What follows belongs to an exercise in optimizing a design on an open flow for a short achievable clock period and few clock cycles per item; a production flow would make more cautious choices.
Where RTL was checked, it was by simulation tests only, not by an equivalence proof against the original.
Some runs may be left out. An edit can pass the tests and still lose a function that they never use.
The RTL of run 4 was laid out without a check of its function.

## flow/run.sh

```bash
#!/bin/bash
# synth_recipe.tcl (not shown) runs the flow's synth.tcl, then flattens the netlist and writes it again
# the make line also repeats each setting of config.mk as NAME=value (left out here)
make -C /OpenROAD-flow-scripts/flow DESIGN_CONFIG=/design/flow/config.mk WORK_HOME=/design/flow/orfs CLKGATE_MAP_FILE= SYNTH_SCRIPT=/design/flow/synth_recipe.tcl finish
```

## flow/config.mk

```make
export PLATFORM = sky130hd
export DESIGN_NAME = pd5
export DESIGN_NICKNAME = pd5
export VERILOG_FILES = /design/flow/design.v
export SDC_FILE = /design/flow/constraint.sdc
export NUM_CORES = 4
export LEC_CHECK = 0
export CAP_MARGIN = 20
export CORE_MARGIN = 2
export CORE_UTILIZATION = 40
export SLEW_MARGIN = 20
```

## flow/constraint.sdc

```tcl
create_clock -name core_clock -period 10.0 [get_ports {clk}]
set_input_delay 2.0000 -clock core_clock [delete_from_list [all_inputs] [get_ports {clk}]]
set_output_delay 2.0000 -clock core_clock [all_outputs]
set_load 0.01 [all_outputs]
```

## flow/design.v

```verilog
parameter logic [31:0] ZERO = 32'd0;
parameter logic [6:0] OPCODE_RTYPE  = 7'b0110011;
parameter logic [6:0] OPCODE_ITYPE  = 7'b0010011;
parameter logic [6:0] OPCODE_LOAD   = 7'b0000011;
parameter logic [6:0] OPCODE_STORE  = 7'b0100011;
parameter logic [6:0] OPCODE_BRANCH = 7'b1100011;
parameter logic [6:0] OPCODE_JALR   = 7'b1100111;
parameter logic [6:0] OPCODE_JAL    = 7'b1101111;
parameter logic [6:0] OPCODE_LUI    = 7'b0110111;
parameter logic [6:0] OPCODE_AUIPC  = 7'b0010111;
parameter logic [2:0] FUNCT3_ADD_SUB = 3'b000;
parameter logic [2:0] FUNCT3_SLL     = 3'b001;
parameter logic [2:0] FUNCT3_SLT     = 3'b010;
parameter logic [2:0] FUNCT3_SLTU    = 3'b011;
parameter logic [2:0] FUNCT3_XOR     = 3'b100;
parameter logic [2:0] FUNCT3_OR      = 3'b110;
parameter logic [2:0] FUNCT3_AND     = 3'b111;
parameter logic [2:0] FUNCT3_SRL_SRA = 3'b101;
parameter logic [2:0] FUNCT3_BEQ    = 3'b000;   
parameter logic [2:0] FUNCT3_BNE    = 3'b001;  
parameter logic [2:0] FUNCT3_BLT    = 3'b100;  
parameter logic [2:0] FUNCT3_BGE    = 3'b101;  
parameter logic [2:0] FUNCT3_BLTU   = 3'b110;  
parameter logic [2:0] FUNCT3_BGEU   = 3'b111;  
parameter logic [2:0] FUNCT3_LB    = 3'b000;
parameter logic [2:0] FUNCT3_LH    = 3'b001;
parameter logic [2:0] FUNCT3_LW    = 3'b010;
parameter logic [2:0] FUNCT3_LBU   = 3'b100;
parameter logic [2:0] FUNCT3_LHU   = 3'b101;
parameter logic [2:0] FUNCT3_SB    = 3'b000;
parameter logic [2:0] FUNCT3_SH    = 3'b001;
parameter logic [2:0] FUNCT3_SW    = 3'b010;
parameter logic [6:0] FUNCT7_ADD  = 7'b0000000;
parameter logic [6:0] FUNCT7_SUB  = 7'b0100000;
parameter logic [6:0] FUNCT7_SRL  = 7'b0000000;
parameter logic [6:0] FUNCT7_SRA  = 7'b0100000;
parameter logic [6:0] FUNCT7_SLL  = 7'b0000000;
parameter logic [6:0] FUNCT7_SLT  = 7'b0000000;
parameter logic [6:0] FUNCT7_SLTU = 7'b0000000;
parameter logic [6:0] FUNCT7_XOR  = 7'b0000000;
parameter logic [6:0] FUNCT7_OR   = 7'b0000000;
parameter logic [6:0] FUNCT7_AND  = 7'b0000000;
parameter logic [3:0] ALU_ADD  = 4'b0000;
parameter logic [3:0] ALU_SUB  = 4'b0001;
parameter logic [3:0] ALU_AND  = 4'b0010;
parameter logic [3:0] ALU_OR   = 4'b0011;
parameter logic [3:0] ALU_XOR  = 4'b0100;
parameter logic [3:0] ALU_SLL  = 4'b0101;
parameter logic [3:0] ALU_SRL  = 4'b0110;
parameter logic [3:0] ALU_SRA  = 4'b0111;
parameter logic [3:0] ALU_SLT  = 4'b1000;
parameter logic [3:0] ALU_SLTU = 4'b1001;
parameter logic [3:0] ALU_LUI  = 4'b1010;
parameter logic [3:0] ALU_AUIPC= 4'b1011;
 module branch_control #(
    parameter int DWIDTH=32
)(
    input logic [6:0] opcode_i,
    input logic [2:0] funct3_i,
    input logic [DWIDTH-1:0] rs1_i,
    input logic [DWIDTH-1:0] rs2_i,
    output logic breq_o,
    output logic brlt_o
);
    always_comb begin
        breq_o = 1'b0;
        brlt_o = 1'b0;
        if (opcode_i == OPCODE_BRANCH) begin
            breq_o = (rs1_i == rs2_i) ? 1'b1 : 1'b0;
            case (funct3_i)
                FUNCT3_BLT, FUNCT3_BGE: begin
                    brlt_o = ($signed(rs1_i) < $signed(rs2_i)) ? 1'b1 : 1'b0;
                end
                FUNCT3_BLTU, FUNCT3_BGEU: begin
                    brlt_o = (rs1_i < rs2_i) ? 1'b1 : 1'b0;
                end
                default: begin
                    brlt_o = 1'b0;
                end
            endcase
        end
    end
endmodule
module control #(
	parameter int DWIDTH=32
)(
    input logic [DWIDTH-1:0] insn_i,
    input logic [6:0] opcode_i,
    input logic [6:0] funct7_i,
    input logic [2:0] funct3_i,
    output logic pcsel_o,
    output logic immsel_o,
    output logic regwren_o,
    output logic rs1sel_o,
    output logic rs2sel_o,
    output logic memren_o,
    output logic memwren_o,
    output logic [1:0] wbsel_o,
    output logic [3:0] alusel_o
);
    always_comb begin
        pcsel_o = 1'b0;       
        immsel_o = 1'b0;      
        regwren_o = 1'b0;     
        rs1sel_o = 1'b0;      
        rs2sel_o = 1'b0;      
        memren_o = 1'b0;      
        memwren_o = 1'b0;     
        wbsel_o = 2'b00;      
        alusel_o = ALU_ADD;   
        case (opcode_i)
            OPCODE_RTYPE: begin
                regwren_o = 1'b1;     
                rs1sel_o = 1'b0;      
                rs2sel_o = 1'b0;      
                immsel_o = 1'b0;      
                wbsel_o = 2'b00;      
                case (funct3_i)
                    FUNCT3_ADD_SUB: begin
                        if (funct7_i == FUNCT7_SUB) begin
                            alusel_o = ALU_SUB;   
                        end else begin
                            alusel_o = ALU_ADD;   
                        end
                    end
                    FUNCT3_AND: alusel_o = ALU_AND;     
                    FUNCT3_OR: alusel_o = ALU_OR;       
                    FUNCT3_XOR: alusel_o = ALU_XOR;     
                    FUNCT3_SLL: alusel_o = ALU_SLL;     
                    FUNCT3_SRL_SRA: begin
                        if (funct7_i == FUNCT7_SRA) begin
                            alusel_o = ALU_SRA;   
                        end else begin
                            alusel_o = ALU_SRL;   
                        end
                    end
                    FUNCT3_SLT: alusel_o = ALU_SLT;     
                    FUNCT3_SLTU: alusel_o = ALU_SLTU;   
                    default: alusel_o = ALU_ADD;        
                endcase
            end
            OPCODE_ITYPE: begin
                regwren_o = 1'b1;     
                rs1sel_o = 1'b0;      
                rs2sel_o = 1'b1;      
                immsel_o = 1'b1;      
                wbsel_o = 2'b00;      
                case (funct3_i)
                    FUNCT3_ADD_SUB: alusel_o = ALU_ADD;   
                    FUNCT3_AND: alusel_o = ALU_AND;       
                    FUNCT3_OR: alusel_o = ALU_OR;         
                    FUNCT3_XOR: alusel_o = ALU_XOR;       
                    FUNCT3_SLL: alusel_o = ALU_SLL;       
                    FUNCT3_SRL_SRA: begin
                        if (funct7_i == FUNCT7_SRA) begin
                            alusel_o = ALU_SRA;   
                        end else begin
                            alusel_o = ALU_SRL;   
                        end
                    end
                    FUNCT3_SLT: alusel_o = ALU_SLT;       
                    FUNCT3_SLTU: alusel_o = ALU_SLTU;     
                    default: alusel_o = ALU_ADD;          
                endcase
            end
            OPCODE_LOAD: begin
                regwren_o = 1'b1;     
                rs1sel_o = 1'b0;      
                rs2sel_o = 1'b1;      
                immsel_o = 1'b1;      
                memren_o = 1'b1;      
                wbsel_o = 2'b01;      
                alusel_o = ALU_ADD;   
            end
            OPCODE_STORE: begin
                regwren_o = 1'b0;     
                rs1sel_o = 1'b0;      
                rs2sel_o = 1'b1;      
                immsel_o = 1'b1;      
                memwren_o = 1'b1;     
                wbsel_o = 2'b00;      
                alusel_o = ALU_ADD;   
            end
            OPCODE_BRANCH: begin
                regwren_o = 1'b0;     
                rs1sel_o = 1'b0;      
                rs2sel_o = 1'b0;      
                immsel_o = 1'b1;      
                pcsel_o = 1'b0;       
                wbsel_o = 2'b00;      
                alusel_o = ALU_SUB;   
            end
            OPCODE_JAL: begin
                regwren_o = 1'b1;     
                rs1sel_o = 1'b1;      
                rs2sel_o = 1'b1;      
                immsel_o = 1'b1;      
                pcsel_o = 1'b1;       
                wbsel_o = 2'b10;      
                alusel_o = ALU_ADD;   
            end
            OPCODE_JALR: begin
                regwren_o = 1'b1;     
                rs1sel_o = 1'b0;      
                rs2sel_o = 1'b1;      
                immsel_o = 1'b1;      
                pcsel_o = 1'b1;       
                wbsel_o = 2'b10;      
                alusel_o = ALU_ADD;   
            end
            OPCODE_LUI: begin
                regwren_o = 1'b1;     
                rs1sel_o = 1'b1;      
                rs2sel_o = 1'b1;      
                immsel_o = 1'b1;      
                wbsel_o = 2'b00;      
                alusel_o = ALU_LUI;   
            end
            OPCODE_AUIPC: begin
                regwren_o = 1'b1;     
                rs1sel_o = 1'b1;      
                rs2sel_o = 1'b1;      
                immsel_o = 1'b1;      
                wbsel_o = 2'b00;      
                alusel_o = ALU_AUIPC;  
            end
            default: begin
                pcsel_o = 1'b0;       
                immsel_o = 1'b0;      
                regwren_o = 1'b0;     
                rs1sel_o = 1'b0;      
                rs2sel_o = 1'b0;     
                memren_o = 1'b0;      
                memwren_o = 1'b0;    
                wbsel_o = 2'b00;      
                alusel_o = ALU_ADD;   
            end
        endcase
    end
endmodule
module decode #(
    parameter int DWIDTH=32,
    parameter int AWIDTH=32
)(
    input logic clk,
    input logic rst,
    input logic [DWIDTH - 1:0] insn_i,
    input logic [AWIDTH - 1:0] pc_i,
    output logic [AWIDTH-1:0] pc_o,
    output logic [DWIDTH-1:0] insn_o,
    output logic [6:0] opcode_o,
    output logic [4:0] rd_o,
    output logic [4:0] rs1_o,
    output logic [4:0] rs2_o,
    output logic [6:0] funct7_o,
    output logic [2:0] funct3_o,
    output logic [4:0] shamt_o,   
    output logic [DWIDTH-1:0] imm_o
);	
    logic [DWIDTH-1:0] imm_internal;
    logic [6:0] opcode_internal;
    igen #( .DWIDTH(DWIDTH) ) imm_gen (
        .opcode_i(insn_i[6:0]),
        .insn_i(insn_i),
        .imm_o(imm_internal)
    );
    assign opcode_internal = insn_i[6:0];
    always_comb begin
        pc_o = pc_i;
        insn_o = insn_i;
        opcode_o = opcode_internal;
        rd_o = insn_i[11:7];
        rs1_o = insn_i[19:15];
        rs2_o = insn_i[24:20];
        funct7_o = insn_i[31:25];
        funct3_o = insn_i[14:12];
        shamt_o = insn_i[24:20];  
        imm_o = imm_internal;
        case (opcode_internal)
            OPCODE_RTYPE: begin
                rd_o = insn_i[11:7];      
                funct3_o = insn_i[14:12];  
                rs1_o = insn_i[19:15];     
                rs2_o = insn_i[24:20];     
                funct7_o = insn_i[31:25];  
            end
            OPCODE_ITYPE, OPCODE_LOAD, OPCODE_JALR: begin
                rd_o = insn_i[11:7];      
                funct3_o = insn_i[14:12];  
                rs1_o = insn_i[19:15];     
                if (opcode_internal == OPCODE_ITYPE && 
                   (funct3_o == FUNCT3_SLL || funct3_o == FUNCT3_SRL_SRA)) begin
                    funct7_o = insn_i[31:25];  
                    shamt_o = insn_i[24:20];   
                end
            end
            OPCODE_STORE: begin
                funct3_o = insn_i[14:12];  
                rs1_o = insn_i[19:15];     
                rs2_o = insn_i[24:20];     
            end
            OPCODE_BRANCH: begin
                funct3_o = insn_i[14:12];  
                rs1_o = insn_i[19:15];     
                rs2_o = insn_i[24:20];     
            end
            OPCODE_LUI, OPCODE_AUIPC: begin
                rd_o = insn_i[11:7];       
            end
            OPCODE_JAL: begin
                rd_o = insn_i[11:7];       
            end
            default: begin
                rd_o = insn_i[11:7];       
                funct3_o = insn_i[14:12];  
                rs1_o = insn_i[19:15];     
                rs2_o = insn_i[24:20];     
                funct7_o = insn_i[31:25];  
                shamt_o = insn_i[24:20];   
            end
        endcase
    end
endmodule
module alu #(
    parameter int DWIDTH=32,
    parameter int AWIDTH=32
)(
    input logic [AWIDTH-1:0] pc_i,
    input logic [DWIDTH-1:0] rs1_i,
    input logic [DWIDTH-1:0] rs2_i,
    input logic [DWIDTH-1:0] imm_i,
    input logic [6:0] opcode_i,
    input logic [2:0] funct3_i,
    input logic [6:0] funct7_i,
    output logic [DWIDTH-1:0] res_o,
    output logic brtaken_o
);
    logic breq_o;
    logic brlt_o;
    branch_control br_ctrl (
        .opcode_i (opcode_i),
        .funct3_i (funct3_i),
        .rs1_i   (rs1_i),
        .rs2_i   (rs2_i),
        .breq_o   (breq_o),
        .brlt_o   (brlt_o)
    );
    always_comb begin
        res_o = ZERO;
        brtaken_o = 1'b0;
        case (opcode_i)
            OPCODE_RTYPE: begin  
                case (funct3_i)
                    FUNCT3_ADD_SUB: begin  
                        if (funct7_i == FUNCT7_SUB)
                            res_o = rs1_i - rs2_i;  
                        else
                            res_o = rs1_i + rs2_i;  
                    end
                    FUNCT3_SLL: res_o = rs1_i << rs2_i[4:0];  
                    FUNCT3_SLT: res_o = ($signed(rs1_i) < $signed(rs2_i)) ? 32'd1 : ZERO;  
                    FUNCT3_SLTU: res_o = (rs1_i < rs2_i) ? 32'd1 : ZERO;  
                    FUNCT3_XOR: res_o = rs1_i ^ rs2_i;  
                    FUNCT3_SRL_SRA: begin  
                        if (funct7_i == FUNCT7_SRA)
                            res_o = $signed(rs1_i) >>> rs2_i[4:0];  
                        else
                            res_o = rs1_i >> rs2_i[4:0];  
                    end
                    FUNCT3_OR: res_o = rs1_i | rs2_i;  
                    FUNCT3_AND: res_o = rs1_i & rs2_i;  
                    default: res_o = ZERO;
                endcase
            end
            OPCODE_ITYPE: begin  
                case (funct3_i)
                    FUNCT3_ADD_SUB: res_o = rs1_i + imm_i;  
                    FUNCT3_SLL: res_o = rs1_i << imm_i[4:0];  
                    FUNCT3_SLT: res_o = ($signed(rs1_i) < $signed(imm_i)) ? 32'd1 : ZERO;  
                    FUNCT3_SLTU: res_o = (rs1_i < imm_i) ? 32'd1 : ZERO;  
                    FUNCT3_XOR: res_o = rs1_i ^ imm_i;  
                    FUNCT3_SRL_SRA: begin  
                        if (imm_i[10] == 1'b1)  
                            res_o = $signed(rs1_i) >>> imm_i[4:0];  
                        else
                            res_o = rs1_i >> imm_i[4:0];  
                    end
                    FUNCT3_OR: res_o = rs1_i | imm_i;  
                    FUNCT3_AND: res_o = rs1_i & imm_i;  
                    default: res_o = ZERO;
                endcase
            end
            OPCODE_LOAD: begin  
                case (funct3_i)
                    FUNCT3_LB, FUNCT3_LBU, FUNCT3_LH, FUNCT3_LHU, FUNCT3_LW: begin
                        res_o = rs1_i + imm_i;  
                    end
                    default: res_o = ZERO;
                endcase
            end
            OPCODE_STORE: begin  
                case (funct3_i)
                    FUNCT3_SB, FUNCT3_SH, FUNCT3_SW: begin
                        res_o = rs1_i + imm_i;  
                    end
                    default: res_o = ZERO;
                endcase
            end
            OPCODE_BRANCH: begin  
                res_o = pc_i + imm_i;  
                case (funct3_i)
                    FUNCT3_BEQ: brtaken_o = breq_o;  
                    FUNCT3_BNE: brtaken_o = ~breq_o;  
                    FUNCT3_BLT: brtaken_o = brlt_o;  
                    FUNCT3_BGE: brtaken_o = ~brlt_o | breq_o;  
                    FUNCT3_BLTU: brtaken_o = brlt_o;  
                    FUNCT3_BGEU: brtaken_o = ~brlt_o | breq_o;  
                    default: brtaken_o = 1'b0;
                endcase
            end
            OPCODE_JAL: begin  
                res_o = pc_i + imm_i;  
            end
            OPCODE_JALR: begin  
                res_o = rs1_i + imm_i;  
            end
            OPCODE_LUI: begin  
                res_o = imm_i;  
            end
            OPCODE_AUIPC: begin  
                res_o = pc_i + imm_i;  
            end
            default: begin  
                res_o = ZERO;
                brtaken_o = 1'b0;
            end
        endcase
    end
endmodule
module fetch #(
    parameter int DWIDTH=32,
    parameter int AWIDTH=32,
    parameter int BASEADDR=32'h01000000
)(
    input logic clk,
    input logic rst,
    input logic pcsel_i,                     
    input logic [AWIDTH-1:0] pctarget_i,    
    output logic [AWIDTH-1:0] pc_o,
    output logic [DWIDTH-1:0] insn_o
);
    logic [AWIDTH - 1:0] pc;
    always_ff @(posedge clk) begin 
        if (rst) begin
            pc <= BASEADDR;
        end else begin
            if (pcsel_i)
                pc <= pctarget_i;   
            else
                pc <= pc + 32'd4;   
        end
    end
    assign pc_o = pc;
endmodule
module hazard_unit (
    input  logic [4:0] d_rs1,
    input  logic [4:0] d_rs2,
    input  logic [4:0] e_rs1,
    input  logic [4:0] e_rs2,
    input  logic [4:0] e_rd,
    input  logic       e_memren,
    input  logic [4:0] m_rd,
    input  logic       m_regwren,
    input  logic [4:0] w_rd,
    input  logic       w_regwren,
    input  logic       e_br_taken,
    input  logic [6:0] e_opcode,
    output logic       stall_if,
    output logic       ifid_wren,
    output logic       ifid_flush,
    output logic       idex_flush,
    output logic [1:0] rs1_sel,
    output logic [1:0] rs2_sel,
    output logic       wm_fwd_sel
);
    logic load_use_hazard;
    assign load_use_hazard =
        e_memren &&
        (e_rd != 5'd0) &&
        ((e_rd == d_rs1) || (e_rd == d_rs2));
    logic wd_hazard;
    assign wd_hazard =
        w_regwren &&
        (w_rd != 5'd0) &&
        ((w_rd == d_rs1) || (w_rd == d_rs2));
    logic stall_hazard;
    assign stall_hazard = load_use_hazard | wd_hazard;
    logic is_jump;
    assign is_jump =
        (e_opcode == 7'b1101111) ||    
        (e_opcode == 7'b1100111);      
    logic control_flow_change;
    assign control_flow_change = e_br_taken | is_jump;
    assign stall_if   = stall_hazard & ~control_flow_change;
    assign ifid_wren  = ~stall_if;
    assign ifid_flush = control_flow_change;
    assign idex_flush = control_flow_change | stall_hazard;
    always_comb begin
        rs1_sel = 2'b00;
        rs2_sel = 2'b00;
        if (m_regwren && (m_rd != 0) && (m_rd == e_rs1))
            rs1_sel = 2'b01;
        else if (w_regwren && (w_rd != 0) && (w_rd == e_rs1))
            rs1_sel = 2'b10;
        if (m_regwren && (m_rd != 0) && (m_rd == e_rs2))
            rs2_sel = 2'b01;
        else if (w_regwren && (w_rd != 0) && (w_rd == e_rs2))
            rs2_sel = 2'b10;
    end
    assign wm_fwd_sel = 1'b0;
endmodule
module igen #(
    parameter int DWIDTH=32
)(
    input logic [6:0] opcode_i,
    input logic [DWIDTH-1:0] insn_i,
    output logic [31:0] imm_o
);
    always_comb begin
        case (opcode_i)
            OPCODE_ITYPE, OPCODE_LOAD, OPCODE_JALR: begin
                imm_o = {{20{insn_i[31]}}, insn_i[31:20]};
            end
            OPCODE_STORE: begin
                imm_o = {{20{insn_i[31]}}, insn_i[31:25], insn_i[11:7]};
            end
            OPCODE_BRANCH: begin
                imm_o = {{19{insn_i[31]}}, insn_i[31], insn_i[7], insn_i[30:25], insn_i[11:8], 1'b0};
            end
            OPCODE_LUI, OPCODE_AUIPC: begin
                imm_o = {insn_i[31:12], 12'b0};
            end
            OPCODE_JAL: begin
                imm_o = {{11{insn_i[31]}}, insn_i[31], insn_i[19:12], insn_i[20], insn_i[30:21], 1'b0};
            end
            default: begin
                imm_o = 32'd0;  
            end
        endcase
    end
endmodule
module pipeline_registers #(
    parameter int AWIDTH = 32,
    parameter int DWIDTH = 32
)(
    input  logic clk,
    input  logic reset,
    input  logic               ifid_wren,           
    input  logic               ifid_flush,          
    input  logic [AWIDTH-1:0]  f_pc,                
    input  logic [DWIDTH-1:0]  f_insn,              
    output logic [AWIDTH-1:0]  d_pc,                
    output logic [DWIDTH-1:0]  d_insn,              
    input  logic               idex_wren,           
    input  logic               idex_flush,          
    input  logic [AWIDTH-1:0]  d_pc_i,              
    input  logic [DWIDTH-1:0]  d_rs1data,           
    input  logic [DWIDTH-1:0]  d_rs2data,           
    input  logic [DWIDTH-1:0]  d_imm,               
    input  logic [4:0]         d_rs1,               
    input  logic [4:0]         d_rs2,               
    input  logic [4:0]         d_rd,                
    input  logic [2:0]         d_funct3,            
    input  logic [6:0]         d_funct7,            
    input  logic [6:0]         d_opcode,            
    input  logic               d_regwren,           
    input  logic               d_memren,            
    input  logic               d_memwren,           
    input  logic [1:0]         d_wbsel,             
    input  logic [3:0]         d_alusel,            
    input  logic               d_pcsel,             
    output logic [AWIDTH-1:0]  e_pc,                
    output logic [DWIDTH-1:0]  e_rs1data,           
    output logic [DWIDTH-1:0]  e_rs2data,           
    output logic [DWIDTH-1:0]  e_imm,               
    output logic [4:0]         e_rs1,               
    output logic [4:0]         e_rs2,               
    output logic [4:0]         e_rd,                
    output logic [2:0]         e_funct3,            
    output logic [6:0]         e_funct7,            
    output logic [6:0]         e_opcode,            
    output logic               e_regwren,           
    output logic               e_memren,            
    output logic               e_memwren,           
    output logic [1:0]         e_wbsel,             
    output logic [3:0]         e_alusel,            
    output logic               e_pcsel,             
    input  logic               exmem_wren,          
    input  logic [AWIDTH-1:0]  e_pc_i,              
    input  logic [DWIDTH-1:0]  e_alu_res,           
    input  logic [DWIDTH-1:0]  e_rs2data_i,         
    input  logic [4:0]         e_rs2_i,             
    input  logic [4:0]         e_rd_i,              
    input  logic [2:0]         e_funct3_i,          
    input  logic               e_regwren_i,         
    input  logic               e_memren_i,          
    input  logic               e_memwren_i,         
    input  logic [1:0]         e_wbsel_i,           
    input  logic               e_br_taken,          
    output logic [AWIDTH-1:0]  m_pc,                
    output logic [DWIDTH-1:0]  m_alu_res,           
    output logic [DWIDTH-1:0]  m_rs2data,           
    output logic [4:0]         m_rs2,               
    output logic [4:0]         m_rd,                
    output logic [2:0]         m_funct3,            
    output logic               m_regwren,           
    output logic               m_memren,            
    output logic               m_memwren,           
    output logic [1:0]         m_wbsel,             
    output logic               m_br_taken,          
    input  logic               memwb_wren,          
    input  logic [AWIDTH-1:0]  m_pc_i,              
    input  logic [DWIDTH-1:0]  m_alu_res_i,         
    input  logic [DWIDTH-1:0]  m_mem_data,          
    input  logic [4:0]         m_rd_i,              
    input  logic               m_regwren_i,         
    input  logic [1:0]         m_wbsel_i,           
    input  logic               m_br_taken_i,        
    output logic [AWIDTH-1:0]  w_pc,                
    output logic [DWIDTH-1:0]  w_alu_res,           
    output logic [DWIDTH-1:0]  w_mem_data,          
    output logic [4:0]         w_rd,                
    output logic               w_regwren,           
    output logic [1:0]         w_wbsel,             
    output logic               w_br_taken           
);
    logic [AWIDTH-1:0] ifid_pc_reg;                 
    logic [DWIDTH-1:0] ifid_insn_reg;               
    always_ff @(posedge clk) begin
        if (reset) begin
            ifid_pc_reg   <= '0;
            ifid_insn_reg <= 32'h00000000;
        end else if (ifid_flush) begin
            ifid_pc_reg   <= d_pc_i;
            ifid_insn_reg <= 32'h00000013;   
        end else if (ifid_wren) begin
            ifid_pc_reg   <= f_pc;
            ifid_insn_reg <= f_insn;
        end
    end
    assign d_pc   = ifid_pc_reg;
    assign d_insn = ifid_insn_reg;
    logic [AWIDTH-1:0] idex_pc_reg;                 
    logic [DWIDTH-1:0] idex_rs1data_reg;            
    logic [DWIDTH-1:0] idex_rs2data_reg;            
    logic [DWIDTH-1:0] idex_imm_reg;                
    logic [4:0]        idex_rs1_reg;                
    logic [4:0]        idex_rs2_reg;                
    logic [4:0]        idex_rd_reg;                 
    logic [2:0]        idex_funct3_reg;             
    logic [6:0]        idex_funct7_reg;             
    logic [6:0]        idex_opcode_reg;             
    logic              idex_regwren_reg;            
    logic              idex_memren_reg;             
    logic              idex_memwren_reg;            
    logic [1:0]        idex_wbsel_reg;              
    logic [3:0]        idex_alusel_reg;             
    logic              idex_pcsel_reg;              
    always_ff @(posedge clk) begin
        if (reset) begin
            idex_pc_reg       <= '0;
            idex_rs1data_reg  <= '0;
            idex_rs2data_reg  <= '0;
            idex_imm_reg      <= '0;
            idex_rs1_reg      <= '0;
            idex_rs2_reg      <= '0;
            idex_rd_reg       <= '0;
            idex_funct3_reg   <= '0;
            idex_funct7_reg   <= '0;
            idex_opcode_reg   <= '0;
            idex_regwren_reg  <= 1'b0;
            idex_memren_reg   <= 1'b0;
            idex_memwren_reg  <= 1'b0;
            idex_wbsel_reg    <= 2'b00;
            idex_alusel_reg   <= 4'b0000;
            idex_pcsel_reg    <= 1'b0;
        end else if (idex_flush) begin
            idex_pc_reg       <= d_pc_i;
            idex_rs1data_reg  <= '0;
            idex_rs2data_reg  <= '0;
            idex_imm_reg      <= '0;
            idex_rs1_reg      <= '0;
            idex_rs2_reg      <= '0;
            idex_rd_reg       <= '0;
            idex_funct3_reg   <= '0;
            idex_funct7_reg   <= '0;
            idex_opcode_reg   <= '0;
            idex_regwren_reg  <= d_regwren;
            idex_memren_reg   <= 1'b0;
            idex_memwren_reg  <= 1'b0;
            idex_wbsel_reg    <= 2'b00;
            idex_alusel_reg   <= 4'b0000;
            idex_pcsel_reg    <= 1'b0;
        end else if (idex_wren) begin
            idex_pc_reg       <= d_pc_i;
            idex_rs1data_reg  <= d_rs1data;
            idex_rs2data_reg  <= d_rs2data;
            idex_imm_reg      <= d_imm;
            idex_rs1_reg      <= d_rs1;
            idex_rs2_reg      <= d_rs2;
            idex_rd_reg       <= d_rd;
            idex_funct3_reg   <= d_funct3;
            idex_funct7_reg   <= d_funct7;
            idex_opcode_reg   <= d_opcode;
            idex_regwren_reg  <= d_regwren;
            idex_memren_reg   <= d_memren;
            idex_memwren_reg  <= d_memwren;
            idex_wbsel_reg    <= d_wbsel;
            idex_alusel_reg   <= d_alusel;
            idex_pcsel_reg    <= d_pcsel;
        end
    end
    assign e_pc       = idex_pc_reg;
    assign e_rs1data  = idex_rs1data_reg;
    assign e_rs2data  = idex_rs2data_reg;
    assign e_imm      = idex_imm_reg;
    assign e_rs1      = idex_rs1_reg;
    assign e_rs2      = idex_rs2_reg;
    assign e_rd       = idex_rd_reg;
    assign e_funct3   = idex_funct3_reg;
    assign e_funct7   = idex_funct7_reg;
    assign e_opcode   = idex_opcode_reg;
    assign e_regwren  = idex_regwren_reg;
    assign e_memren   = idex_memren_reg;
    assign e_memwren  = idex_memwren_reg;
    assign e_wbsel    = idex_wbsel_reg;
    assign e_alusel   = idex_alusel_reg;
    assign e_pcsel    = idex_pcsel_reg;
    logic [AWIDTH-1:0] exmem_pc_reg;                
    logic [DWIDTH-1:0] exmem_alu_res_reg;           
    logic [DWIDTH-1:0] exmem_rs2data_reg;           
    logic [4:0]        exmem_rs2_reg;               
    logic [4:0]        exmem_rd_reg;                
    logic [2:0]        exmem_funct3_reg;            
    logic              exmem_regwren_reg;           
    logic              exmem_memren_reg;            
    logic              exmem_memwren_reg;           
    logic [1:0]        exmem_wbsel_reg;             
    logic              exmem_br_taken_reg;          
    always_ff @(posedge clk) begin
        if (reset) begin
            exmem_pc_reg       <= '0;
            exmem_alu_res_reg  <= '0;
            exmem_rs2data_reg  <= '0;
            exmem_rs2_reg      <= '0;
            exmem_rd_reg       <= '0;
            exmem_funct3_reg   <= '0;
            exmem_regwren_reg  <= 1'b0;
            exmem_memren_reg   <= 1'b0;
            exmem_memwren_reg  <= 1'b0;
            exmem_wbsel_reg    <= 2'b00;
            exmem_br_taken_reg <= 1'b0;
        end else if (exmem_wren) begin
            exmem_pc_reg       <= e_pc_i;
            exmem_alu_res_reg  <= e_alu_res;
            exmem_rs2data_reg  <= e_rs2data_i;
            exmem_rs2_reg      <= e_rs2_i;
            exmem_rd_reg       <= e_rd_i;
            exmem_funct3_reg   <= e_funct3_i;
            exmem_regwren_reg  <= e_regwren_i;
            exmem_memren_reg   <= e_memren_i;
            exmem_memwren_reg  <= e_memwren_i;
            exmem_wbsel_reg    <= e_wbsel_i;
            exmem_br_taken_reg <= e_br_taken;
        end
    end
    assign m_pc       = exmem_pc_reg;
    assign m_alu_res  = exmem_alu_res_reg;
    assign m_rs2data  = exmem_rs2data_reg;
    assign m_rs2      = exmem_rs2_reg;
    assign m_rd       = exmem_rd_reg;
    assign m_funct3   = exmem_funct3_reg;
    assign m_regwren  = exmem_regwren_reg;
    assign m_memren   = exmem_memren_reg;
    assign m_memwren  = exmem_memwren_reg;
    assign m_wbsel    = exmem_wbsel_reg;
    assign m_br_taken = exmem_br_taken_reg;
    logic [AWIDTH-1:0] memwb_pc_reg;                
    logic [DWIDTH-1:0] memwb_alu_res_reg;           
    logic [DWIDTH-1:0] memwb_mem_data_reg;          
    logic [4:0]        memwb_rd_reg;                
    logic              memwb_regwren_reg;           
    logic [1:0]        memwb_wbsel_reg;             
    logic              memwb_br_taken_reg;          
    always_ff @(posedge clk) begin
        if (reset) begin
            memwb_pc_reg       <= '0;
            memwb_alu_res_reg  <= '0;
            memwb_mem_data_reg <= '0;
            memwb_rd_reg       <= '0;
            memwb_regwren_reg  <= 1'b0;
            memwb_wbsel_reg    <= 2'b00;
            memwb_br_taken_reg <= 1'b0;
        end else if (memwb_wren) begin
            memwb_pc_reg       <= m_pc_i;
            memwb_alu_res_reg  <= m_alu_res_i;
            memwb_mem_data_reg <= m_mem_data;
            memwb_rd_reg       <= m_rd_i;
            memwb_regwren_reg  <= m_regwren_i;
            memwb_wbsel_reg    <= m_wbsel_i;
            memwb_br_taken_reg <= m_br_taken_i;
        end
    end
    assign w_pc       = memwb_pc_reg;
    assign w_alu_res  = memwb_alu_res_reg;
    assign w_mem_data = memwb_mem_data_reg;
    assign w_rd       = memwb_rd_reg;
    assign w_regwren  = memwb_regwren_reg;
    assign w_wbsel    = memwb_wbsel_reg;
    assign w_br_taken = memwb_br_taken_reg;
endmodule
 module register_file #(
     parameter int DWIDTH=32
 )(
     input logic clk,
     input logic rst,
     input logic [4:0] rs1_i,
     input logic [4:0] rs2_i,
     input logic [4:0] rd_i,
     input logic [DWIDTH-1:0] datawb_i,   
     input logic regwren_i,  
     output logic [DWIDTH-1:0] rs1data_o,
     output logic [DWIDTH-1:0] rs2data_o
 );
    localparam logic [DWIDTH-1:0] stack_pointer = 32'h0110_0000;
    logic [DWIDTH-1:0] registers [31:0];
    assign rs1data_o = (rs1_i != 0) ? registers[rs1_i] : '0;
    assign rs2data_o = (rs2_i != 0) ? registers[rs2_i] : '0;
    always_ff @(posedge clk) begin
        if (rst) begin
            for (int i = 0; i < 32; i++) begin
                registers[i] <= '0;
            end
            registers[2] <= stack_pointer;  
        end else begin
            if (regwren_i && rd_i != 5'd0) begin
                registers[rd_i] <= datawb_i;
            end
            registers[0] <= '0;
        end
    end
endmodule
 module writeback #(
     parameter int DWIDTH=32,
     parameter int AWIDTH=32
 )(
     input logic [AWIDTH-1:0] pc_i,
     input logic [DWIDTH-1:0] alu_res_i,
     input logic [DWIDTH-1:0] memory_data_i,
     input logic [1:0] wbsel_i,
     input logic brtaken_i,
     output logic [DWIDTH-1:0] writeback_data_o,
     output logic [AWIDTH-1:0] next_pc_o
 );
    always_comb begin
        case (wbsel_i)
            2'b00: begin
                writeback_data_o = alu_res_i;           
            end
            2'b01: begin
                writeback_data_o = memory_data_i;      
            end
            2'b10: begin
                writeback_data_o = pc_i + 4;           
            end
            default: begin
                writeback_data_o = '0;                
            end
        endcase
    end
    always_comb begin
        if (brtaken_i || wbsel_i == 2'b10) begin
            next_pc_o = alu_res_i;   
        end else begin
            next_pc_o = pc_i + 4;    
        end
    end
endmodule
module pd5 #(
    parameter int AWIDTH = 32,
    parameter int DWIDTH = 32)(
    input  logic              clk,
    input  logic              reset,
    output logic [AWIDTH-1:0] imem_addr,
    input  logic [DWIDTH-1:0] imem_rdata,
    output logic [AWIDTH-1:0] dmem_addr,
    output logic [DWIDTH-1:0] dmem_wdata,
    output logic [2:0]        dmem_funct3,
    output logic              dmem_re,
    output logic              dmem_we,
    input  logic [DWIDTH-1:0] dmem_rdata
);
  logic [AWIDTH-1:0] probe_f_pc;
  logic [DWIDTH-1:0] probe_f_insn;
  logic [AWIDTH-1:0] probe_d_pc;
  logic [6:0]        probe_d_opcode;
  logic [4:0]        probe_d_rd;
  logic [2:0]        probe_d_funct3;
  logic [4:0]        probe_d_rs1;
  logic [4:0]        probe_d_rs2;
  logic [6:0]        probe_d_funct7;
  logic [DWIDTH-1:0] probe_d_imm;
  logic [4:0]        probe_d_shamt;
  logic              probe_r_write_enable;
  logic [4:0]        probe_r_write_destination;
  logic [DWIDTH-1:0] probe_r_write_data;
  logic [4:0]        probe_r_read_rs1;
  logic [4:0]        probe_r_read_rs2;
  logic [DWIDTH-1:0] probe_r_read_rs1_data;
  logic [DWIDTH-1:0] probe_r_read_rs2_data;
  logic [AWIDTH-1:0] probe_e_pc;
  logic [DWIDTH-1:0] probe_e_alu_res;
  logic              probe_e_br_taken;
  logic [AWIDTH-1:0] probe_m_pc;
  logic [DWIDTH-1:0] probe_m_address;
  logic [1:0]        probe_m_size_encoded;
  logic [DWIDTH-1:0] probe_m_data;
  logic [AWIDTH-1:0] probe_w_pc;
  logic              probe_w_enable;
  logic [4:0]        probe_w_destination;
  logic [DWIDTH-1:0] probe_w_data;
  logic [DWIDTH-1:0] d_insn;
  logic [AWIDTH-1:0] next_pc;
  logic [DWIDTH-1:0] data_out;
  logic pcsel, immsel, regwren, rs1sel, rs2sel, memren, memwren;
  logic [1:0] wbsel;
  logic [3:0] alusel;
  logic [DWIDTH-1:0] dmem_data_o;
  logic [DWIDTH-1:0] rf_rs1data_raw;
  logic [DWIDTH-1:0] rf_rs2data_raw;
  logic [AWIDTH-1:0] ifid_pc;
  logic [DWIDTH-1:0] ifid_insn;
  logic [AWIDTH-1:0] e_pc;
  logic [DWIDTH-1:0] e_rs1data;
  logic [DWIDTH-1:0] e_rs2data;
  logic [DWIDTH-1:0] e_imm;
  logic [4:0]        e_rs1;
  logic [4:0]        e_rs2;
  logic [4:0]        e_rd;
  logic [2:0]        e_funct3;
  logic [6:0]        e_funct7;
  logic [6:0]        e_opcode;
  logic              e_regwren;
  logic              e_memren;
  logic              e_memwren;
  logic [1:0]        e_wbsel;
  logic [3:0]        e_alusel;
  logic              e_pcsel;
  logic [AWIDTH-1:0] m_pc;
  logic [DWIDTH-1:0] m_alu_res;
  logic [DWIDTH-1:0] m_rs2data;
  logic [4:0]        m_rd;
  logic [2:0]        m_funct3;
  logic              m_regwren;
  logic              m_memren;
  logic              m_memwren;
  logic [1:0]        m_wbsel;
  logic              m_br_taken;
  logic [4:0]        m_rs2;       
  logic [AWIDTH-1:0] w_pc;
  logic [DWIDTH-1:0] w_alu_res;
  logic [DWIDTH-1:0] w_mem_data;
  logic [4:0]        w_rd;
  logic              w_regwren;
  logic [1:0]        w_wbsel;
  logic              w_br_taken;
  logic       stall_if;     
  logic       ifid_wren;    
  logic       ifid_flush;   
  logic       idex_flush;   
  logic [1:0] rs1_sel;      
  logic [1:0] rs2_sel;      
  logic [DWIDTH-1:0] e_rs1_val;
  logic [DWIDTH-1:0] e_rs2_val;
  logic [DWIDTH-1:0] e_alu_res;
  logic              e_br_taken;
  logic              fetch_pcsel;
  logic [AWIDTH-1:0] fetch_pctarget;
  assign fetch_pcsel   = stall_if ? 1'b1 : (e_pcsel || e_br_taken);
  assign fetch_pctarget = stall_if ? probe_f_pc : next_pc;
  fetch #(
      .AWIDTH(AWIDTH),
      .DWIDTH(DWIDTH),
      .BASEADDR(32'h01000000)
  ) fetch_stage (
      .clk(clk),
      .rst(reset),
      .pcsel_i(fetch_pcsel),
      .pctarget_i(fetch_pctarget),
      .pc_o(probe_f_pc),
      .insn_o()   
  );
  assign imem_addr    = probe_f_pc;
  assign probe_f_insn = imem_rdata;
  pipeline_registers #(
      .AWIDTH(AWIDTH),
      .DWIDTH(DWIDTH)
  ) pipe_regs (
      .clk(clk),
      .reset(reset),
      .ifid_wren (ifid_wren),
      .ifid_flush(ifid_flush),
      .f_pc      (probe_f_pc),
      .f_insn    (probe_f_insn),
      .d_pc      (ifid_pc),
      .d_insn    (ifid_insn),
      .idex_wren (1'b1),         
      .idex_flush(idex_flush),
      .d_pc_i    (probe_d_pc),
      .d_rs1data (rf_rs1data_raw),
      .d_rs2data (rf_rs2data_raw),
      .d_imm     (probe_d_imm),
      .d_rs1     (probe_d_rs1),
      .d_rs2     (probe_d_rs2),
      .d_rd      (probe_d_rd),
      .d_funct3  (probe_d_funct3),
      .d_funct7  (probe_d_funct7),
      .d_opcode  (probe_d_opcode),
      .d_regwren (regwren),
      .d_memren  (memren),
      .d_memwren (memwren),
      .d_wbsel   (wbsel),
      .d_alusel  (alusel),
      .d_pcsel   (pcsel),
      .e_pc      (e_pc),
      .e_rs1data (e_rs1data),
      .e_rs2data (e_rs2data),
      .e_imm     (e_imm),
      .e_rs1     (e_rs1),
      .e_rs2     (e_rs2),
      .e_rd      (e_rd),
      .e_funct3  (e_funct3),
      .e_funct7  (e_funct7),
      .e_opcode  (e_opcode),
      .e_regwren (e_regwren),
      .e_memren  (e_memren),
      .e_memwren (e_memwren),
      .e_wbsel   (e_wbsel),
      .e_alusel  (e_alusel),
      .e_pcsel   (e_pcsel),
      .exmem_wren (1'b1),
      .e_pc_i     (e_pc),
      .e_alu_res  (e_alu_res),
      .e_rs2data_i(e_rs2_val),
      .e_rs2_i    (e_rs2),       
      .e_rd_i     (e_rd),
      .e_funct3_i (e_funct3),
      .e_regwren_i(e_regwren),
      .e_memren_i (e_memren),
      .e_memwren_i(e_memwren),
      .e_wbsel_i  (e_wbsel),
      .e_br_taken (e_br_taken),
      .m_pc       (m_pc),
      .m_alu_res  (m_alu_res),
      .m_rs2data  (m_rs2data),
      .m_rs2      (m_rs2),
      .m_rd       (m_rd),
      .m_funct3   (m_funct3),
      .m_regwren  (m_regwren),
      .m_memren   (m_memren),
      .m_memwren  (m_memwren),
      .m_wbsel    (m_wbsel),
      .m_br_taken (m_br_taken),
      .memwb_wren (1'b1),
      .m_pc_i      (m_pc),
      .m_alu_res_i (m_alu_res),
      .m_mem_data  (dmem_data_o),
      .m_rd_i      (m_rd),
      .m_regwren_i (m_regwren),
      .m_wbsel_i   (m_wbsel),
      .m_br_taken_i(m_br_taken),
      .w_pc       (w_pc),
      .w_alu_res  (w_alu_res),
      .w_mem_data (w_mem_data),
      .w_rd       (w_rd),
      .w_regwren  (w_regwren),
      .w_wbsel    (w_wbsel),
      .w_br_taken (w_br_taken)
  );
  decode #(
      .AWIDTH(AWIDTH),
      .DWIDTH(DWIDTH)
  ) decode_stage (
      .clk   (clk),
      .rst   (reset),
      .insn_i(ifid_insn),
      .pc_i  (ifid_pc),
      .pc_o     (probe_d_pc),
      .insn_o   (d_insn),
      .opcode_o (probe_d_opcode),
      .rd_o     (probe_d_rd),
      .rs1_o    (probe_d_rs1),
      .rs2_o    (probe_d_rs2),
      .funct7_o (probe_d_funct7),
      .funct3_o (probe_d_funct3),
      .shamt_o  (probe_d_shamt),
      .imm_o    (probe_d_imm)
  );
  control #(
      .DWIDTH(DWIDTH)
  ) control_unit (
      .insn_i   (d_insn),
      .opcode_i (probe_d_opcode),
      .funct7_i (probe_d_funct7),
      .funct3_i (probe_d_funct3),
      .pcsel_o  (pcsel),
      .immsel_o (immsel),
      .regwren_o(regwren),
      .rs1sel_o (rs1sel),
      .rs2sel_o (rs2sel),
      .memren_o (memren),
      .memwren_o(memwren),
      .wbsel_o  (wbsel),
      .alusel_o (alusel)
  );
  assign probe_r_read_rs1 = probe_d_rs1;
  assign probe_r_read_rs2 = probe_d_rs2;
  assign probe_r_write_enable      = w_regwren;
  assign probe_r_write_destination = w_rd;
  register_file #(
      .DWIDTH(DWIDTH)
  ) reg_file (
      .clk       (clk),
      .rst       (reset),
      .rs1_i     (probe_r_read_rs1),
      .rs2_i     (probe_r_read_rs2),
      .rd_i      (probe_r_write_destination),
      .datawb_i  (probe_w_data),
      .regwren_i (probe_r_write_enable),
      .rs1data_o (rf_rs1data_raw),
      .rs2data_o (rf_rs2data_raw)
  );
  assign probe_r_read_rs1_data = rf_rs1data_raw;
  assign probe_r_read_rs2_data = rf_rs2data_raw;
  hazard_unit hazards (
      .d_rs1     (probe_d_rs1),
      .d_rs2     (probe_d_rs2),
      .e_rs1     (e_rs1),
      .e_rs2     (e_rs2),
      .e_rd      (e_rd),
      .e_memren  (e_memren),
      .e_opcode  (e_opcode),
      .m_rd      (m_rd),
      .m_regwren (m_regwren),
      .w_rd      (w_rd),
      .w_regwren (w_regwren),
      .e_br_taken(e_br_taken),
      .stall_if  (stall_if),
      .ifid_wren (ifid_wren),
      .ifid_flush(ifid_flush),
      .idex_flush(idex_flush),
      .rs1_sel   (rs1_sel),
      .rs2_sel   (rs2_sel),
      .wm_fwd_sel()
  );
  assign probe_e_pc = e_pc;
  always_comb begin
      e_rs1_val = e_rs1data;
      e_rs2_val = e_rs2data;
      case (rs1_sel)
          2'b01: e_rs1_val = m_alu_res;     
          2'b10: e_rs1_val = probe_w_data;  
          default: e_rs1_val = e_rs1data;   
      endcase
      case (rs2_sel)
          2'b01: e_rs2_val = m_alu_res;     
          2'b10: e_rs2_val = probe_w_data;  
          default: e_rs2_val = e_rs2data;   
      endcase
  end
  alu #(
      .DWIDTH(DWIDTH),
      .AWIDTH(AWIDTH)
  ) alu_stage (
      .pc_i    (e_pc),
      .rs1_i   (e_rs1_val),
      .rs2_i   (e_rs2_val),
      .imm_i   (e_imm),
      .opcode_i(e_opcode),
      .funct3_i(e_funct3),
      .funct7_i(e_funct7),
      .res_o   (e_alu_res),
      .brtaken_o(e_br_taken)
  );
  assign probe_e_alu_res  = e_alu_res;
  assign probe_e_br_taken = e_br_taken;
  writeback #(
      .DWIDTH(DWIDTH),
      .AWIDTH(AWIDTH)
  ) writeback_pc (
      .pc_i          (probe_e_pc),
      .alu_res_i     (e_alu_res),
      .memory_data_i (dmem_data_o),   
      .wbsel_i       (e_wbsel),
      .brtaken_i     (e_br_taken),
      .writeback_data_o(),            
      .next_pc_o     (next_pc)
  );
  logic              wm_fwd_sel;
  logic [DWIDTH-1:0] m_store_data;
  assign wm_fwd_sel = m_memwren && w_regwren &&
                      (w_rd != 5'd0) &&
                      (w_rd == m_rs2);
  assign m_store_data = wm_fwd_sel ? probe_w_data : m_rs2data;
  assign dmem_addr   = m_alu_res;
  assign dmem_wdata  = m_store_data;   
  assign dmem_funct3 = m_funct3;
  assign dmem_re     = m_memren;
  assign dmem_we     = m_memwren;
  assign dmem_data_o = dmem_rdata;
  assign probe_m_pc           = m_pc;
  assign probe_m_address      = m_alu_res;
  assign probe_m_size_encoded = m_funct3[1:0];
  assign probe_m_data         = m_store_data;
  writeback #(
      .DWIDTH(DWIDTH),
      .AWIDTH(AWIDTH)
  ) writeback_stage (
      .pc_i          (w_pc),
      .alu_res_i     (w_alu_res),
      .memory_data_i (w_mem_data),
      .wbsel_i       (w_wbsel),
      .brtaken_i     (w_br_taken),
      .writeback_data_o(probe_w_data),
      .next_pc_o     ()   
  );
  assign probe_w_pc          = w_pc;
  assign probe_w_enable      = w_regwren;
  assign probe_w_destination = w_rd;
endmodule
```

==> run notes, run 1 <==
- The die footprint is 229000 sq um.
- The final-report setup violation count is 0.
- The sequential fraction of the synthesis area is 0.445.
- Leaving out fill and tap cells, the most frequent cell in the layout is sky130_fd_sc_hd__nor2_1.
- In the synthesized netlist the dominant register cell turns out to be sky130_fd_sc_hd__edfxtp_1.
- The commonest cells after synthesis are 1581 x sky130_fd_sc_hd__nor2_1, 992 x sky130_fd_sc_hd__edfxtp_1, 673 x sky130_fd_sc_hd__mux4_2.
- The number of vias per cell is 6.79.
- During synthesis, Yosys emitted a total of 11 warnings.
- The worst-margin pin slew is 1340 ps.
- The standard cell area after detailed placement is 95700 sq um.
- After detailed routing, the average wire length per cell comes to 41.0 microns.
- STA classifies the critical path endpoint as a flop.
- After synthesis, the netlist uses 124 different library cells.
- Ranked by flip-flop count, first place goes to reg_file.registers.
- The fraction of the mapped netlist area in compound gates is 0.132.
- The placeable core area is 224000 sq um.
- The simple-gate area share of the yosys netlist is 0.139.
- The number of port buffers is 166.
- The number of buffers inserted during clock tree synthesis is 167.
- The peak clock frequency supported by timing is 116 MHz.
- The root buffer cell is sky130_fd_sc_hd__clkbuf_16.
- After synthesis, the largest family of logic cells by area is multiplexers.
- After layout, the worst setup slack is 1390 ps.
- The share of synthesized area in the top cell type comes to 0.331.
- Leaving out fill and tap cells, the most frequent cells in the layout are 1576 x sky130_fd_sc_hd__nor2_1, 992 x sky130_fd_sc_hd__edfxtp_1, 673 x sky130_fd_sc_hd__mux4_2, 493 x sky130_fd_sc_hd__dfxtp_1, 428 x sky130_fd_sc_hd__a21oi_1.
- The portion of synthesized area spent on multiplexers is 0.191.
- Summing every instance area after synthesis gives 89900 sq um.
- The worst setup path is of the flop to flop kind.
- Hold timing on the final database bottoms out at a slack of 427 ps.
- The total DRC errors in the routed layout is 0.
- TritonCTS built the clock tree.
- Dividing the final minimum period by the clock period gives 0.861.
- The number of hold buffers added after CTS was 0.
- Excluding fillers, the count of instances in the completed layout stands at 11400.
- The initial antenna violation count is 42.
- The routed design could run at a clock period as short as 8610 ps.
- The count of instances resized after the clock tree is built is 0.
- After filler insertion, the fill cell instance count of the layout stands at 20900.
- The headroom to the max-slew limit is 0.0969.
- The first-pass GRT wire length is 629000 microns.
- The most repeated cell in the gate-level netlist after synthesis is sky130_fd_sc_hd__nor2_1.
- The final layout contains 8516 nets.
- Entering global routing, the biggest net connects 119 pins.
- The latest clock arrival within the worst-skew pair is 850 ps.
- The max-cap check violation count is 0.
- The number of placed instances, taps included, is 11000.
- The post-placement worst setup slack is 1510 ps.
- The number of pins with negative max-slew slack in the final report is 0.
- The longest clock path from root to sink contains 3 buffers.
- The largest area contributor in the synthesized netlist is sky130_fd_sc_hd__edfxtp_1.
- With fillers left out, the area of the finished cells amounts to 102000 sq um.
- The count of final hold-check violations is 0.
- The share of the core filled with cells is 0.453.
- The sink count of the clock tree is 1503.
- The worst min-delay path class is flop to flop.
- The arrival time at the worst endpoint is 9260 ps.
- The total via count after detailed routing is 77200.
- Clock-pin slew was measured on the worst setup and hold paths at 60 ps.
- The number of global-route vias before repair came to 73000.
- Of the total synthesized cell area, the portion taken by full adders, half adders and majority gates is 0.0348.
- The clock tree synthesis step divided the H-tree into 4 levels.
- The area growth from synthesis to layout is 13.0%.
- Setup repair after global routing left no endpoint under its margin.
- The routability congestion estimate is 1.10.
- The synthesized design contains 992 enable-type register cells.
- Synthesis handed over a netlist of 8257 instances.
- The number of synthesized register bits is 1503.
- In this run the worst path has a maximum fanout of 33.
- The critical path data required time is 10650 ps.
- Global routing finished with a remaining overflow of 0.
- The detailed router finished its first iteration with 12400 violations.
- After legalization and detailed placement, the total HPWL measured 323000 microns.
- The iteration count of the initial detailed-routing pass is 8.
- The category of the worst setup path launch point is a flop.
- In the post-synthesis netlist, the biggest area contributors are sky130_fd_sc_hd__edfxtp_1 33%, sky130_fd_sc_hd__mux4_2 17%, sky130_fd_sc_hd__dfxtp_1 11%.
- In the global route stage, overall resource usage came out at 0.399.
- The starting density of the core is 0.401.
- The count of nets left with antenna violations after detail routing is 0.
- The fraction of layout instances using a drive strength above 1 is 0.184.
- The register with the most flip-flops in the layout has 1024 of them.
- The setup clock skew after layout is 61.2 ps.
- The flow ran to the end and the layout has no timing, DRC or antenna violations.
- Of the total synthesized cell area, the portion taken by XOR and XNOR cells is 0.0178.
- Setup total negative slack on the finished layout was measured at 0 ps.
- In the synthesized netlist the async set-or-reset flop fraction comes to 0.
- The number of setup buffers added after CTS is 0.
- A synthesized cell averages 10.9 sq um.
Testbench counts for the RTL of run 1, summed over its fixed seeds: cycles 36,005, instrs 26,936.
[run 1: cell families (layout without fill, tap and decap cells)]
logic type | Yosys count | in the layout
buf+inv | 922 | 980
flops | 1503 | 1503
other cells | 1 | 64
mux | 874 | 874
simple gates | 2789 | 2789
compound gates | 1737 | 1737
xor+xnor | 183 | 183
fa+ha+maj | 248 | 248
[run 1: final cells by class]
class                      count  area (sq um)  share of cell area
antenna                       32          80.1            0.000788
sequential                  1503         40100               0.394
inverter                     188           709             0.00698
clock buffer                 226          4640              0.0456
clock inverter                87          1070              0.0106
tap                         2992          3740              0.0368
multi-input combinational   5863         47200               0.464
timing repair buffer         479          4120              0.0406
[run 1: critical path, cell delays in order, from the launching register on]
cell	delay, ps
sky130_fd_sc_hd__dfxtp_1	760
sky130_fd_sc_hd__nor3_2	270
sky130_fd_sc_hd__a211oi_2	520
sky130_fd_sc_hd__and2_2	820
sky130_fd_sc_hd__buf_4	400
sky130_fd_sc_hd__a211oi_1	120
sky130_fd_sc_hd__a21oi_1	860
sky130_fd_sc_hd__ha_1	440
sky130_fd_sc_hd__nand3_1	220
sky130_fd_sc_hd__a2111oi_0	460
sky130_fd_sc_hd__buf_4	230
sky130_fd_sc_hd__o21ai_0	310
sky130_fd_sc_hd__a31oi_1	510
sky130_fd_sc_hd__o221ai_1	410
sky130_fd_sc_hd__o311ai_0	670
sky130_fd_sc_hd__xnor2_1	360
sky130_fd_sc_hd__a21oi_1	220
sky130_fd_sc_hd__buf_4	260
sky130_fd_sc_hd__nor2_1	400
sky130_fd_sc_hd__nor2_1	100
[run 1: per-layer routing]
metal	part of all wire	GRT usage	up-vias
met5	0.00021	0	-
met4	0.096	0.309	14
met3	0.11	0.0899	1467
met2	0.44	0.597	5745
met1	0.36	0.501	39100
li1	-	-	30900
[run 1: final timing paths]
check,start,to,slack (ps),cells after the start
setup / recovery,pipe_regs.memwb_rd_reg[2],pipe_regs.exmem_alu_res_reg[27],1390,19
hold / removal,pipe_regs.idex_regwren_reg,pipe_regs.exmem_regwren_reg,430,1
setup reg to reg,pipe_regs.memwb_rd_reg[2],pipe_regs.exmem_alu_res_reg[27],1390,19
hold reg to reg,pipe_regs.idex_regwren_reg,pipe_regs.exmem_regwren_reg,430,1
**Run 1: final layout**

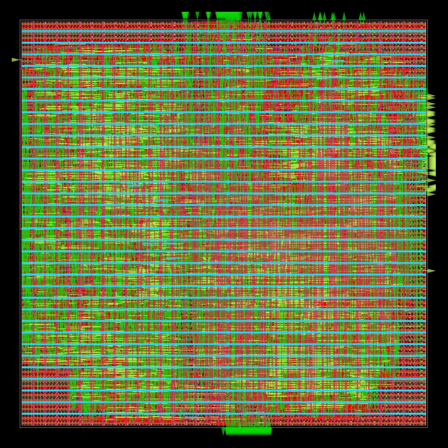
Chip Height: 478 microns
die boundary width: 478 microns
I/O pin cnt: 167
Placement Rows: 174
routed wire length: 467000 microns

**Run 1: placement density heat map**

The die is cut into 24 by 24 equal tiles; dark blue is low, red is high, 0 to 100% covered.
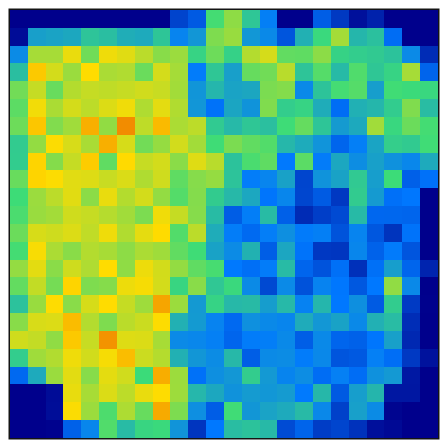
nearly empty tiles = 6.8%
densest ninth of the die = west
emptiest ninth of the die = south-east

**Run 1: register map, names as in the netlist**

Scale: 1 px per micron. Other sequential cells in the stronger gray, the rest of the logic in the fainter gray.
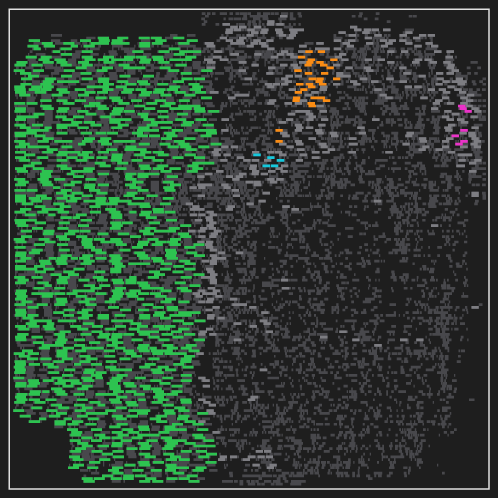
cyan -> pipe_regs.idex_rd_reg  # placed flops 5
magenta -> pipe_regs.idex_funct7_reg  # placed flops 7, where north-east
orange -> pipe_regs.exmem_pc_reg  # placed flops 32
green -> reg_file.registers  # placed flops 1024
not colored = 435

## Run 2: files that changed since run 1, shown whole
removed: flow/run.sh
==> flow/design.v <==
parameter logic [31:0] ZERO = 32'd0;
parameter logic [6:0] OPCODE_RTYPE  = 7'b0110011;
parameter logic [6:0] OPCODE_ITYPE  = 7'b0010011;
parameter logic [6:0] OPCODE_LOAD   = 7'b0000011;
parameter logic [6:0] OPCODE_STORE  = 7'b0100011;
parameter logic [6:0] OPCODE_BRANCH = 7'b1100011;
parameter logic [6:0] OPCODE_JALR   = 7'b1100111;
parameter logic [6:0] OPCODE_JAL    = 7'b1101111;
parameter logic [6:0] OPCODE_LUI    = 7'b0110111;
parameter logic [6:0] OPCODE_AUIPC  = 7'b0010111;
parameter logic [2:0] FUNCT3_ADD_SUB = 3'b000;
parameter logic [2:0] FUNCT3_SLL     = 3'b001;
parameter logic [2:0] FUNCT3_SLT     = 3'b010;
parameter logic [2:0] FUNCT3_SLTU    = 3'b011;
parameter logic [2:0] FUNCT3_XOR     = 3'b100;
parameter logic [2:0] FUNCT3_OR      = 3'b110;
parameter logic [2:0] FUNCT3_AND     = 3'b111;
parameter logic [2:0] FUNCT3_SRL_SRA = 3'b101;
parameter logic [2:0] FUNCT3_BEQ    = 3'b000;   
parameter logic [2:0] FUNCT3_BNE    = 3'b001;  
parameter logic [2:0] FUNCT3_BLT    = 3'b100;  
parameter logic [2:0] FUNCT3_BGE    = 3'b101;  
parameter logic [2:0] FUNCT3_BLTU   = 3'b110;  
parameter logic [2:0] FUNCT3_BGEU   = 3'b111;  
parameter logic [2:0] FUNCT3_LB    = 3'b000;
parameter logic [2:0] FUNCT3_LH    = 3'b001;
parameter logic [2:0] FUNCT3_LW    = 3'b010;
parameter logic [2:0] FUNCT3_LBU   = 3'b100;
parameter logic [2:0] FUNCT3_LHU   = 3'b101;
parameter logic [2:0] FUNCT3_SB    = 3'b000;
parameter logic [2:0] FUNCT3_SH    = 3'b001;
parameter logic [2:0] FUNCT3_SW    = 3'b010;
parameter logic [6:0] FUNCT7_ADD  = 7'b0000000;
parameter logic [6:0] FUNCT7_SUB  = 7'b0100000;
parameter logic [6:0] FUNCT7_SRL  = 7'b0000000;
parameter logic [6:0] FUNCT7_SRA  = 7'b0100000;
parameter logic [6:0] FUNCT7_SLL  = 7'b0000000;
parameter logic [6:0] FUNCT7_SLT  = 7'b0000000;
parameter logic [6:0] FUNCT7_SLTU = 7'b0000000;
parameter logic [6:0] FUNCT7_XOR  = 7'b0000000;
parameter logic [6:0] FUNCT7_OR   = 7'b0000000;
parameter logic [6:0] FUNCT7_AND  = 7'b0000000;
parameter logic [3:0] ALU_ADD  = 4'b0000;
parameter logic [3:0] ALU_SUB  = 4'b0001;
parameter logic [3:0] ALU_AND  = 4'b0010;
parameter logic [3:0] ALU_OR   = 4'b0011;
parameter logic [3:0] ALU_XOR  = 4'b0100;
parameter logic [3:0] ALU_SLL  = 4'b0101;
parameter logic [3:0] ALU_SRL  = 4'b0110;
parameter logic [3:0] ALU_SRA  = 4'b0111;
parameter logic [3:0] ALU_SLT  = 4'b1000;
parameter logic [3:0] ALU_SLTU = 4'b1001;
parameter logic [3:0] ALU_LUI  = 4'b1010;
parameter logic [3:0] ALU_AUIPC= 4'b1011;
module pd5 #(
    parameter int AWIDTH = 32,
    parameter int DWIDTH = 32)(
    input  logic              clk,
    input  logic              reset,
    output logic [AWIDTH-1:0] imem_addr,
    input  logic [DWIDTH-1:0] imem_rdata,
    output logic [AWIDTH-1:0] dmem_addr,
    output logic [DWIDTH-1:0] dmem_wdata,
    output logic [2:0]        dmem_funct3,
    output logic              dmem_re,
    output logic              dmem_we,
    input  logic [DWIDTH-1:0] dmem_rdata
);
  localparam logic [31:0] BASEADDR = 32'h0100_0000;
  localparam logic [31:0] SP_RESET = 32'h0110_0000;
  localparam logic [6:0] OP_R      = 7'b0110011;
  localparam logic [6:0] OP_I      = 7'b0010011;
  localparam logic [6:0] OP_LOAD   = 7'b0000011;
  localparam logic [6:0] OP_STORE  = 7'b0100011;
  localparam logic [6:0] OP_BRANCH = 7'b1100011;
  localparam logic [6:0] OP_JAL    = 7'b1101111;
  localparam logic [6:0] OP_JALR   = 7'b1100111;
  localparam logic [6:0] OP_LUI    = 7'b0110111;
  localparam logic [6:0] OP_AUIPC  = 7'b0010111;
  logic [31:0] pc;
  logic        d_valid;
  logic        d_btb;        
  logic        d_pj;         
  logic [31:0] d_timm;       
  logic [31:0] d_pc;
  logic [31:0] d_insn;
  logic        e_we, e_load, e_store, e_jalr, e_auipc, e_sfwd;
  logic        e_kill;       
  logic        e_wv;         
  logic        e_c_eq, e_c_ne, e_c_lt, e_c_ge, e_c_ltu, e_c_geu;
  logic [4:0]  e_rd;
  logic [2:0]  e_f3;
  logic [31:0] e_a, e_b, e_s, e_alt, e_pc4;
  logic        e_sra;
  logic        e_r_add, e_r_sub, e_r_sll, e_r_sr, e_r_slt, e_r_sltu;
  logic        e_r_xor, e_r_or, e_r_and, e_r_link;
  logic        m_we, m_load, m_store;
  logic [4:0]  m_rd;
  logic [2:0]  m_f3;
  logic [31:0] m_res;        
  logic [31:0] m_alu;        
  logic [31:0] m_sdata;
  logic        w_we;
  logic [4:0]  w_rd;
  logic [31:0] w_res;
  logic [31:0] rf [1:31];
  localparam int BTB_N  = 4;
  localparam int BTB_IW = 2;               
  localparam int BTB_TW = 32 - BTB_IW;
  logic                  btb_v   [BTB_N];
  logic [BTB_TW-1:0]     btb_tag [BTB_N];
  logic [31:0]           btb_tgt [BTB_N];
  logic [31:0]           pc4;
  logic [BTB_IW-1:0]     n_idx;
  logic                  n_hit;
  logic                  f_hit;
  logic [31:0]           f_tgt;
  logic                  btb_hit;
  logic [31:0]           btb_target;
  assign pc4        = pc + 32'd4;
  assign n_idx      = pc4[BTB_IW+1:2];
  assign n_hit      = btb_v[n_idx] && (btb_tag[n_idx] == {pc4[31:BTB_IW+2], pc4[1:0]});
  assign btb_hit    = f_hit;
  assign btb_target = f_tgt;
  logic [6:0]  f_op;
  logic [31:0] f_timm;
  logic        f_pj;
  assign f_op = imem_rdata[6:0];
  always_comb begin
    case (f_op[3:2])
      2'b11:   f_timm = {{12{imem_rdata[31]}}, imem_rdata[19:12], imem_rdata[20],
                         imem_rdata[30:21], 1'b0};                        
      2'b01:   f_timm = {imem_rdata[31:12], 12'b0};                       
      default: f_timm = {{20{imem_rdata[31]}}, imem_rdata[7], imem_rdata[30:25],
                         imem_rdata[11:8], 1'b0};                         
    endcase
  end
  assign f_pj = (f_op == OP_JAL) | ((f_op == OP_BRANCH) & imem_rdata[31]);
  logic [31:0] e_sum, e_diff, e_res, e_sll, e_sr;
  logic        e_eq, e_ltu, e_lt, e_redirect;
  logic [31:0] e_target;
  logic e_cout_d;
  ks_add32 add_u (.a(e_a), .b(e_b),  .cin(1'b0), .s(e_sum),  .cout());
  ks_add32 sub_u (.a(e_a), .b(~e_b), .cin(1'b1), .s(e_diff), .cout(e_cout_d));
  assign e_eq  = (e_a == e_b);
  assign e_ltu = ~e_cout_d;
  assign e_lt  = (e_a[31] ^ e_b[31]) ? e_a[31] : e_ltu;
  assign e_sll = e_a << e_b[4:0];
  assign e_sr  = $signed({e_sra & e_a[31], e_a}) >>> e_b[4:0];
  logic [31:0] e_res_f;
  assign e_res = ({32{e_r_add}}  & e_sum)
               | ({32{e_r_sub}}  & e_diff)
               | e_res_f;
  assign e_res_f = ({32{e_r_sll}}  & e_sll)
               | ({32{e_r_sr}}   & e_sr)
               | ({32{e_r_slt}}  & {31'b0, e_lt})
               | ({32{e_r_sltu}} & {31'b0, e_ltu})
               | ({32{e_r_xor}}  & (e_a ^ e_b))
               | ({32{e_r_or}}   & (e_a | e_b))
               | ({32{e_r_and}}  & (e_a & e_b))
               | ({32{e_r_link}} & e_pc4);
  assign e_wv       = e_we & ~e_kill;
  assign e_redirect = ~e_kill & (e_jalr |
                                 (e_c_eq  &  e_eq)  | (e_c_ne  & ~e_eq) |
                                 (e_c_lt  &  e_lt)  | (e_c_ge  & ~e_lt) |
                                 (e_c_ltu &  e_ltu) | (e_c_geu & ~e_ltu));
  assign e_target   = e_jalr ? {e_sum[31:1], 1'b0} : e_alt;
  logic [31:0] m_fwd;
  assign m_fwd = dmem_rdata | m_alu;
  assign dmem_addr   = m_res;
  assign dmem_wdata  = m_sdata;
  assign dmem_funct3 = m_f3;
  assign dmem_re     = m_load;
  assign dmem_we     = m_store;
  logic [6:0]  op;
  logic [4:0]  rs1, rs2, rd;
  logic [2:0]  f3;
  logic        is_r, is_i, is_load, is_store, is_branch, is_jal, is_jalr;
  logic        is_lui, is_auipc;
  logic        uses_rs1, uses_rs2, use_imm, writes;
  logic [31:0] imm_i, imm_s, imm_b, imm_u, imm_j, imm;
  assign op  = d_insn[6:0];
  assign rd  = d_insn[11:7];
  assign f3  = d_insn[14:12];
  assign rs1 = d_insn[19:15];
  assign rs2 = d_insn[24:20];
  assign is_r      = (op == OP_R);
  assign is_i      = (op == OP_I);
  assign is_load   = (op == OP_LOAD);
  assign is_store  = (op == OP_STORE);
  assign is_branch = (op == OP_BRANCH);
  assign is_jal    = (op == OP_JAL);
  assign is_jalr   = (op == OP_JALR);
  assign is_lui    = (op == OP_LUI);
  assign is_auipc  = (op == OP_AUIPC);
  assign uses_rs1 = is_r | is_i | is_load | is_store | is_branch | is_jalr;
  assign uses_rs2 = is_r | is_store | is_branch;
  assign use_imm  = is_i | is_load | is_store | is_jalr | is_lui | is_auipc;
  assign writes   = (is_r | is_i | is_load | is_jal | is_jalr | is_lui | is_auipc)
                    && (rd != 5'd0);
  assign imm_i = {{20{d_insn[31]}}, d_insn[31:20]};
  assign imm_s = {{20{d_insn[31]}}, d_insn[31:25], d_insn[11:7]};
  assign imm_b = {{20{d_insn[31]}}, d_insn[7], d_insn[30:25], d_insn[11:8], 1'b0};
  assign imm_u = {d_insn[31:12], 12'b0};
  assign imm_j = {{12{d_insn[31]}}, d_insn[19:12], d_insn[20], d_insn[30:21], 1'b0};
  always_comb begin
    if (is_store)               imm = imm_s;
    else if (is_lui | is_auipc) imm = imm_u;
    else                        imm = imm_i;
  end
  logic [31:0] d_pc4, d_target, d_jtarget, d_rtarget;
  logic        d_pred, d_fuse, d_jump, d_redirect;
  assign d_pc4     = d_pc + 32'd4;
  ks_add32 tgt_u  (.a(d_pc),  .b(d_timm), .cin(1'b0), .s(d_target),  .cout());
  assign d_pred    = is_branch & d_insn[31];           
  assign d_fuse    = is_jalr & e_auipc & e_wv & (e_rd == rs1);
  ks_add32 jtgt_u (.a(e_alt), .b(imm_i),  .cin(1'b0), .s(d_jtarget), .cout());
  assign d_rtarget = d_fuse ? {d_jtarget[31:1], 1'b0} : d_target;
  assign d_jump    = (d_pj & ~d_btb) | d_fuse;
  assign d_redirect = d_valid & d_jump;
  logic e_ld_wr, stall, issue, sfwd;
  assign e_ld_wr = e_load & e_wv;
  assign stall   = d_valid & e_ld_wr &
                   ((uses_rs1 & (e_rd == rs1)) |
                    (uses_rs2 & ~is_store & (e_rd == rs2)));
  assign sfwd    = hit_e2;
  assign issue   = d_valid & ~stall;    
  logic [31:0] rf1, rf2;
  assign rf1 = (rs1 == 5'd0) ? 32'b0 : rf[rs1];
  assign rf2 = (rs2 == 5'd0) ? 32'b0 : rf[rs2];
  logic hit_e1, hit_m1, hit_w1, hit_e2, hit_m2, hit_w2;
  assign hit_e1 = e_wv & (e_rd == rs1);
  assign hit_m1 = m_we & (m_rd == rs1);
  assign hit_w1 = w_we & (w_rd == rs1);
  assign hit_e2 = e_wv & (e_rd == rs2);
  assign hit_m2 = m_we & (m_rd == rs2);
  assign hit_w2 = w_we & (w_rd == rs2);
  logic [31:0] r1_old, r2_old, a_o, b_o, a_val, b_val;
  logic        sa_e, sb_e;
  assign sa_e = hit_e1 & ~is_auipc & ~is_lui;
  assign sb_e = hit_e2 & ~use_imm;
  always_comb begin
    if (hit_m1)      r1_old = m_fwd;
    else if (hit_w1) r1_old = w_res;
    else             r1_old = rf1;
    if (hit_m2)      r2_old = m_fwd;
    else if (hit_w2) r2_old = w_res;
    else             r2_old = rf2;
    if (is_auipc)    a_o = d_pc;
    else if (is_lui) a_o = 32'b0;
    else             a_o = r1_old;
    b_o = use_imm ? imm : r2_old;
    a_val = ({32{sa_e & e_r_add}} & e_sum) | ({32{sa_e & e_r_sub}} & e_diff)
          | (sa_e ? e_res_f : a_o);
    b_val = ({32{sb_e & e_r_add}} & e_sum) | ({32{sb_e & e_r_sub}} & e_diff)
          | (sb_e ? e_res_f : b_o);
  end
  always_ff @(posedge clk) begin
    if (reset)           pc <= BASEADDR;
    else if (e_redirect) pc <= e_target;
    else if (stall)      pc <= pc;
    else if (d_redirect) pc <= d_rtarget;
    else if (btb_hit)    pc <= btb_target;
    else                 pc <= pc4;
    if (reset | e_redirect)
      f_hit <= 1'b0;
    else if (!stall)
      f_hit <= n_hit & ~d_redirect & ~btb_hit;
    if (!stall)
      f_tgt <= btb_tgt[n_idx];
    if (reset) begin
      for (int i = 0; i < BTB_N; i++) btb_v[i] <= 1'b0;
    end else if (d_valid & d_pj & ~d_btb) begin
      btb_v[d_pc[BTB_IW+1:2]]   <= 1'b1;
      btb_tag[d_pc[BTB_IW+1:2]] <= {d_pc[31:BTB_IW+2], d_pc[1:0]};
      btb_tgt[d_pc[BTB_IW+1:2]] <= d_target;
    end
    if (reset)
      d_valid <= 1'b0;
    else if (e_redirect | d_redirect)
      d_valid <= stall & ~e_redirect;
    else if (!stall)
      d_valid <= 1'b1;
    if (!stall) begin
      d_pc   <= pc;
      d_insn <= imem_rdata;
      d_btb  <= btb_hit;
      d_pj   <= f_pj;
      d_timm <= f_timm;
    end
    if (reset) begin
      e_we     <= 1'b0;
      e_load   <= 1'b0;
      e_store  <= 1'b0;
      e_jalr   <= 1'b0;
      e_kill   <= 1'b0;
      e_c_eq   <= 1'b0;
      e_c_ne   <= 1'b0;
      e_c_lt   <= 1'b0;
      e_c_ge   <= 1'b0;
      e_c_ltu  <= 1'b0;
      e_c_geu  <= 1'b0;
      e_auipc  <= 1'b0;
    end else begin
      e_we     <= issue & writes;
      e_load   <= issue & is_load;
      e_store  <= issue & is_store;
      e_kill   <= e_redirect;
      e_c_eq   <= issue & is_branch & (f3[2:1] == 2'b00) & ~(f3[0] ^ d_pred);
      e_c_ne   <= issue & is_branch & (f3[2:1] == 2'b00) &  (f3[0] ^ d_pred);
      e_c_lt   <= issue & is_branch & (f3[2:1] == 2'b10) & ~(f3[0] ^ d_pred);
      e_c_ge   <= issue & is_branch & (f3[2:1] == 2'b10) &  (f3[0] ^ d_pred);
      e_c_ltu  <= issue & is_branch & (f3[2:1] == 2'b11) & ~(f3[0] ^ d_pred);
      e_c_geu  <= issue & is_branch & (f3[2:1] == 2'b11) &  (f3[0] ^ d_pred);
      e_jalr   <= issue & is_jalr & ~d_fuse;
      e_auipc  <= issue & is_auipc;
    end
    e_sfwd   <= sfwd;
    e_rd     <= rd;
    e_f3     <= f3;
    e_a      <= a_val;
    e_b      <= b_val;
    e_s      <= r2_old;    
    e_alt    <= d_pred ? d_pc4 : d_target;
    e_pc4    <= d_pc4;
    e_sra    <= d_insn[30];
    e_r_add  <= (is_i & (f3 == 3'b000)) | (is_r & (f3 == 3'b000) & ~d_insn[30]) |
                is_load | is_store | is_lui | is_auipc;
    e_r_sub  <= is_r & (f3 == 3'b000) & d_insn[30];
    e_r_sll  <= (is_r | is_i) & (f3 == 3'b001);
    e_r_slt  <= (is_r | is_i) & (f3 == 3'b010);
    e_r_sltu <= (is_r | is_i) & (f3 == 3'b011);
    e_r_xor  <= (is_r | is_i) & (f3 == 3'b100);
    e_r_sr   <= (is_r | is_i) & (f3 == 3'b101);
    e_r_or   <= (is_r | is_i) & (f3 == 3'b110);
    e_r_and  <= (is_r | is_i) & (f3 == 3'b111);
    e_r_link <= is_jal | is_jalr;
    if (reset) begin
      m_we    <= 1'b0;
      m_load  <= 1'b0;
      m_store <= 1'b0;
    end else begin
      m_we    <= e_wv;
      m_load  <= e_load & ~e_kill;
      m_store <= e_store & ~e_kill;
    end
    m_rd    <= e_rd;
    m_f3    <= e_f3;
    m_res   <= e_res;
    m_alu   <= e_load ? 32'b0 : e_res;
    m_sdata <= e_sfwd ? m_fwd : e_s;    
    if (reset) w_we <= 1'b0;
    else       w_we <= m_we;
    w_rd  <= m_rd;
    w_res <= m_fwd;
  end
  always_ff @(posedge clk) begin
    for (int i = 1; i < 32; i++) begin
      if (reset)
        rf[i] <= (i == 2) ? SP_RESET : 32'b0;
      else if (w_we && w_rd == 5'(i))
        rf[i] <= w_res;
    end
  end
  assign imem_addr = pc;
endmodule
module ks_add32 (
    input  logic [31:0] a,
    input  logic [31:0] b,
    input  logic        cin,
    output logic [31:0] s,
    output logic        cout
);
  logic [31:0] p;
  logic [31:0] g [0:5];
  logic [31:0] t [0:5];    
  assign p    = a ^ b;
  assign g[0] = (a & b) | {31'b0, p[0] & cin};
  assign t[0] = p;
  for (genvar k = 0; k < 5; k++) begin : lvl
    for (genvar i = 0; i < 32; i++) begin : bit_
      if (i >= (1 << k)) begin : comb
        assign g[k+1][i] = g[k][i] | (t[k][i] & g[k][i - (1 << k)]);
        assign t[k+1][i] = t[k][i] & t[k][i - (1 << k)];
      end else begin : pass
        assign g[k+1][i] = g[k][i];
        assign t[k+1][i] = t[k][i];
      end
    end
  end
  assign s    = p ^ {g[5][30:0], cin};
  assign cout = g[5][31];
endmodule
==> flow/flow/run.sh <==
#!/bin/bash
set -euo pipefail
MARGIN=$(cat flow/margin.txt)
bash standard.sh SETUP_SLACK_MARGIN=$MARGIN ADDER_MAP_FILE= finish > flow_make.log 2>&1
==> flow/flow/margin.txt <==
7
==> flow/standard.sh <==
#!/bin/bash
# synth_recipe.tcl (not shown) runs the flow's synth.tcl, then flattens the netlist and writes it again
# the make line also repeats each setting of config.mk as NAME=value (left out here)
make -C /OpenROAD-flow-scripts/flow DESIGN_CONFIG=/design/flow/config.mk WORK_HOME=/design/flow/orfs CLKGATE_MAP_FILE= SYNTH_SCRIPT=/design/flow/synth_recipe.tcl "${@:-finish}"
==> flow/config.mk <==
export PLATFORM = sky130hd
export DESIGN_NAME = pd5
export DESIGN_NICKNAME = pd5
export VERILOG_FILES = /design/flow/design.v
export SDC_FILE = /design/flow/constraint.sdc
export NUM_CORES = 4
export LEC_CHECK = 0
export ABC_CLOCK_PERIOD_IN_PS = 2500
export CAP_MARGIN = 20
export CELL_PAD_IN_SITES_DETAIL_PLACEMENT = 1
export CELL_PAD_IN_SITES_GLOBAL_PLACEMENT = 1
export CORE_MARGIN = 2
export CORE_UTILIZATION = 35
export SLEW_MARGIN = 20
**Run 2: placement density heat map**

The die is cut into 25 by 25 equal tiles; dark blue is low, red is high, 0 to 100% covered.
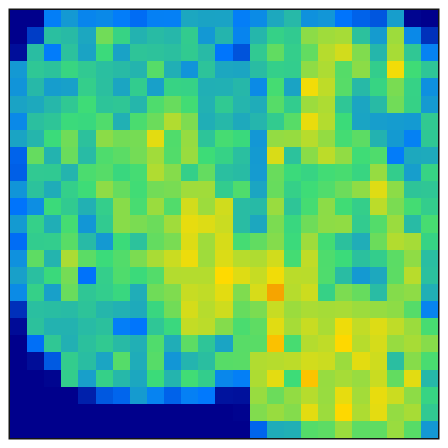
tiles over 75% full = 1.0%
emptiest ninth of the die = south-west
nearly empty tiles = 6.7%
mean over tiles = 46%

==> run notes, run 2 <==
- The starting density of the core is 0.352 (was 0.401).
- The number of rows in the core area is 180 (was 174).
- The largest register by flop count is rf (was reg_file.registers).
- The kind of end point of the critical path is a flop (unchanged).
- The cell with the largest stage delay on the worst path is sky130_fd_sc_hd__or4_4 (was sky130_fd_sc_hd__a21oi_1).
- The clock-pin slew on the worst setup and hold paths is 60 ps (about the same).
- Most common library cells after synthesis: 2349 x sky130_fd_sc_hd__nand2_1, 1390 x sky130_fd_sc_hd__a21oi_1, 1362 x sky130_fd_sc_hd__dfxtp_1 (was 1581 x sky130_fd_sc_hd__nor2_1, 992 x sky130_fd_sc_hd__edfxtp_1, 673 x sky130_fd_sc_hd__mux4_2).
- The critical path data required time was 10780 ps (was 10650 ps).
- The post-route clock period utilization came to 0.385 (was 0.861).
- The worst hold path endpoint is m_f3[0] (was pipe_regs.exmem_regwren_reg).
- The startpoint of the worst-slack reg-to-reg timing path is e_b[3] (was pipe_regs.memwb_rd_reg[2]).
- The setup TNS is 0 ps (unchanged).
- The initial DRC count came to 16600 (was 12400).
- The count of instances resized after the clock tree is built was 2012 (was 0).
- The number of stages on the worst hold path is 0 (was 1).
- The number of distinct library cells after synthesis came to 103 (was 124).
- The total wire length after detailed routing is 599000 microns (was 467000 microns).
- The headroom to the max-slew limit is 0.136 (was 0.0969).
- The standard cell area after detailed placement is 89900 sq um (was 95700 sq um).
- The met1 wire length was 206000 microns (was 169000 microns).
- The iteration count of the initial detailed-routing pass is 14 (was 8).
- The latest clock arrival within the worst-skew pair is 950 ps (was 850 ps).
- The number of global-route vias before repair came to 93200 (was 73000).
- The worst min-delay path class is flop to flop (unchanged).
- The max-cap check violation count came to 0 (unchanged).
- The cell repeated most along the worst path is sky130_fd_sc_hd__buf_12 (was sky130_fd_sc_hd__buf_4).
- The I/O pin count came to 167 (unchanged).
- The type of the setup path with the least slack is flop to flop (unchanged).
- The final-report setup violation count was 0 (unchanged).
- The root buffer cell was sky130_fd_sc_hd__clkbuf_16 (unchanged).
- The number of cells on the worst reg-to-reg path came to 17 (was 19).
- The post-placement worst setup slack is 4430 ps (was 1510 ps).
- The number of buffers on the longest clock path is 3 (unchanged).
- The shortest clock period the worst path allows after layout is 3850 ps (was 8610 ps).
- The share of flip-flops with an asynchronous set or reset was 0 (unchanged).
- The worst-margin pin slew was 1300 ps (was 1340 ps).
- The placeable core area is 241000 sq um (was 224000 sq um).
- The sequential fraction of the synthesis area was 0.454 (was 0.445).
- The area of all placed cells without fillers is 117000 sq um (was 102000 sq um).
- The post-cts hold buffer count is 0 (unchanged).
- The most utilized layer in the global route result was met2 (unchanged).
- The pin count of the biggest net entering global routing is 100 (was 119).
- The met2 usage in global routing is 0.658 (was 0.597).
- The delay of the slowest critical-path stage is 580 ps (was 860 ps).
- The number of port buffers is 166 (unchanged).
- The number of buffers inserted during clock tree synthesis was 195 (was 167).
- The worst reg-to-reg setup slack was 6150 ps (was 1390 ps).
- The die footprint is 247000 sq um (was 229000 sq um).
- The most repeated cell in the gate-level netlist after synthesis is sky130_fd_sc_hd__nand2_1 (was sky130_fd_sc_hd__nor2_1).
- The uppermost signal routing layer after detailed routing is met5 (unchanged).
- The commonest non-fill, non-tap cell in the layout is sky130_fd_sc_hd__nand2_1 (was sky130_fd_sc_hd__nor2_1).
- The gate count after technology mapping was 10200 (was 8257).
- The final non-filler cell total is 14300 (was 11400).
- The level count of the clock H-tree is 4 (unchanged).
- The met3 track demand over resource in global routing was 0.177 (was 0.0899).
- The area share of the leading cell type in the synthesized netlist is 0.321 (was 0.331).
- The met2 wire length was 242000 microns (was 204000 microns).
- The length of routed met3 wiring is 82200 microns (was 49400 microns).
- The layout filler cell count is 26700 (was 20900).
- RSZ-0062 raised after global routing: yes (was no).
- Top post-synthesis cells by area: sky130_fd_sc_hd__dfxtp_1 32%, sky130_fd_sc_hd__edfxtp_1 13%, sky130_fd_sc_hd__nand2_1 10% (was sky130_fd_sc_hd__edfxtp_1 33%, sky130_fd_sc_hd__mux4_2 17%, sky130_fd_sc_hd__dfxtp_1 11%).
- The count of nets left with antenna violations after detail routing is 0 (unchanged).
- The warning count from the yosys run is 37 (was 11).
- The post-synthesis cell area is 84900 sq um (was 89900 sq um).
- The fraction of layout instances using a drive strength above 1 is 0.284 (was 0.184).
- The total grt overflow is 0 (unchanged).
- The first-pass GRT wire length is 776000 microns (was 629000 microns).
- The worst setup margin came to 6150 ps (was 1390 ps).
- The final HPWL from detailed placement is 321000 microns (was 323000 microns).
- The number of vias per cell was 6.98 (was 6.79).
- The post-CTS setup buffer count is 675 (was 0).
- The arrival time at the worst endpoint came to 4630 ps (was 9260 ps).
- The chip width is 497 microns (was 478 microns).
- The sink count of the clock tree is 1738 (was 1503).
- The number of synthesized flops with an enable pin came to 376 (was 992).
- Most used cells in the layout excluding fill and tap cells: 2288 x sky130_fd_sc_hd__nand2_1, 1287 x sky130_fd_sc_hd__a21oi_1, 1218 x sky130_fd_sc_hd__dfxtp_1, 761 x sky130_fd_sc_hd__buf_4, 384 x sky130_fd_sc_hd__nor2_1 (was 1576 x sky130_fd_sc_hd__nor2_1, 992 x sky130_fd_sc_hd__edfxtp_1, 673 x sky130_fd_sc_hd__mux4_2, 493 x sky130_fd_sc_hd__dfxtp_1, 428 x sky130_fd_sc_hd__a21oi_1).
- The mean instance size in the synthesized netlist is 8.34 sq um (was 10.9 sq um).
- The largest area contributor in the synthesized netlist is sky130_fd_sc_hd__dfxtp_1 (was sky130_fd_sc_hd__edfxtp_1).
- The count of final hold-check violations is 0 (unchanged).
- The setup clock skew after layout is 90.9 ps (was 61.2 ps).
- The worst reg2reg path endpoint is pc[15] (was pipe_regs.exmem_alu_res_reg[27]).
- The number of pins with negative max-slew slack in the final report is 0 (unchanged).
- The most instantiated flip-flop cell in the synthesis netlist was sky130_fd_sc_hd__dfxtp_1 (was sky130_fd_sc_hd__edfxtp_1).
- The final layout net count is 11000 (was 8516).
- The share of the core filled with cells is 0.485 (was 0.453).
- The category of the worst setup path launch point is a flop (unchanged).
- The post-route worst hold slack is 329 ps (was 427 ps).
- The total DRC errors in the routed layout is 0 (unchanged).
- The largest driver fanout on the critical path is 3 (was 33).
- The number of flip-flops in the largest register came to 992 (was 1024).
- The height of the chip is 497 microns (was 478 microns).
- The number of synthesized register bits is 1738 (was 1503).
- The signed area change from the synthesized netlist to the final layout came to 37.7% (was 13.0%).
- The routability congestion estimate came to 0.994 (was 1.10).
- The beginning of the worst hold path is e_f3[0] (was pipe_regs.idex_regwren_reg).
- The instance count after placement with tap cells included came to 12800 (was 11000).
- The initial antenna violation count is 55 (was 42).
- The TritonCTS clock tree is yes (unchanged).
- Critical Path, Cell by Cell: buf_12, xnor2_4, or4_4, a21boi_4, buf_6, buf_12, a21oi_4, o32ai_4, buf_4, buf_6, a31oi_4, xnor2_2, buf_12, nor2_2, nor3_1, a31oi_1, o32ai_1 (was nor3_2, a211oi_2, and2_2, buf_4, a211oi_1, a21oi_1, ha_1, nand3_1, a2111oi_0, buf_4, o21ai_0, a31oi_1, o221ai_1, o311ai_0, xnor2_1, a21oi_1, buf_4, nor2_1, nor2_1).
- The peak clock frequency supported by timing is 260 MHz (was 116 MHz).
- Status: finished clean (unchanged).
- The met1 track demand over resource in global routing was 0.520 (was 0.501).
Testbench counts for the RTL of run 2, summed over its fixed seeds: cycles 31,148, instrs 26,936.
**Run 2: wiring by layer**

Scale: 1 px per micron.
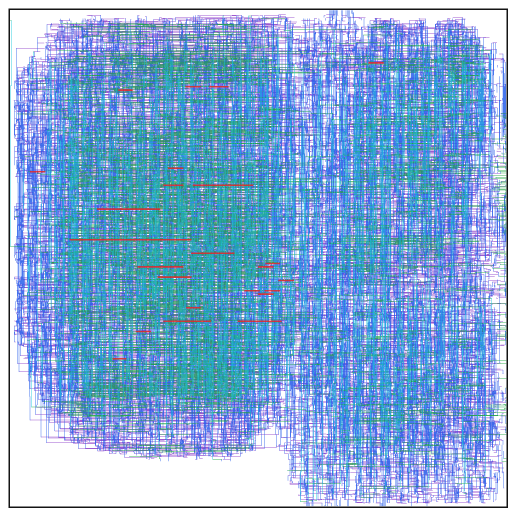
blue -> metal 2  # wire length 242 mm
purple -> metal 1  # wire length 206 mm
red -> metal 5  # wire length 673 microns
green -> metal 3  # wire length 82.2 mm
cyan -> metal 4  # wire length 68.5 mm
aggregate global-route resource usage: 0.452
detailed-route wire length per cell: 41.9 microns
total number of vias: 99800

[run 2: changes by cell type after synthesis, moves of 97 or more]
cell / previous run / this run
sky130_fd_sc_hd__nand4_1: 50 / 151
sky130_fd_sc_hd__edfxtp_1: 992 / 376
sky130_fd_sc_hd__o21ai_0: 341 / 244
sky130_fd_sc_hd__a22o_1: 13 / 238
sky130_fd_sc_hd__a21oi_1: 432 / 1390
sky130_fd_sc_hd__nor2b_1: 198 / 59
sky130_fd_sc_hd__nand2_1: 375 / 2349
sky130_fd_sc_hd__nor2_1: 1581 / 530
sky130_fd_sc_hd__a221oi_1: 41 / 274
sky130_fd_sc_hd__clkbuf_1: 568 / 825
sky130_fd_sc_hd__mux4_2: 673 / 91
sky130_fd_sc_hd__dfxtp_1: 511 / 1362
sky130_fd_sc_hd__a22oi_1: 39 / 379
sky130_fd_sc_hd__ha_1: 244 / 0
[run 2: cells by family (layout without fill, tap and decap cells)]
| group | after synthesis | after routing | synth area share |
|---|---|---|---|
| AND/OR/NAND/NOR | 3694 | 3705 | 0.183 |
| AO/OA/AOI/OAI | 3081 | 3082 | 0.235 |
| flip-flops | 1738 | 1738 | 0.454 |
| buffers and inverters | 1095 | 1970 | 0.0499 |
| XOR/XNOR | 307 | 307 | 0.0318 |
| multiplexers | 222 | 222 | 0.0398 |
| adder cells (fa/ha/maj) | 50 | 50 | 0.00592 |
| other | 0 | 44 | 0 |
[run 2: worst max-delay path by stage]
stage	cells past startpoint	startpoint	to
floorplan	3	reset	btb_v[0]
global placement	12	d_insn[20]	e_b[20]
detailed placement	12	d_insn[20]	e_b[20]
CTS	13	e_b[3]	e_a[30]
global route	16	d_insn[22]	e_b[31]
finish	17	e_b[3]	pc[15]
[run 2: cell type report]
type                    count  area (sq um)  area share
flip-flops and latches   1738         38900       0.333
multi-input cells        7366         49700       0.425
clock buffers             279          5690      0.0486
inverters                 119           473     0.00404
clock inverters            86           986     0.00843
well taps                3185          3990      0.0341
diodes                     44           110    0.000942
repair inverters            4          67.6    0.000578
repair buffers           1482         17000       0.145
[run 2: critical path, delay by kind of cell (launching register included)]
kind | cells | cell delay [ps]
xor+xnor | 2 | 430
flops | 1 | 360
simple gates | 3 | 1180
compound gates | 6 | 930
buf+inv | 6 | 830
==> run 3, diff against run 2 <==
==> flow/run.sh (new file) <==
#!/bin/bash
# synth_recipe.tcl (not shown) runs the flow's synth.tcl, then flattens the netlist and writes it again
# the make line also repeats each setting of config.mk as NAME=value (left out here)
make -C /OpenROAD-flow-scripts/flow DESIGN_CONFIG=/design/flow/config.mk WORK_HOME=/design/flow/orfs CLKGATE_MAP_FILE= SYNTH_SCRIPT=/design/flow/synth_recipe.tcl finish
--- a/flow/config.mk
+++ b/flow/config.mk
@@ -10,5 +10,6 @@
 export CELL_PAD_IN_SITES_DETAIL_PLACEMENT = 1
 export CELL_PAD_IN_SITES_GLOBAL_PLACEMENT = 1
 export CORE_MARGIN = 2
-export CORE_UTILIZATION = 35
+export CORE_UTILIZATION = 30
+export SETUP_SLACK_MARGIN = 5
 export SLEW_MARGIN = 20
removed: flow/flow/run.sh
removed: flow/flow/margin.txt
removed: flow/standard.sh
**Run 3: final layout**

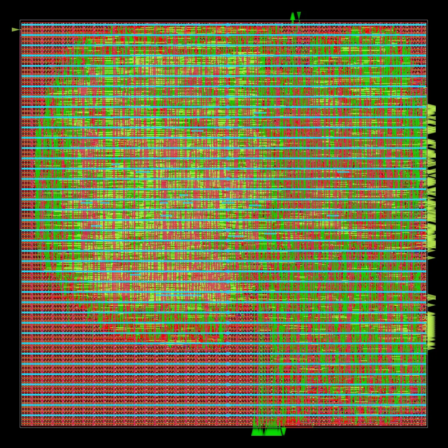
routed wire length: 540000 microns
Chip Height: 539 microns
Placement Rows: 196
die boundary width: 539 microns

==> run notes, run 3 <==
- The critical path data required time came to 10770 ps (was 10780 ps).
- The buffering stage count on the worst path with inverters included was 2 (was 6).
- The instance count after placement with tap cells included is 13500 (was 12800).
- The post-route clock period utilization was 0.517 (was 0.385).
- The worst hold path endpoint is m_f3[1] (was m_f3[0]).
- The post-cts hold buffer count is 0 (unchanged).
- The share of the core filled with cells is 0.346 (was 0.485).
- The area share of the leading cell type in the synthesized netlist is 0.317 (was 0.321).
- The largest driver fanout on the critical path is 18 (was 3).
- The total via count after detailed routing is 90600 (was 99800).
- The type of the setup path with the least slack is flop to flop (unchanged).
- The total stage count of the critical path is 12 (was 17).
- The kind of end point of the critical path is a flop (unchanged).
- The clock-pin slew on the worst setup and hold paths is 60 ps (about the same).
- The share of flip-flops with an asynchronous set or reset came to 0 (unchanged).
- The cell with the largest stage delay on the worst path is sky130_fd_sc_hd__nor4_1 (was sky130_fd_sc_hd__or4_4).
- The total DRC errors in the routed layout is 0 (unchanged).
- The worst reg-to-reg setup slack is 4830 ps (was 6150 ps).
- The final-report setup violation count was 0 (unchanged).
- The placeable core area is 285000 sq um (was 241000 sq um).
- The post-synthesis cell area is 86000 sq um (was 84900 sq um).
- The beginning of the worst hold path is e_f3[1] (was e_f3[0]).
- The setup clock skew after layout is 115 ps (was 90.9 ps).
- The shortest clock period the worst path allows after layout is 5170 ps (was 3850 ps).
- The delay of the slowest critical-path stage is 960 ps (was 580 ps).
- The layout filler cell count came to 33100 (was 26700).
- The final non-filler cell total is 13900 (was 14300).
- The worst-margin pin slew is 1320 ps (was 1300 ps).
- The initial antenna violation count came to 42 (was 55).
- The die footprint is 291000 sq um (was 247000 sq um).
- Most common library cells after synthesis: 2450 x sky130_fd_sc_hd__nand2_1, 1363 x sky130_fd_sc_hd__a21oi_1, 1362 x sky130_fd_sc_hd__dfxtp_1 (was 2349 x sky130_fd_sc_hd__nand2_1, 1390 x sky130_fd_sc_hd__a21oi_1, 1362 x sky130_fd_sc_hd__dfxtp_1).
- The first-pass GRT wire length is 732000 microns (was 776000 microns).
- The worst reg2reg path endpoint is e_a[15] (was pc[15]).
- The headroom to the max-slew limit is 0.115 (was 0.136).
- The most instantiated flip-flop cell in the synthesis netlist is sky130_fd_sc_hd__dfxtp_1 (unchanged).
- The number of cells on the worst reg-to-reg path came to 12 (was 17).
- The total grt overflow came to 0 (unchanged).
- The latest clock arrival within the worst-skew pair came to 960 ps (was 950 ps).
- The I/O pin count came to 167 (unchanged).
- The largest area contributor in the synthesized netlist is sky130_fd_sc_hd__dfxtp_1 (unchanged).
- The count of nets left with antenna violations after detail routing was 0 (unchanged).
- The number of buffers on the longest clock path is 4 (was 3).
- The number of distinct library cells after synthesis is 100 (was 103).
- The overall routing resource usage is 0.356 (was 0.452).
- The warning count from the yosys run is 37 (unchanged).
- The number of synthesized register bits is 1738 (unchanged).
- The number of synthesized flops with an enable pin is 376 (unchanged).
- The arrival time at the worst endpoint is 5930 ps (was 4630 ps).
- The starting density of the core was 0.302 (was 0.352).
- Most used cells in the layout excluding fill and tap cells: 2426 x sky130_fd_sc_hd__nand2_1, 1361 x sky130_fd_sc_hd__a21oi_1, 1338 x sky130_fd_sc_hd__dfxtp_1, 582 x sky130_fd_sc_hd__a22oi_1, 406 x sky130_fd_sc_hd__nor2_1 (was 2288 x sky130_fd_sc_hd__nand2_1, 1287 x sky130_fd_sc_hd__a21oi_1, 1218 x sky130_fd_sc_hd__dfxtp_1, 761 x sky130_fd_sc_hd__buf_4, 384 x sky130_fd_sc_hd__nor2_1).
- The pin count of the biggest net entering global routing is 188 (was 100).
- The TritonCTS clock tree is yes (unchanged).
- Status: finished clean (unchanged).
- The final HPWL from detailed placement is 354000 microns (was 321000 microns).
- The wire length per cell was 38.9 microns (was 41.9 microns).
- The fraction of layout instances using a drive strength above 1 came to 0.103 (was 0.284).
- The sequential fraction of the synthesis area is 0.448 (was 0.454).
- The sink count of the clock tree was 1738 (unchanged).
- The peak clock frequency supported by timing came to 194 MHz (was 260 MHz).
- The number of buffers inserted during clock tree synthesis came to 200 (was 195).
- The startpoint of the worst-slack reg-to-reg timing path is d_insn[15] (was e_b[3]).
- The startpoint of the worst setup timing path is d_insn[15] (was e_b[3]).
- The count of final hold-check violations is 0 (unchanged).
- The number of stages on the worst hold path was 0 (unchanged).
- The root buffer cell is sky130_fd_sc_hd__clkbuf_16 (unchanged).
- The most repeated cell in the gate-level netlist after synthesis was sky130_fd_sc_hd__nand2_1 (unchanged).
- RSZ-0062 raised after global routing: yes (unchanged).
- The max-cap check violation count was 0 (unchanged).
- The final layout net count came to 10200 (was 11000).
- The iteration count of the initial detailed-routing pass is 10 (was 14).
- The level count of the clock H-tree came to 4 (unchanged).
- Top post-synthesis cells by area: sky130_fd_sc_hd__dfxtp_1 32%, sky130_fd_sc_hd__edfxtp_1 13%, sky130_fd_sc_hd__nand2_1 11% (was sky130_fd_sc_hd__dfxtp_1 32%, sky130_fd_sc_hd__edfxtp_1 13%, sky130_fd_sc_hd__nand2_1 10%).
- The number of vias per cell is 6.51 (was 6.98).
- The worst min-delay path class is flop to flop (unchanged).
- The commonest non-fill, non-tap cell in the layout is sky130_fd_sc_hd__nand2_1 (unchanged).
- The gate count after technology mapping is 10200 (about the same).
- The number of port buffers is 166 (unchanged).
- The initial DRC count was 14300 (was 16600).
- The signed area change from the synthesized netlist to the final layout came to 14.9% (was 37.7%).
- The number of flip-flops in the largest register is 992 (unchanged).
- The dominant delay contributor by cell family on the critical path is compound AO/OA/AOI/OAI gates (was simple AND/OR/NAND/NOR gates).
- The largest register by flop count is rf (unchanged).
- The critical path capture point was e_a[15] (was pc[15]).
- The mean instance size in the synthesized netlist is 8.44 sq um (was 8.34 sq um).
- The category of the worst setup path launch point is a flop (unchanged).
- The routability congestion estimate was 0.992 (was 0.994).
- Critical Path, Cell by Cell: nand2_1, nor2_4, buf_4, buf_4, a22oi_1, nand2_1, nor4_1, a21oi_1, a211oi_1, a211oi_1, a41oi_1, a31oi_1 (was buf_12, xnor2_4, or4_4, a21boi_4, buf_6, buf_12, a21oi_4, o32ai_4, buf_4, buf_6, a31oi_4, xnor2_2, buf_12, nor2_2, nor3_1, a31oi_1, o32ai_1).
- The number of pins with negative max-slew slack in the final report is 0 (unchanged).
- The setup TNS is 0 ps (unchanged).
- The number of global-route vias before repair came to 87400 (was 93200).
**Run 3: wiring by layer**

Scale: 1 px per micron.
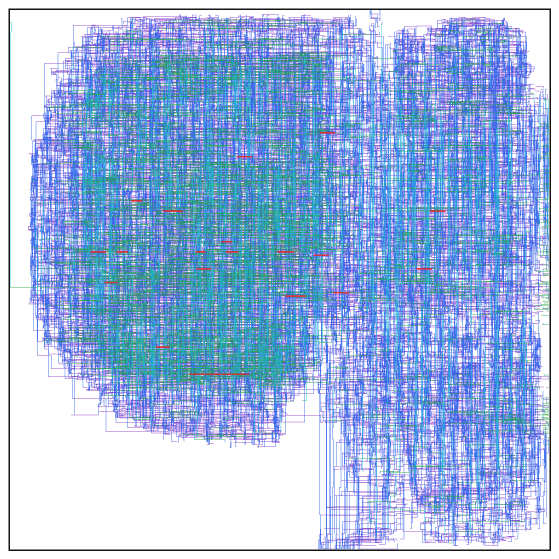
red -> metal 5  # wire length 290 microns
cyan -> metal 4  # wire length 46.5 mm
green -> metal 3  # wire length 63.2 mm
blue -> metal 2  # wire length 228 mm
purple -> metal 1  # wire length 202 mm

[run 3: worst reg2reg max path, stage by stage (launching register included)]
cell                       delay [ps]
sky130_fd_sc_hd__edfxtp_1         660
sky130_fd_sc_hd__nand2_1          660
sky130_fd_sc_hd__nor2_4           110
sky130_fd_sc_hd__buf_4            320
sky130_fd_sc_hd__buf_4            390
sky130_fd_sc_hd__a22oi_1          290
sky130_fd_sc_hd__nand2_1           70
sky130_fd_sc_hd__nor4_1           960
sky130_fd_sc_hd__a21oi_1          460
sky130_fd_sc_hd__a211oi_1         580
sky130_fd_sc_hd__a211oi_1         220
sky130_fd_sc_hd__a41oi_1          270
sky130_fd_sc_hd__a31oi_1          110
[run 3: per-stage QoR]
step                      cell area, sq um  setup WS [ps]  hold WS [ps]
after floorplan                      86000           5580           310
after global placement               92200           4490           314
after detailed placement             92200           4910           313
after CTS                            98600           5000           334
after global routing                 98700           4990           335
final                                98800           4830           329
[run 3: what timing repair did]
action,4_1_cts,5_1_grt
buffers inserted,0,5
cloned,0,1
setup endpoints to repair,1,43
resized for setup,1,15
[run 3: layer usage]
layer / global-route usage / up-vias / part of all wire
met1: 0.438 / 45300 / 0.37
met3: 0.104 / 2097 / 0.12
li1: - / 36200 / -
met5: 0.00181 / - / 0.00053
met2: 0.532 / 6952 / 0.42
met4: 0.254 / 38 / 0.086
[run 3: final cells by class]
| type | instances | area, sq um | area share |
|---|---|---|---|
| inverters | 181 | 688 | 0.00697 |
| diodes | 20 | 50.0 | 0.000507 |
| multi-input cells | 7369 | 44200 | 0.448 |
| clock buffers | 273 | 5620 | 0.0569 |
| clock inverters | 75 | 722 | 0.00731 |
| flip-flops and latches | 1738 | 38600 | 0.391 |
| well taps | 3762 | 4710 | 0.0476 |
| repair inverters | 1 | 5.00 | 0.0000507 |
| repair buffers | 491 | 4160 | 0.0421 |
[run 3: cell families after synthesis]
kind of cell             count (synthesis)  synth area share
XOR/XNOR                               198            0.0202
AND/OR/NAND/NOR                       3675             0.179
AO/OA/AOI/OAI                         3099             0.233
multiplexers                           231            0.0463
adder cells (fa/ha/maj)                166            0.0245
buffers and inverters                 1077            0.0491
flip-flops                            1738             0.448
--- run 4 (changed files replaced; the others as in run 3) ---
==> flow/design.v <==
parameter logic [31:0] ZERO = 32'd0;
parameter logic [6:0] OPCODE_RTYPE  = 7'b0110011;
parameter logic [6:0] OPCODE_ITYPE  = 7'b0010011;
parameter logic [6:0] OPCODE_LOAD   = 7'b0000011;
parameter logic [6:0] OPCODE_STORE  = 7'b0100011;
parameter logic [6:0] OPCODE_BRANCH = 7'b1100011;
parameter logic [6:0] OPCODE_JALR   = 7'b1100111;
parameter logic [6:0] OPCODE_JAL    = 7'b1101111;
parameter logic [6:0] OPCODE_LUI    = 7'b0110111;
parameter logic [6:0] OPCODE_AUIPC  = 7'b0010111;
parameter logic [2:0] FUNCT3_ADD_SUB = 3'b000;
parameter logic [2:0] FUNCT3_SLL     = 3'b001;
parameter logic [2:0] FUNCT3_SLT     = 3'b010;
parameter logic [2:0] FUNCT3_SLTU    = 3'b011;
parameter logic [2:0] FUNCT3_XOR     = 3'b100;
parameter logic [2:0] FUNCT3_OR      = 3'b110;
parameter logic [2:0] FUNCT3_AND     = 3'b111;
parameter logic [2:0] FUNCT3_SRL_SRA = 3'b101;
parameter logic [2:0] FUNCT3_BEQ    = 3'b000;   
parameter logic [2:0] FUNCT3_BNE    = 3'b001;  
parameter logic [2:0] FUNCT3_BLT    = 3'b100;  
parameter logic [2:0] FUNCT3_BGE    = 3'b101;  
parameter logic [2:0] FUNCT3_BLTU   = 3'b110;  
parameter logic [2:0] FUNCT3_BGEU   = 3'b111;  
parameter logic [2:0] FUNCT3_LB    = 3'b000;
parameter logic [2:0] FUNCT3_LH    = 3'b001;
parameter logic [2:0] FUNCT3_LW    = 3'b010;
parameter logic [2:0] FUNCT3_LBU   = 3'b100;
parameter logic [2:0] FUNCT3_LHU   = 3'b101;
parameter logic [2:0] FUNCT3_SB    = 3'b000;
parameter logic [2:0] FUNCT3_SH    = 3'b001;
parameter logic [2:0] FUNCT3_SW    = 3'b010;
parameter logic [6:0] FUNCT7_ADD  = 7'b0000000;
parameter logic [6:0] FUNCT7_SUB  = 7'b0100000;
parameter logic [6:0] FUNCT7_SRL  = 7'b0000000;
parameter logic [6:0] FUNCT7_SRA  = 7'b0100000;
parameter logic [6:0] FUNCT7_SLL  = 7'b0000000;
parameter logic [6:0] FUNCT7_SLT  = 7'b0000000;
parameter logic [6:0] FUNCT7_SLTU = 7'b0000000;
parameter logic [6:0] FUNCT7_XOR  = 7'b0000000;
parameter logic [6:0] FUNCT7_OR   = 7'b0000000;
parameter logic [6:0] FUNCT7_AND  = 7'b0000000;
parameter logic [3:0] ALU_ADD  = 4'b0000;
parameter logic [3:0] ALU_SUB  = 4'b0001;
parameter logic [3:0] ALU_AND  = 4'b0010;
parameter logic [3:0] ALU_OR   = 4'b0011;
parameter logic [3:0] ALU_XOR  = 4'b0100;
parameter logic [3:0] ALU_SLL  = 4'b0101;
parameter logic [3:0] ALU_SRL  = 4'b0110;
parameter logic [3:0] ALU_SRA  = 4'b0111;
parameter logic [3:0] ALU_SLT  = 4'b1000;
parameter logic [3:0] ALU_SLTU = 4'b1001;
parameter logic [3:0] ALU_LUI  = 4'b1010;
parameter logic [3:0] ALU_AUIPC= 4'b1011;
module pd5 #(
    parameter int AWIDTH = 32,
    parameter int DWIDTH = 32)(
    input  logic              clk,
    input  logic              reset,
    output logic [AWIDTH-1:0] imem_addr,
    input  logic [DWIDTH-1:0] imem_rdata,
    output logic [AWIDTH-1:0] dmem_addr,
    output logic [DWIDTH-1:0] dmem_wdata,
    output logic [2:0]        dmem_funct3,
    output logic              dmem_re,
    output logic              dmem_we,
    input  logic [DWIDTH-1:0] dmem_rdata
);
  localparam logic [31:0] BASEADDR = 32'h0100_0000;
  localparam logic [31:0] SP_RESET = 32'h0110_0000;
  localparam logic [6:0] OP_R      = 7'b0110011;
  localparam logic [6:0] OP_I      = 7'b0010011;
  localparam logic [6:0] OP_LOAD   = 7'b0000011;
  localparam logic [6:0] OP_STORE  = 7'b0100011;
  localparam logic [6:0] OP_BRANCH = 7'b1100011;
  localparam logic [6:0] OP_JAL    = 7'b1101111;
  localparam logic [6:0] OP_JALR   = 7'b1100111;
  localparam logic [6:0] OP_LUI    = 7'b0110111;
  localparam logic [6:0] OP_AUIPC  = 7'b0010111;
  logic [31:0] pc;
  logic        d_valid;
  logic [31:0] d_pc;
  logic [31:0] d_insn;
  logic        e_we, e_load, e_store, e_branch, e_jalr, e_pred, e_sfwd;
  logic [4:0]  e_rd;
  logic [2:0]  e_f3;
  logic [31:0] e_a, e_b, e_s, e_alt, e_pc4;
  logic        e_sub, e_sra;
  logic        e_r_add, e_r_sll, e_r_sr, e_r_slt, e_r_sltu;
  logic        e_r_xor, e_r_or, e_r_and, e_r_link;
  logic        m_we, m_load, m_store, m_sfwd;
  logic [4:0]  m_rd;
  logic [2:0]  m_f3;
  logic [31:0] m_res, m_sdata;
  logic        w_we;
  logic [4:0]  w_rd;
  logic [31:0] w_res;
  logic [31:0] rf [1:31];
  logic [31:0] e_bx, e_sum, e_res, e_sll, e_sr;
  logic        e_eq, e_ltu, e_lt, e_taken, e_redirect;
  logic [31:0] e_target;
  assign e_bx  = e_sub ? ~e_b : e_b;
  assign e_sum = e_a + e_bx + {31'b0, e_sub};
  assign e_eq  = (e_a == e_b);
  assign e_ltu = (e_a < e_b);
  assign e_lt  = (e_a[31] ^ e_b[31]) ? e_a[31] : e_ltu;
  assign e_sll = e_a << e_b[4:0];
  assign e_sr  = $signed({e_sra & e_a[31], e_a}) >>> e_b[4:0];
  assign e_res = ({32{e_r_add}}  & e_sum)
               | ({32{e_r_sll}}  & e_sll)
               | ({32{e_r_sr}}   & e_sr)
               | ({32{e_r_slt}}  & {31'b0, e_lt})
               | ({32{e_r_sltu}} & {31'b0, e_ltu})
               | ({32{e_r_xor}}  & (e_a ^ e_b))
               | ({32{e_r_or}}   & (e_a | e_b))
               | ({32{e_r_and}}  & (e_a & e_b))
               | ({32{e_r_link}} & e_pc4);
  always_comb begin
    case (e_f3[2:1])
      2'b00:   e_taken = e_eq;
      2'b10:   e_taken = e_lt;
      2'b11:   e_taken = e_ltu;
      default: e_taken = 1'b0;
    endcase
    e_taken = e_taken ^ e_f3[0];
  end
  assign e_redirect = e_jalr | (e_branch & (e_taken ^ e_pred));
  assign e_target   = e_jalr ? {e_sum[31:1], 1'b0} : e_alt;
  logic [31:0] m_fwd;
  assign m_fwd = m_load ? dmem_rdata : m_res;
  assign dmem_addr   = m_res;
  assign dmem_wdata  = m_sfwd ? w_res : m_sdata;
  assign dmem_funct3 = m_f3;
  assign dmem_re     = m_load;
  assign dmem_we     = m_store;
  logic [6:0]  op;
  logic [4:0]  rs1, rs2, rd;
  logic [2:0]  f3;
  logic        is_r, is_i, is_load, is_store, is_branch, is_jal, is_jalr;
  logic        is_lui, is_auipc;
  logic        uses_rs1, uses_rs2, use_imm, writes;
  logic [31:0] imm_i, imm_s, imm_b, imm_u, imm_j, imm;
  assign op  = d_insn[6:0];
  assign rd  = d_insn[11:7];
  assign f3  = d_insn[14:12];
  assign rs1 = d_insn[19:15];
  assign rs2 = d_insn[24:20];
  assign is_r      = (op == OP_R);
  assign is_i      = (op == OP_I);
  assign is_load   = (op == OP_LOAD);
  assign is_store  = (op == OP_STORE);
  assign is_branch = (op == OP_BRANCH);
  assign is_jal    = (op == OP_JAL);
  assign is_jalr   = (op == OP_JALR);
  assign is_lui    = (op == OP_LUI);
  assign is_auipc  = (op == OP_AUIPC);
  assign uses_rs1 = is_r | is_i | is_load | is_store | is_branch | is_jalr;
  assign uses_rs2 = is_r | is_store | is_branch;
  assign use_imm  = is_i | is_load | is_store | is_jalr | is_lui | is_auipc;
  assign writes   = (is_r | is_i | is_load | is_jal | is_jalr | is_lui | is_auipc)
                    && (rd != 5'd0);
  assign imm_i = {{20{d_insn[31]}}, d_insn[31:20]};
  assign imm_s = {{20{d_insn[31]}}, d_insn[31:25], d_insn[11:7]};
  assign imm_b = {{20{d_insn[31]}}, d_insn[7], d_insn[30:25], d_insn[11:8], 1'b0};
  assign imm_u = {d_insn[31:12], 12'b0};
  assign imm_j = {{12{d_insn[31]}}, d_insn[19:12], d_insn[20], d_insn[30:21], 1'b0};
  always_comb begin
    if (is_store)               imm = imm_s;
    else if (is_lui | is_auipc) imm = imm_u;
    else                        imm = imm_i;
  end
  logic [31:0] d_pc4, d_target;
  logic        d_pred, d_redirect;
  assign d_pc4      = d_pc + 32'd4;
  assign d_target   = d_pc + (is_jal ? imm_j : imm_b);
  assign d_pred     = is_branch & d_insn[31];           
  assign d_redirect = d_valid & (is_jal | d_pred);
  logic e_ld_wr, stall, issue, sfwd;
  assign e_ld_wr = e_load & e_we;
  assign stall   = d_valid & e_ld_wr &
                   ((uses_rs1 & (e_rd == rs1)) |
                    (uses_rs2 & ~is_store & (e_rd == rs2)));
  assign sfwd    = is_store & e_ld_wr & (e_rd == rs2);
  assign issue   = d_valid & ~stall & ~e_redirect;
  logic [31:0] rf1, rf2;
  assign rf1 = (rs1 == 5'd0) ? 32'b0 : rf[rs1];
  assign rf2 = (rs2 == 5'd0) ? 32'b0 : rf[rs2];
  logic hit_e1, hit_m1, hit_w1, hit_e2, hit_m2, hit_w2;
  assign hit_e1 = e_we & (e_rd == rs1);
  assign hit_m1 = m_we & (m_rd == rs1);
  assign hit_w1 = w_we & (w_rd == rs1);
  assign hit_e2 = e_we & (e_rd == rs2);
  assign hit_m2 = m_we & (m_rd == rs2);
  assign hit_w2 = w_we & (w_rd == rs2);
  logic [31:0] rs1_val, rs2_val, a_val, b_val;
  always_comb begin
    if (hit_e1)      rs1_val = e_res;
    else if (hit_m1) rs1_val = m_fwd;
    else if (hit_w1) rs1_val = w_res;
    else             rs1_val = rf1;
    if (hit_e2)      rs2_val = e_res;
    else if (hit_m2) rs2_val = m_fwd;
    else if (hit_w2) rs2_val = w_res;
    else             rs2_val = rf2;
    if (is_auipc)    a_val = d_pc;
    else if (is_lui) a_val = 32'b0;
    else             a_val = rs1_val;
    b_val = use_imm ? imm : rs2_val;
  end
  always_ff @(posedge clk) begin
    if (reset)           pc <= BASEADDR;
    else if (e_redirect) pc <= e_target;
    else if (stall)      pc <= pc;
    else if (d_redirect) pc <= d_target;
    else                 pc <= pc + 32'd4;
    if (reset)
      d_valid <= 1'b0;
    else if (e_redirect | d_redirect)
      d_valid <= stall & ~e_redirect;
    else if (!stall)
      d_valid <= 1'b1;
    if (!stall) begin
      d_pc   <= pc;
      d_insn <= imem_rdata;
    end
    if (reset) begin
      e_we     <= 1'b0;
      e_load   <= 1'b0;
      e_store  <= 1'b0;
      e_branch <= 1'b0;
      e_jalr   <= 1'b0;
    end else begin
      e_we     <= issue & writes;
      e_load   <= issue & is_load;
      e_store  <= issue & is_store;
      e_branch <= issue & is_branch;
      e_jalr   <= issue & is_jalr;
    end
    e_pred   <= d_pred;
    e_sfwd   <= sfwd;
    e_rd     <= rd;
    e_f3     <= f3;
    e_a      <= a_val;
    e_b      <= b_val;
    e_s      <= rs2_val;
    e_alt    <= d_pred ? d_pc4 : d_target;
    e_pc4    <= d_pc4;
    e_sub    <= is_r & (f3 == 3'b000) & d_insn[30];
    e_sra    <= d_insn[30];
    e_r_add  <= ((is_r | is_i) & (f3 == 3'b000)) | is_load | is_store | is_lui | is_auipc;
    e_r_sll  <= (is_r | is_i) & (f3 == 3'b001);
    e_r_slt  <= (is_r | is_i) & (f3 == 3'b010);
    e_r_sltu <= (is_r | is_i) & (f3 == 3'b011);
    e_r_xor  <= (is_r | is_i) & (f3 == 3'b100);
    e_r_sr   <= (is_r | is_i) & (f3 == 3'b101);
    e_r_or   <= (is_r | is_i) & (f3 == 3'b110);
    e_r_and  <= (is_r | is_i) & (f3 == 3'b111);
    e_r_link <= is_jal | is_jalr;
    if (reset) begin
      m_we    <= 1'b0;
      m_load  <= 1'b0;
      m_store <= 1'b0;
    end else begin
      m_we    <= e_we;
      m_load  <= e_load;
      m_store <= e_store;
    end
    m_sfwd  <= e_sfwd;
    m_rd    <= e_rd;
    m_f3    <= e_f3;
    m_res   <= e_res;
    m_sdata <= e_s;
    if (reset) w_we <= 1'b0;
    else       w_we <= m_we;
    w_rd  <= m_rd;
    w_res <= m_fwd;
  end
  always_ff @(posedge clk) begin
    for (int i = 1; i < 32; i++) begin
      if (reset)
        rf[i] <= (i == 2) ? SP_RESET : 32'b0;
      else if (w_we && w_rd == 5'(i))
        rf[i] <= w_res;
    end
  end
  assign imem_addr = pc;
endmodule
==> flow/config.mk <==
export PLATFORM = sky130hd
export DESIGN_NAME = pd5
export DESIGN_NICKNAME = pd5
export VERILOG_FILES = /design/flow/design.v
export SDC_FILE = /design/flow/constraint.sdc
export NUM_CORES = 4
export LEC_CHECK = 0
export ABC_CLOCK_PERIOD_IN_PS = 2500
export CAP_MARGIN = 20
export CORE_MARGIN = 2
export CORE_UTILIZATION = 40
export SETUP_SLACK_MARGIN = 5
export SLEW_MARGIN = 20
**Run 4: wiring by layer**

Scale: 1.5 px per micron.
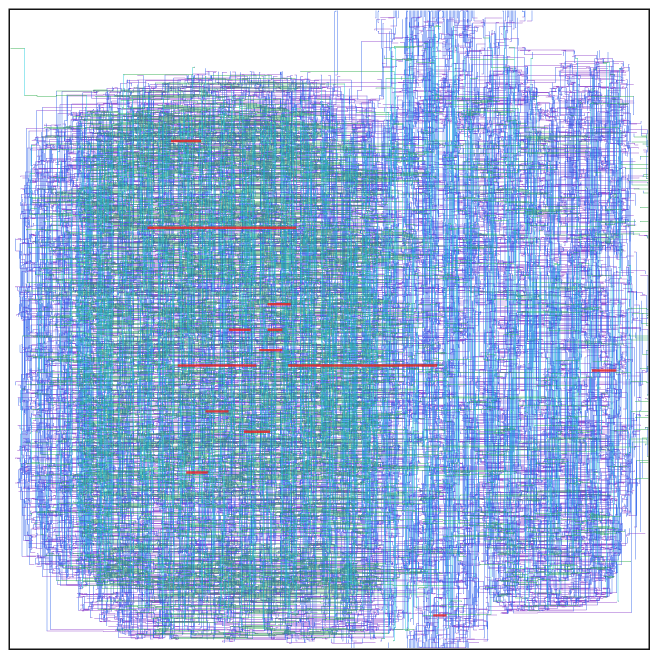
cyan -> metal 4  # wire length 50.4 mm
purple -> metal 1  # wire length 148 mm
red -> metal 5  # wire length 377 microns
blue -> metal 2  # wire length 176 mm
green -> metal 3  # wire length 68.4 mm

==> run notes, run 4 <==
- The cell with the largest stage delay on the worst path is sky130_fd_sc_hd__a2111oi_0 (was sky130_fd_sc_hd__nor4_1).
- The worst hold path endpoint is m_sdata[19] (was m_f3[1]).
- Top post-synthesis cells by area: sky130_fd_sc_hd__dfxtp_1 37%, sky130_fd_sc_hd__nand2_1 13%, sky130_fd_sc_hd__a21oi_1 8.9% (was sky130_fd_sc_hd__dfxtp_1 32%, sky130_fd_sc_hd__edfxtp_1 13%, sky130_fd_sc_hd__nand2_1 11%).
- The routability congestion estimate is 1.05 (was 0.992).
- The warning count from the yosys run is 34 (was 37).
- The overall routing resource usage was 0.469 (was 0.356).
- The peak clock frequency supported by timing was 187 MHz (was 194 MHz).
- The delay of the slowest critical-path stage is 980 ps (was 960 ps).
- The final layout net count is 9130 (was 10200).
- The critical path data required time is 10700 ps (was 10770 ps).
- The dominant combinational cell family by area after synthesis is compound AO/OA/AOI/OAI gates (unchanged).
- Most common library cells after synthesis: 2453 x sky130_fd_sc_hd__nand2_1, 1324 x sky130_fd_sc_hd__dfxtp_1, 1258 x sky130_fd_sc_hd__a21oi_1 (was 2450 x sky130_fd_sc_hd__nand2_1, 1363 x sky130_fd_sc_hd__a21oi_1, 1362 x sky130_fd_sc_hd__dfxtp_1).
- The sink count of the clock tree is 1388 (was 1738).
- The largest area contributor in the synthesized netlist is sky130_fd_sc_hd__dfxtp_1 (unchanged).
- The total wire length after detailed routing is 444000 microns (was 540000 microns).
- The layout filler cell count is 17500 (was 33100).
- The worst-margin pin slew is 1430 ps (was 1320 ps).
- Most used cells in the layout excluding fill and tap cells: 2421 x sky130_fd_sc_hd__nand2_1, 1314 x sky130_fd_sc_hd__dfxtp_1, 1256 x sky130_fd_sc_hd__a21oi_1, 792 x sky130_fd_sc_hd__a22oi_1, 262 x sky130_fd_sc_hd__nor2_1 (was 2426 x sky130_fd_sc_hd__nand2_1, 1361 x sky130_fd_sc_hd__a21oi_1, 1338 x sky130_fd_sc_hd__dfxtp_1, 582 x sky130_fd_sc_hd__a22oi_1, 406 x sky130_fd_sc_hd__nor2_1).
- The number of pins with negative max-slew slack in the final report is 0 (unchanged).
- The I/O pin count is 167 (unchanged).
- The post-route clock period utilization is 0.534 (was 0.517).
- The post-synthesis cell area is 71100 sq um (was 86000 sq um).
- The startpoint of the worst setup timing path is d_insn[20] (was d_insn[15]).
- The kind of end point of the critical path is a flop (unchanged).
- The chip width is 426 microns (was 539 microns).
- The total via count after detailed routing came to 81300 (was 90600).
- Status: finished clean (unchanged).
- The number of synthesized flops with an enable pin was 64 (was 376).
- The share of flip-flops with an asynchronous set or reset was 0 (unchanged).
- The multiplexer fraction of the synthesized cell area is 0.0388 (was 0.0463).
- The number of global-route vias before repair is 73100 (was 87400).
- The area share of the leading cell type in the synthesized netlist is 0.373 (was 0.317).
- The commonest non-fill, non-tap cell in the layout is sky130_fd_sc_hd__nand2_1 (unchanged).
- The wire length per cell was 38.9 microns (about the same).
- The count of final hold-check violations came to 0 (unchanged).
- The largest driver fanout on the critical path is 22 (was 18).
- The fraction of the mapped netlist area in compound gates is 0.253 (was 0.233).
- The root buffer cell is sky130_fd_sc_hd__clkbuf_16 (unchanged).
- Critical Path, Cell by Cell: buf_4, and3b_1, and2_2, a2111oi_0, nand3_1, nor4_1, nor3_1, a21oi_1, nand2_1, a22o_1, a221o_1 (was nand2_1, nor2_4, buf_4, buf_4, a22oi_1, nand2_1, nor4_1, a21oi_1, a211oi_1, a211oi_1, a41oi_1, a31oi_1).
- The total DRC errors in the routed layout is 0 (unchanged).
- The fraction of layout instances using a drive strength above 1 came to 0.0916 (was 0.103).
- The number of buffers on the longest clock path is 3 (was 4).
- The number of distinct library cells after synthesis is 92 (was 100).
- The number of synthesized register bits is 1388 (was 1738).
- The mean instance size in the synthesized netlist is 7.74 sq um (was 8.44 sq um).
- The number of vias per cell is 7.13 (was 6.51).
- The initial DRC count came to 18700 (was 14300).
- The final non-filler cell total is 11400 (was 13900).
- The count of nets left with antenna violations after detail routing is 0 (unchanged).
- The number of rows in the core area came to 154 (was 196).
- The first-pass GRT wire length is 596000 microns (was 732000 microns).
- The setup TNS came to 0 ps (unchanged).
- The xor/xnor share of the synthesized area is 0.0215 (was 0.0202).
- The critical path capture point is e_b[25] (was e_a[15]).
- The gate count after technology mapping is 9185 (was 10200).
- The worst reg2reg path endpoint is e_b[25] (was e_a[15]).
- The setup clock skew after layout is 77.6 ps (was 115 ps).
- The number of port buffers is 166 (unchanged).
- The total grt overflow is 0 (unchanged).
- The worst reg-to-reg setup slack was 4660 ps (was 4830 ps).
- The fraction of the mapped netlist area in adder cells is 0.0292 (was 0.0245).
- The category of the worst setup path launch point was a flop (unchanged).
- The arrival time at the worst endpoint is 6050 ps (was 5930 ps).
- The most repeated cell in the gate-level netlist after synthesis is sky130_fd_sc_hd__nand2_1 (unchanged).
- The type of the setup path with the least slack was flop to flop (unchanged).
- The initial antenna violation count is 26 (was 42).
- The worst min-delay path class is flop to flop (unchanged).
- The height of the chip is 426 microns (was 539 microns).
- The most instantiated flip-flop cell in the synthesis netlist was sky130_fd_sc_hd__dfxtp_1 (unchanged).
- The number of flip-flops in the largest register is 992 (unchanged).
- The placeable core area is 176000 sq um (was 285000 sq um).
- RSZ-0062 raised after global routing: no (was yes).
- The iteration count of the initial detailed-routing pass was 12 (was 10).
**Run 4: register map, names as in the netlist**

Scale: 1.5 px per micron. Other sequential cells in the stronger gray, the rest of the logic in the fainter gray.
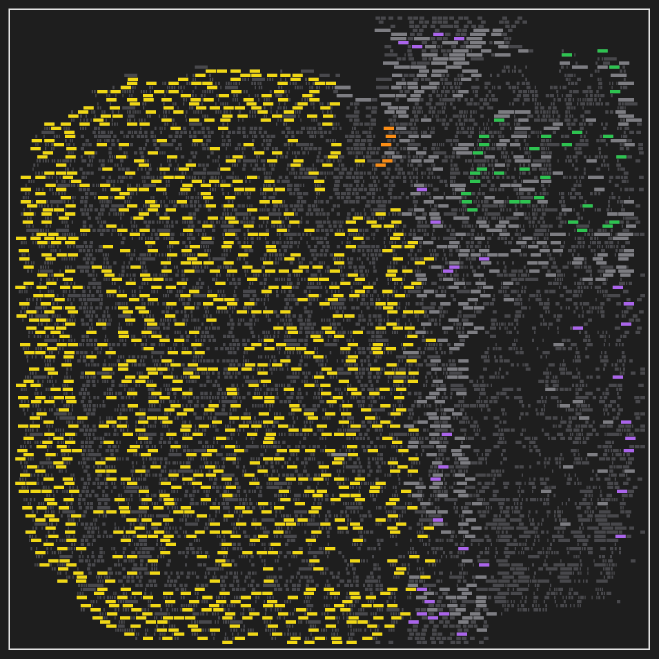
green -> e_alt  # placed flops 31, where north-east
purple -> m_res  # placed flops 32
orange -> w_rd  # placed flops 5, where north
yellow -> rf  # placed flops 992
not colored = 328
fraction of area in registers: 0.353
total area of sequential cells: 28400 sq um

==> run 4: cell types whose count changed in the layout (fill, tap and decap cells not counted), sizes merged, moves of 64 or more <==
| cell | before | now |
|---|---|---|
| a221oi | 193 | 62 |
| buf | 326 | 243 |
| a21oi | 1367 | 1259 |
| edfxtp | 376 | 64 |
| a22o | 143 | 42 |
| mux4 | 130 | 66 |
| nor2 | 491 | 297 |
| a22oi | 582 | 793 |
==> run 4: worst max-delay path: cells and delay by family, from the launching register on <==
| family | cells | cell delay [ps] |
|---|---|---|
| compound gates | 4 | 2170 |
| buf+inv | 1 | 350 |
| flops | 1 | 360 |
| simple gates | 6 | 2250 |
==> run 4: cells by family (layout without fill, tap and decap cells) <==
group                      Yosys count  count (layout)
muxes                              182             182
xor gates and xnor gates           175             175
AOI/OAI and AO/OA                 2836            2836
adders and majority gates          165             165
other                                0              38
DFF                               1388            1388
buffers and inverters              975             818
and+or+nand+nor                   3464            3464
==> run 4: layer usage <==
metal / up-vias / GRT usage / routed length [microns]
li1: 32100 / - / -
met4: 26 / 0.422 / 50400
met1: 38200 / 0.536 / 148000
met2: 8236 / 0.651 / 176000
met5: - / 0.0108 / 377
met3: 2822 / 0.211 / 68400
==> run 4: cell type report <==
type | count | area (sq um) | area share
Multi-Input combinational cell | 6822 | 39700 | 0.493
Timing Repair Buffer | 410 | 3550 | 0.0441
Clock buffer | 222 | 4560 | 0.0567
Tap cell | 2340 | 2930 | 0.0364
Clock inverter | 64 | 748 | 0.00929
Sequential cell | 1388 | 28400 | 0.353
Antenna cell | 38 | 95.1 | 0.00118
Inverter | 122 | 458 | 0.00569
==> run 4: per-stage QoR <==
step	setup WS [ps]	utilization	area, sq um	hold slack (ps)
6_report	4660	0.456	80500	279
5_1_grt	5010	0.456	80400	309
4_1_cts	5010	0.455	80300	316
3_5_place_dp	4650	0.425	74900	312
3_3_place_gp	4610	0.425	74900	311
2_1_floorplan	5630	-	71100	310
==> run 4: timing repair <==
item / CTS / global route
endpoints found under the setup margin: 4 / 18
gates resized for setup: 2 / 6
setup buffers: 0 / 7
cloned: 0 / 0

static timing again, ports no longer ideal:
The results above use ideal ports. As a check the final layouts listed here were re-extracted and re-timed, cells and wires unchanged.
Step 1 sets driving cells, clkbuf_16 on the clock port and buf_2 on the other inputs (assumed; they add their load-dependent delay and slew).
Step 2, shift: input delay + t, output delay - t, t = (earliest + latest rising clock arrival at the registers) / 2. This alone moves slack from input paths to output paths.
a / b / c = no drivers / after step 1 / after step 2; a / b = the first two.
| run | shift t [ns] | setup slack, ns | worst hold slack (ns) |
|---|---|---|---|
| run 1 | 0.914 | 1.391 / 1.391 / 1.391 | 0.427 / 0.427 / 0.427 |
| run 2 | 1.008 | 6.155 / 6.155 / 5.804 | 0.329 / 0.329 / 0.329 |
| run 3 | 1.001 | 4.835 / 4.835 / 4.835 | 0.329 / 0.329 / 0.329 |
| run 4 | 0.954 | 4.657 / 4.657 / 4.657 | 0.279 / 0.279 / 0.279 |
After both steps every run listed still meets setup and hold. For run 2, which loses most, drivers alone change the setup slack by 0.000 ns; drivers and shift together by -0.351 ns.
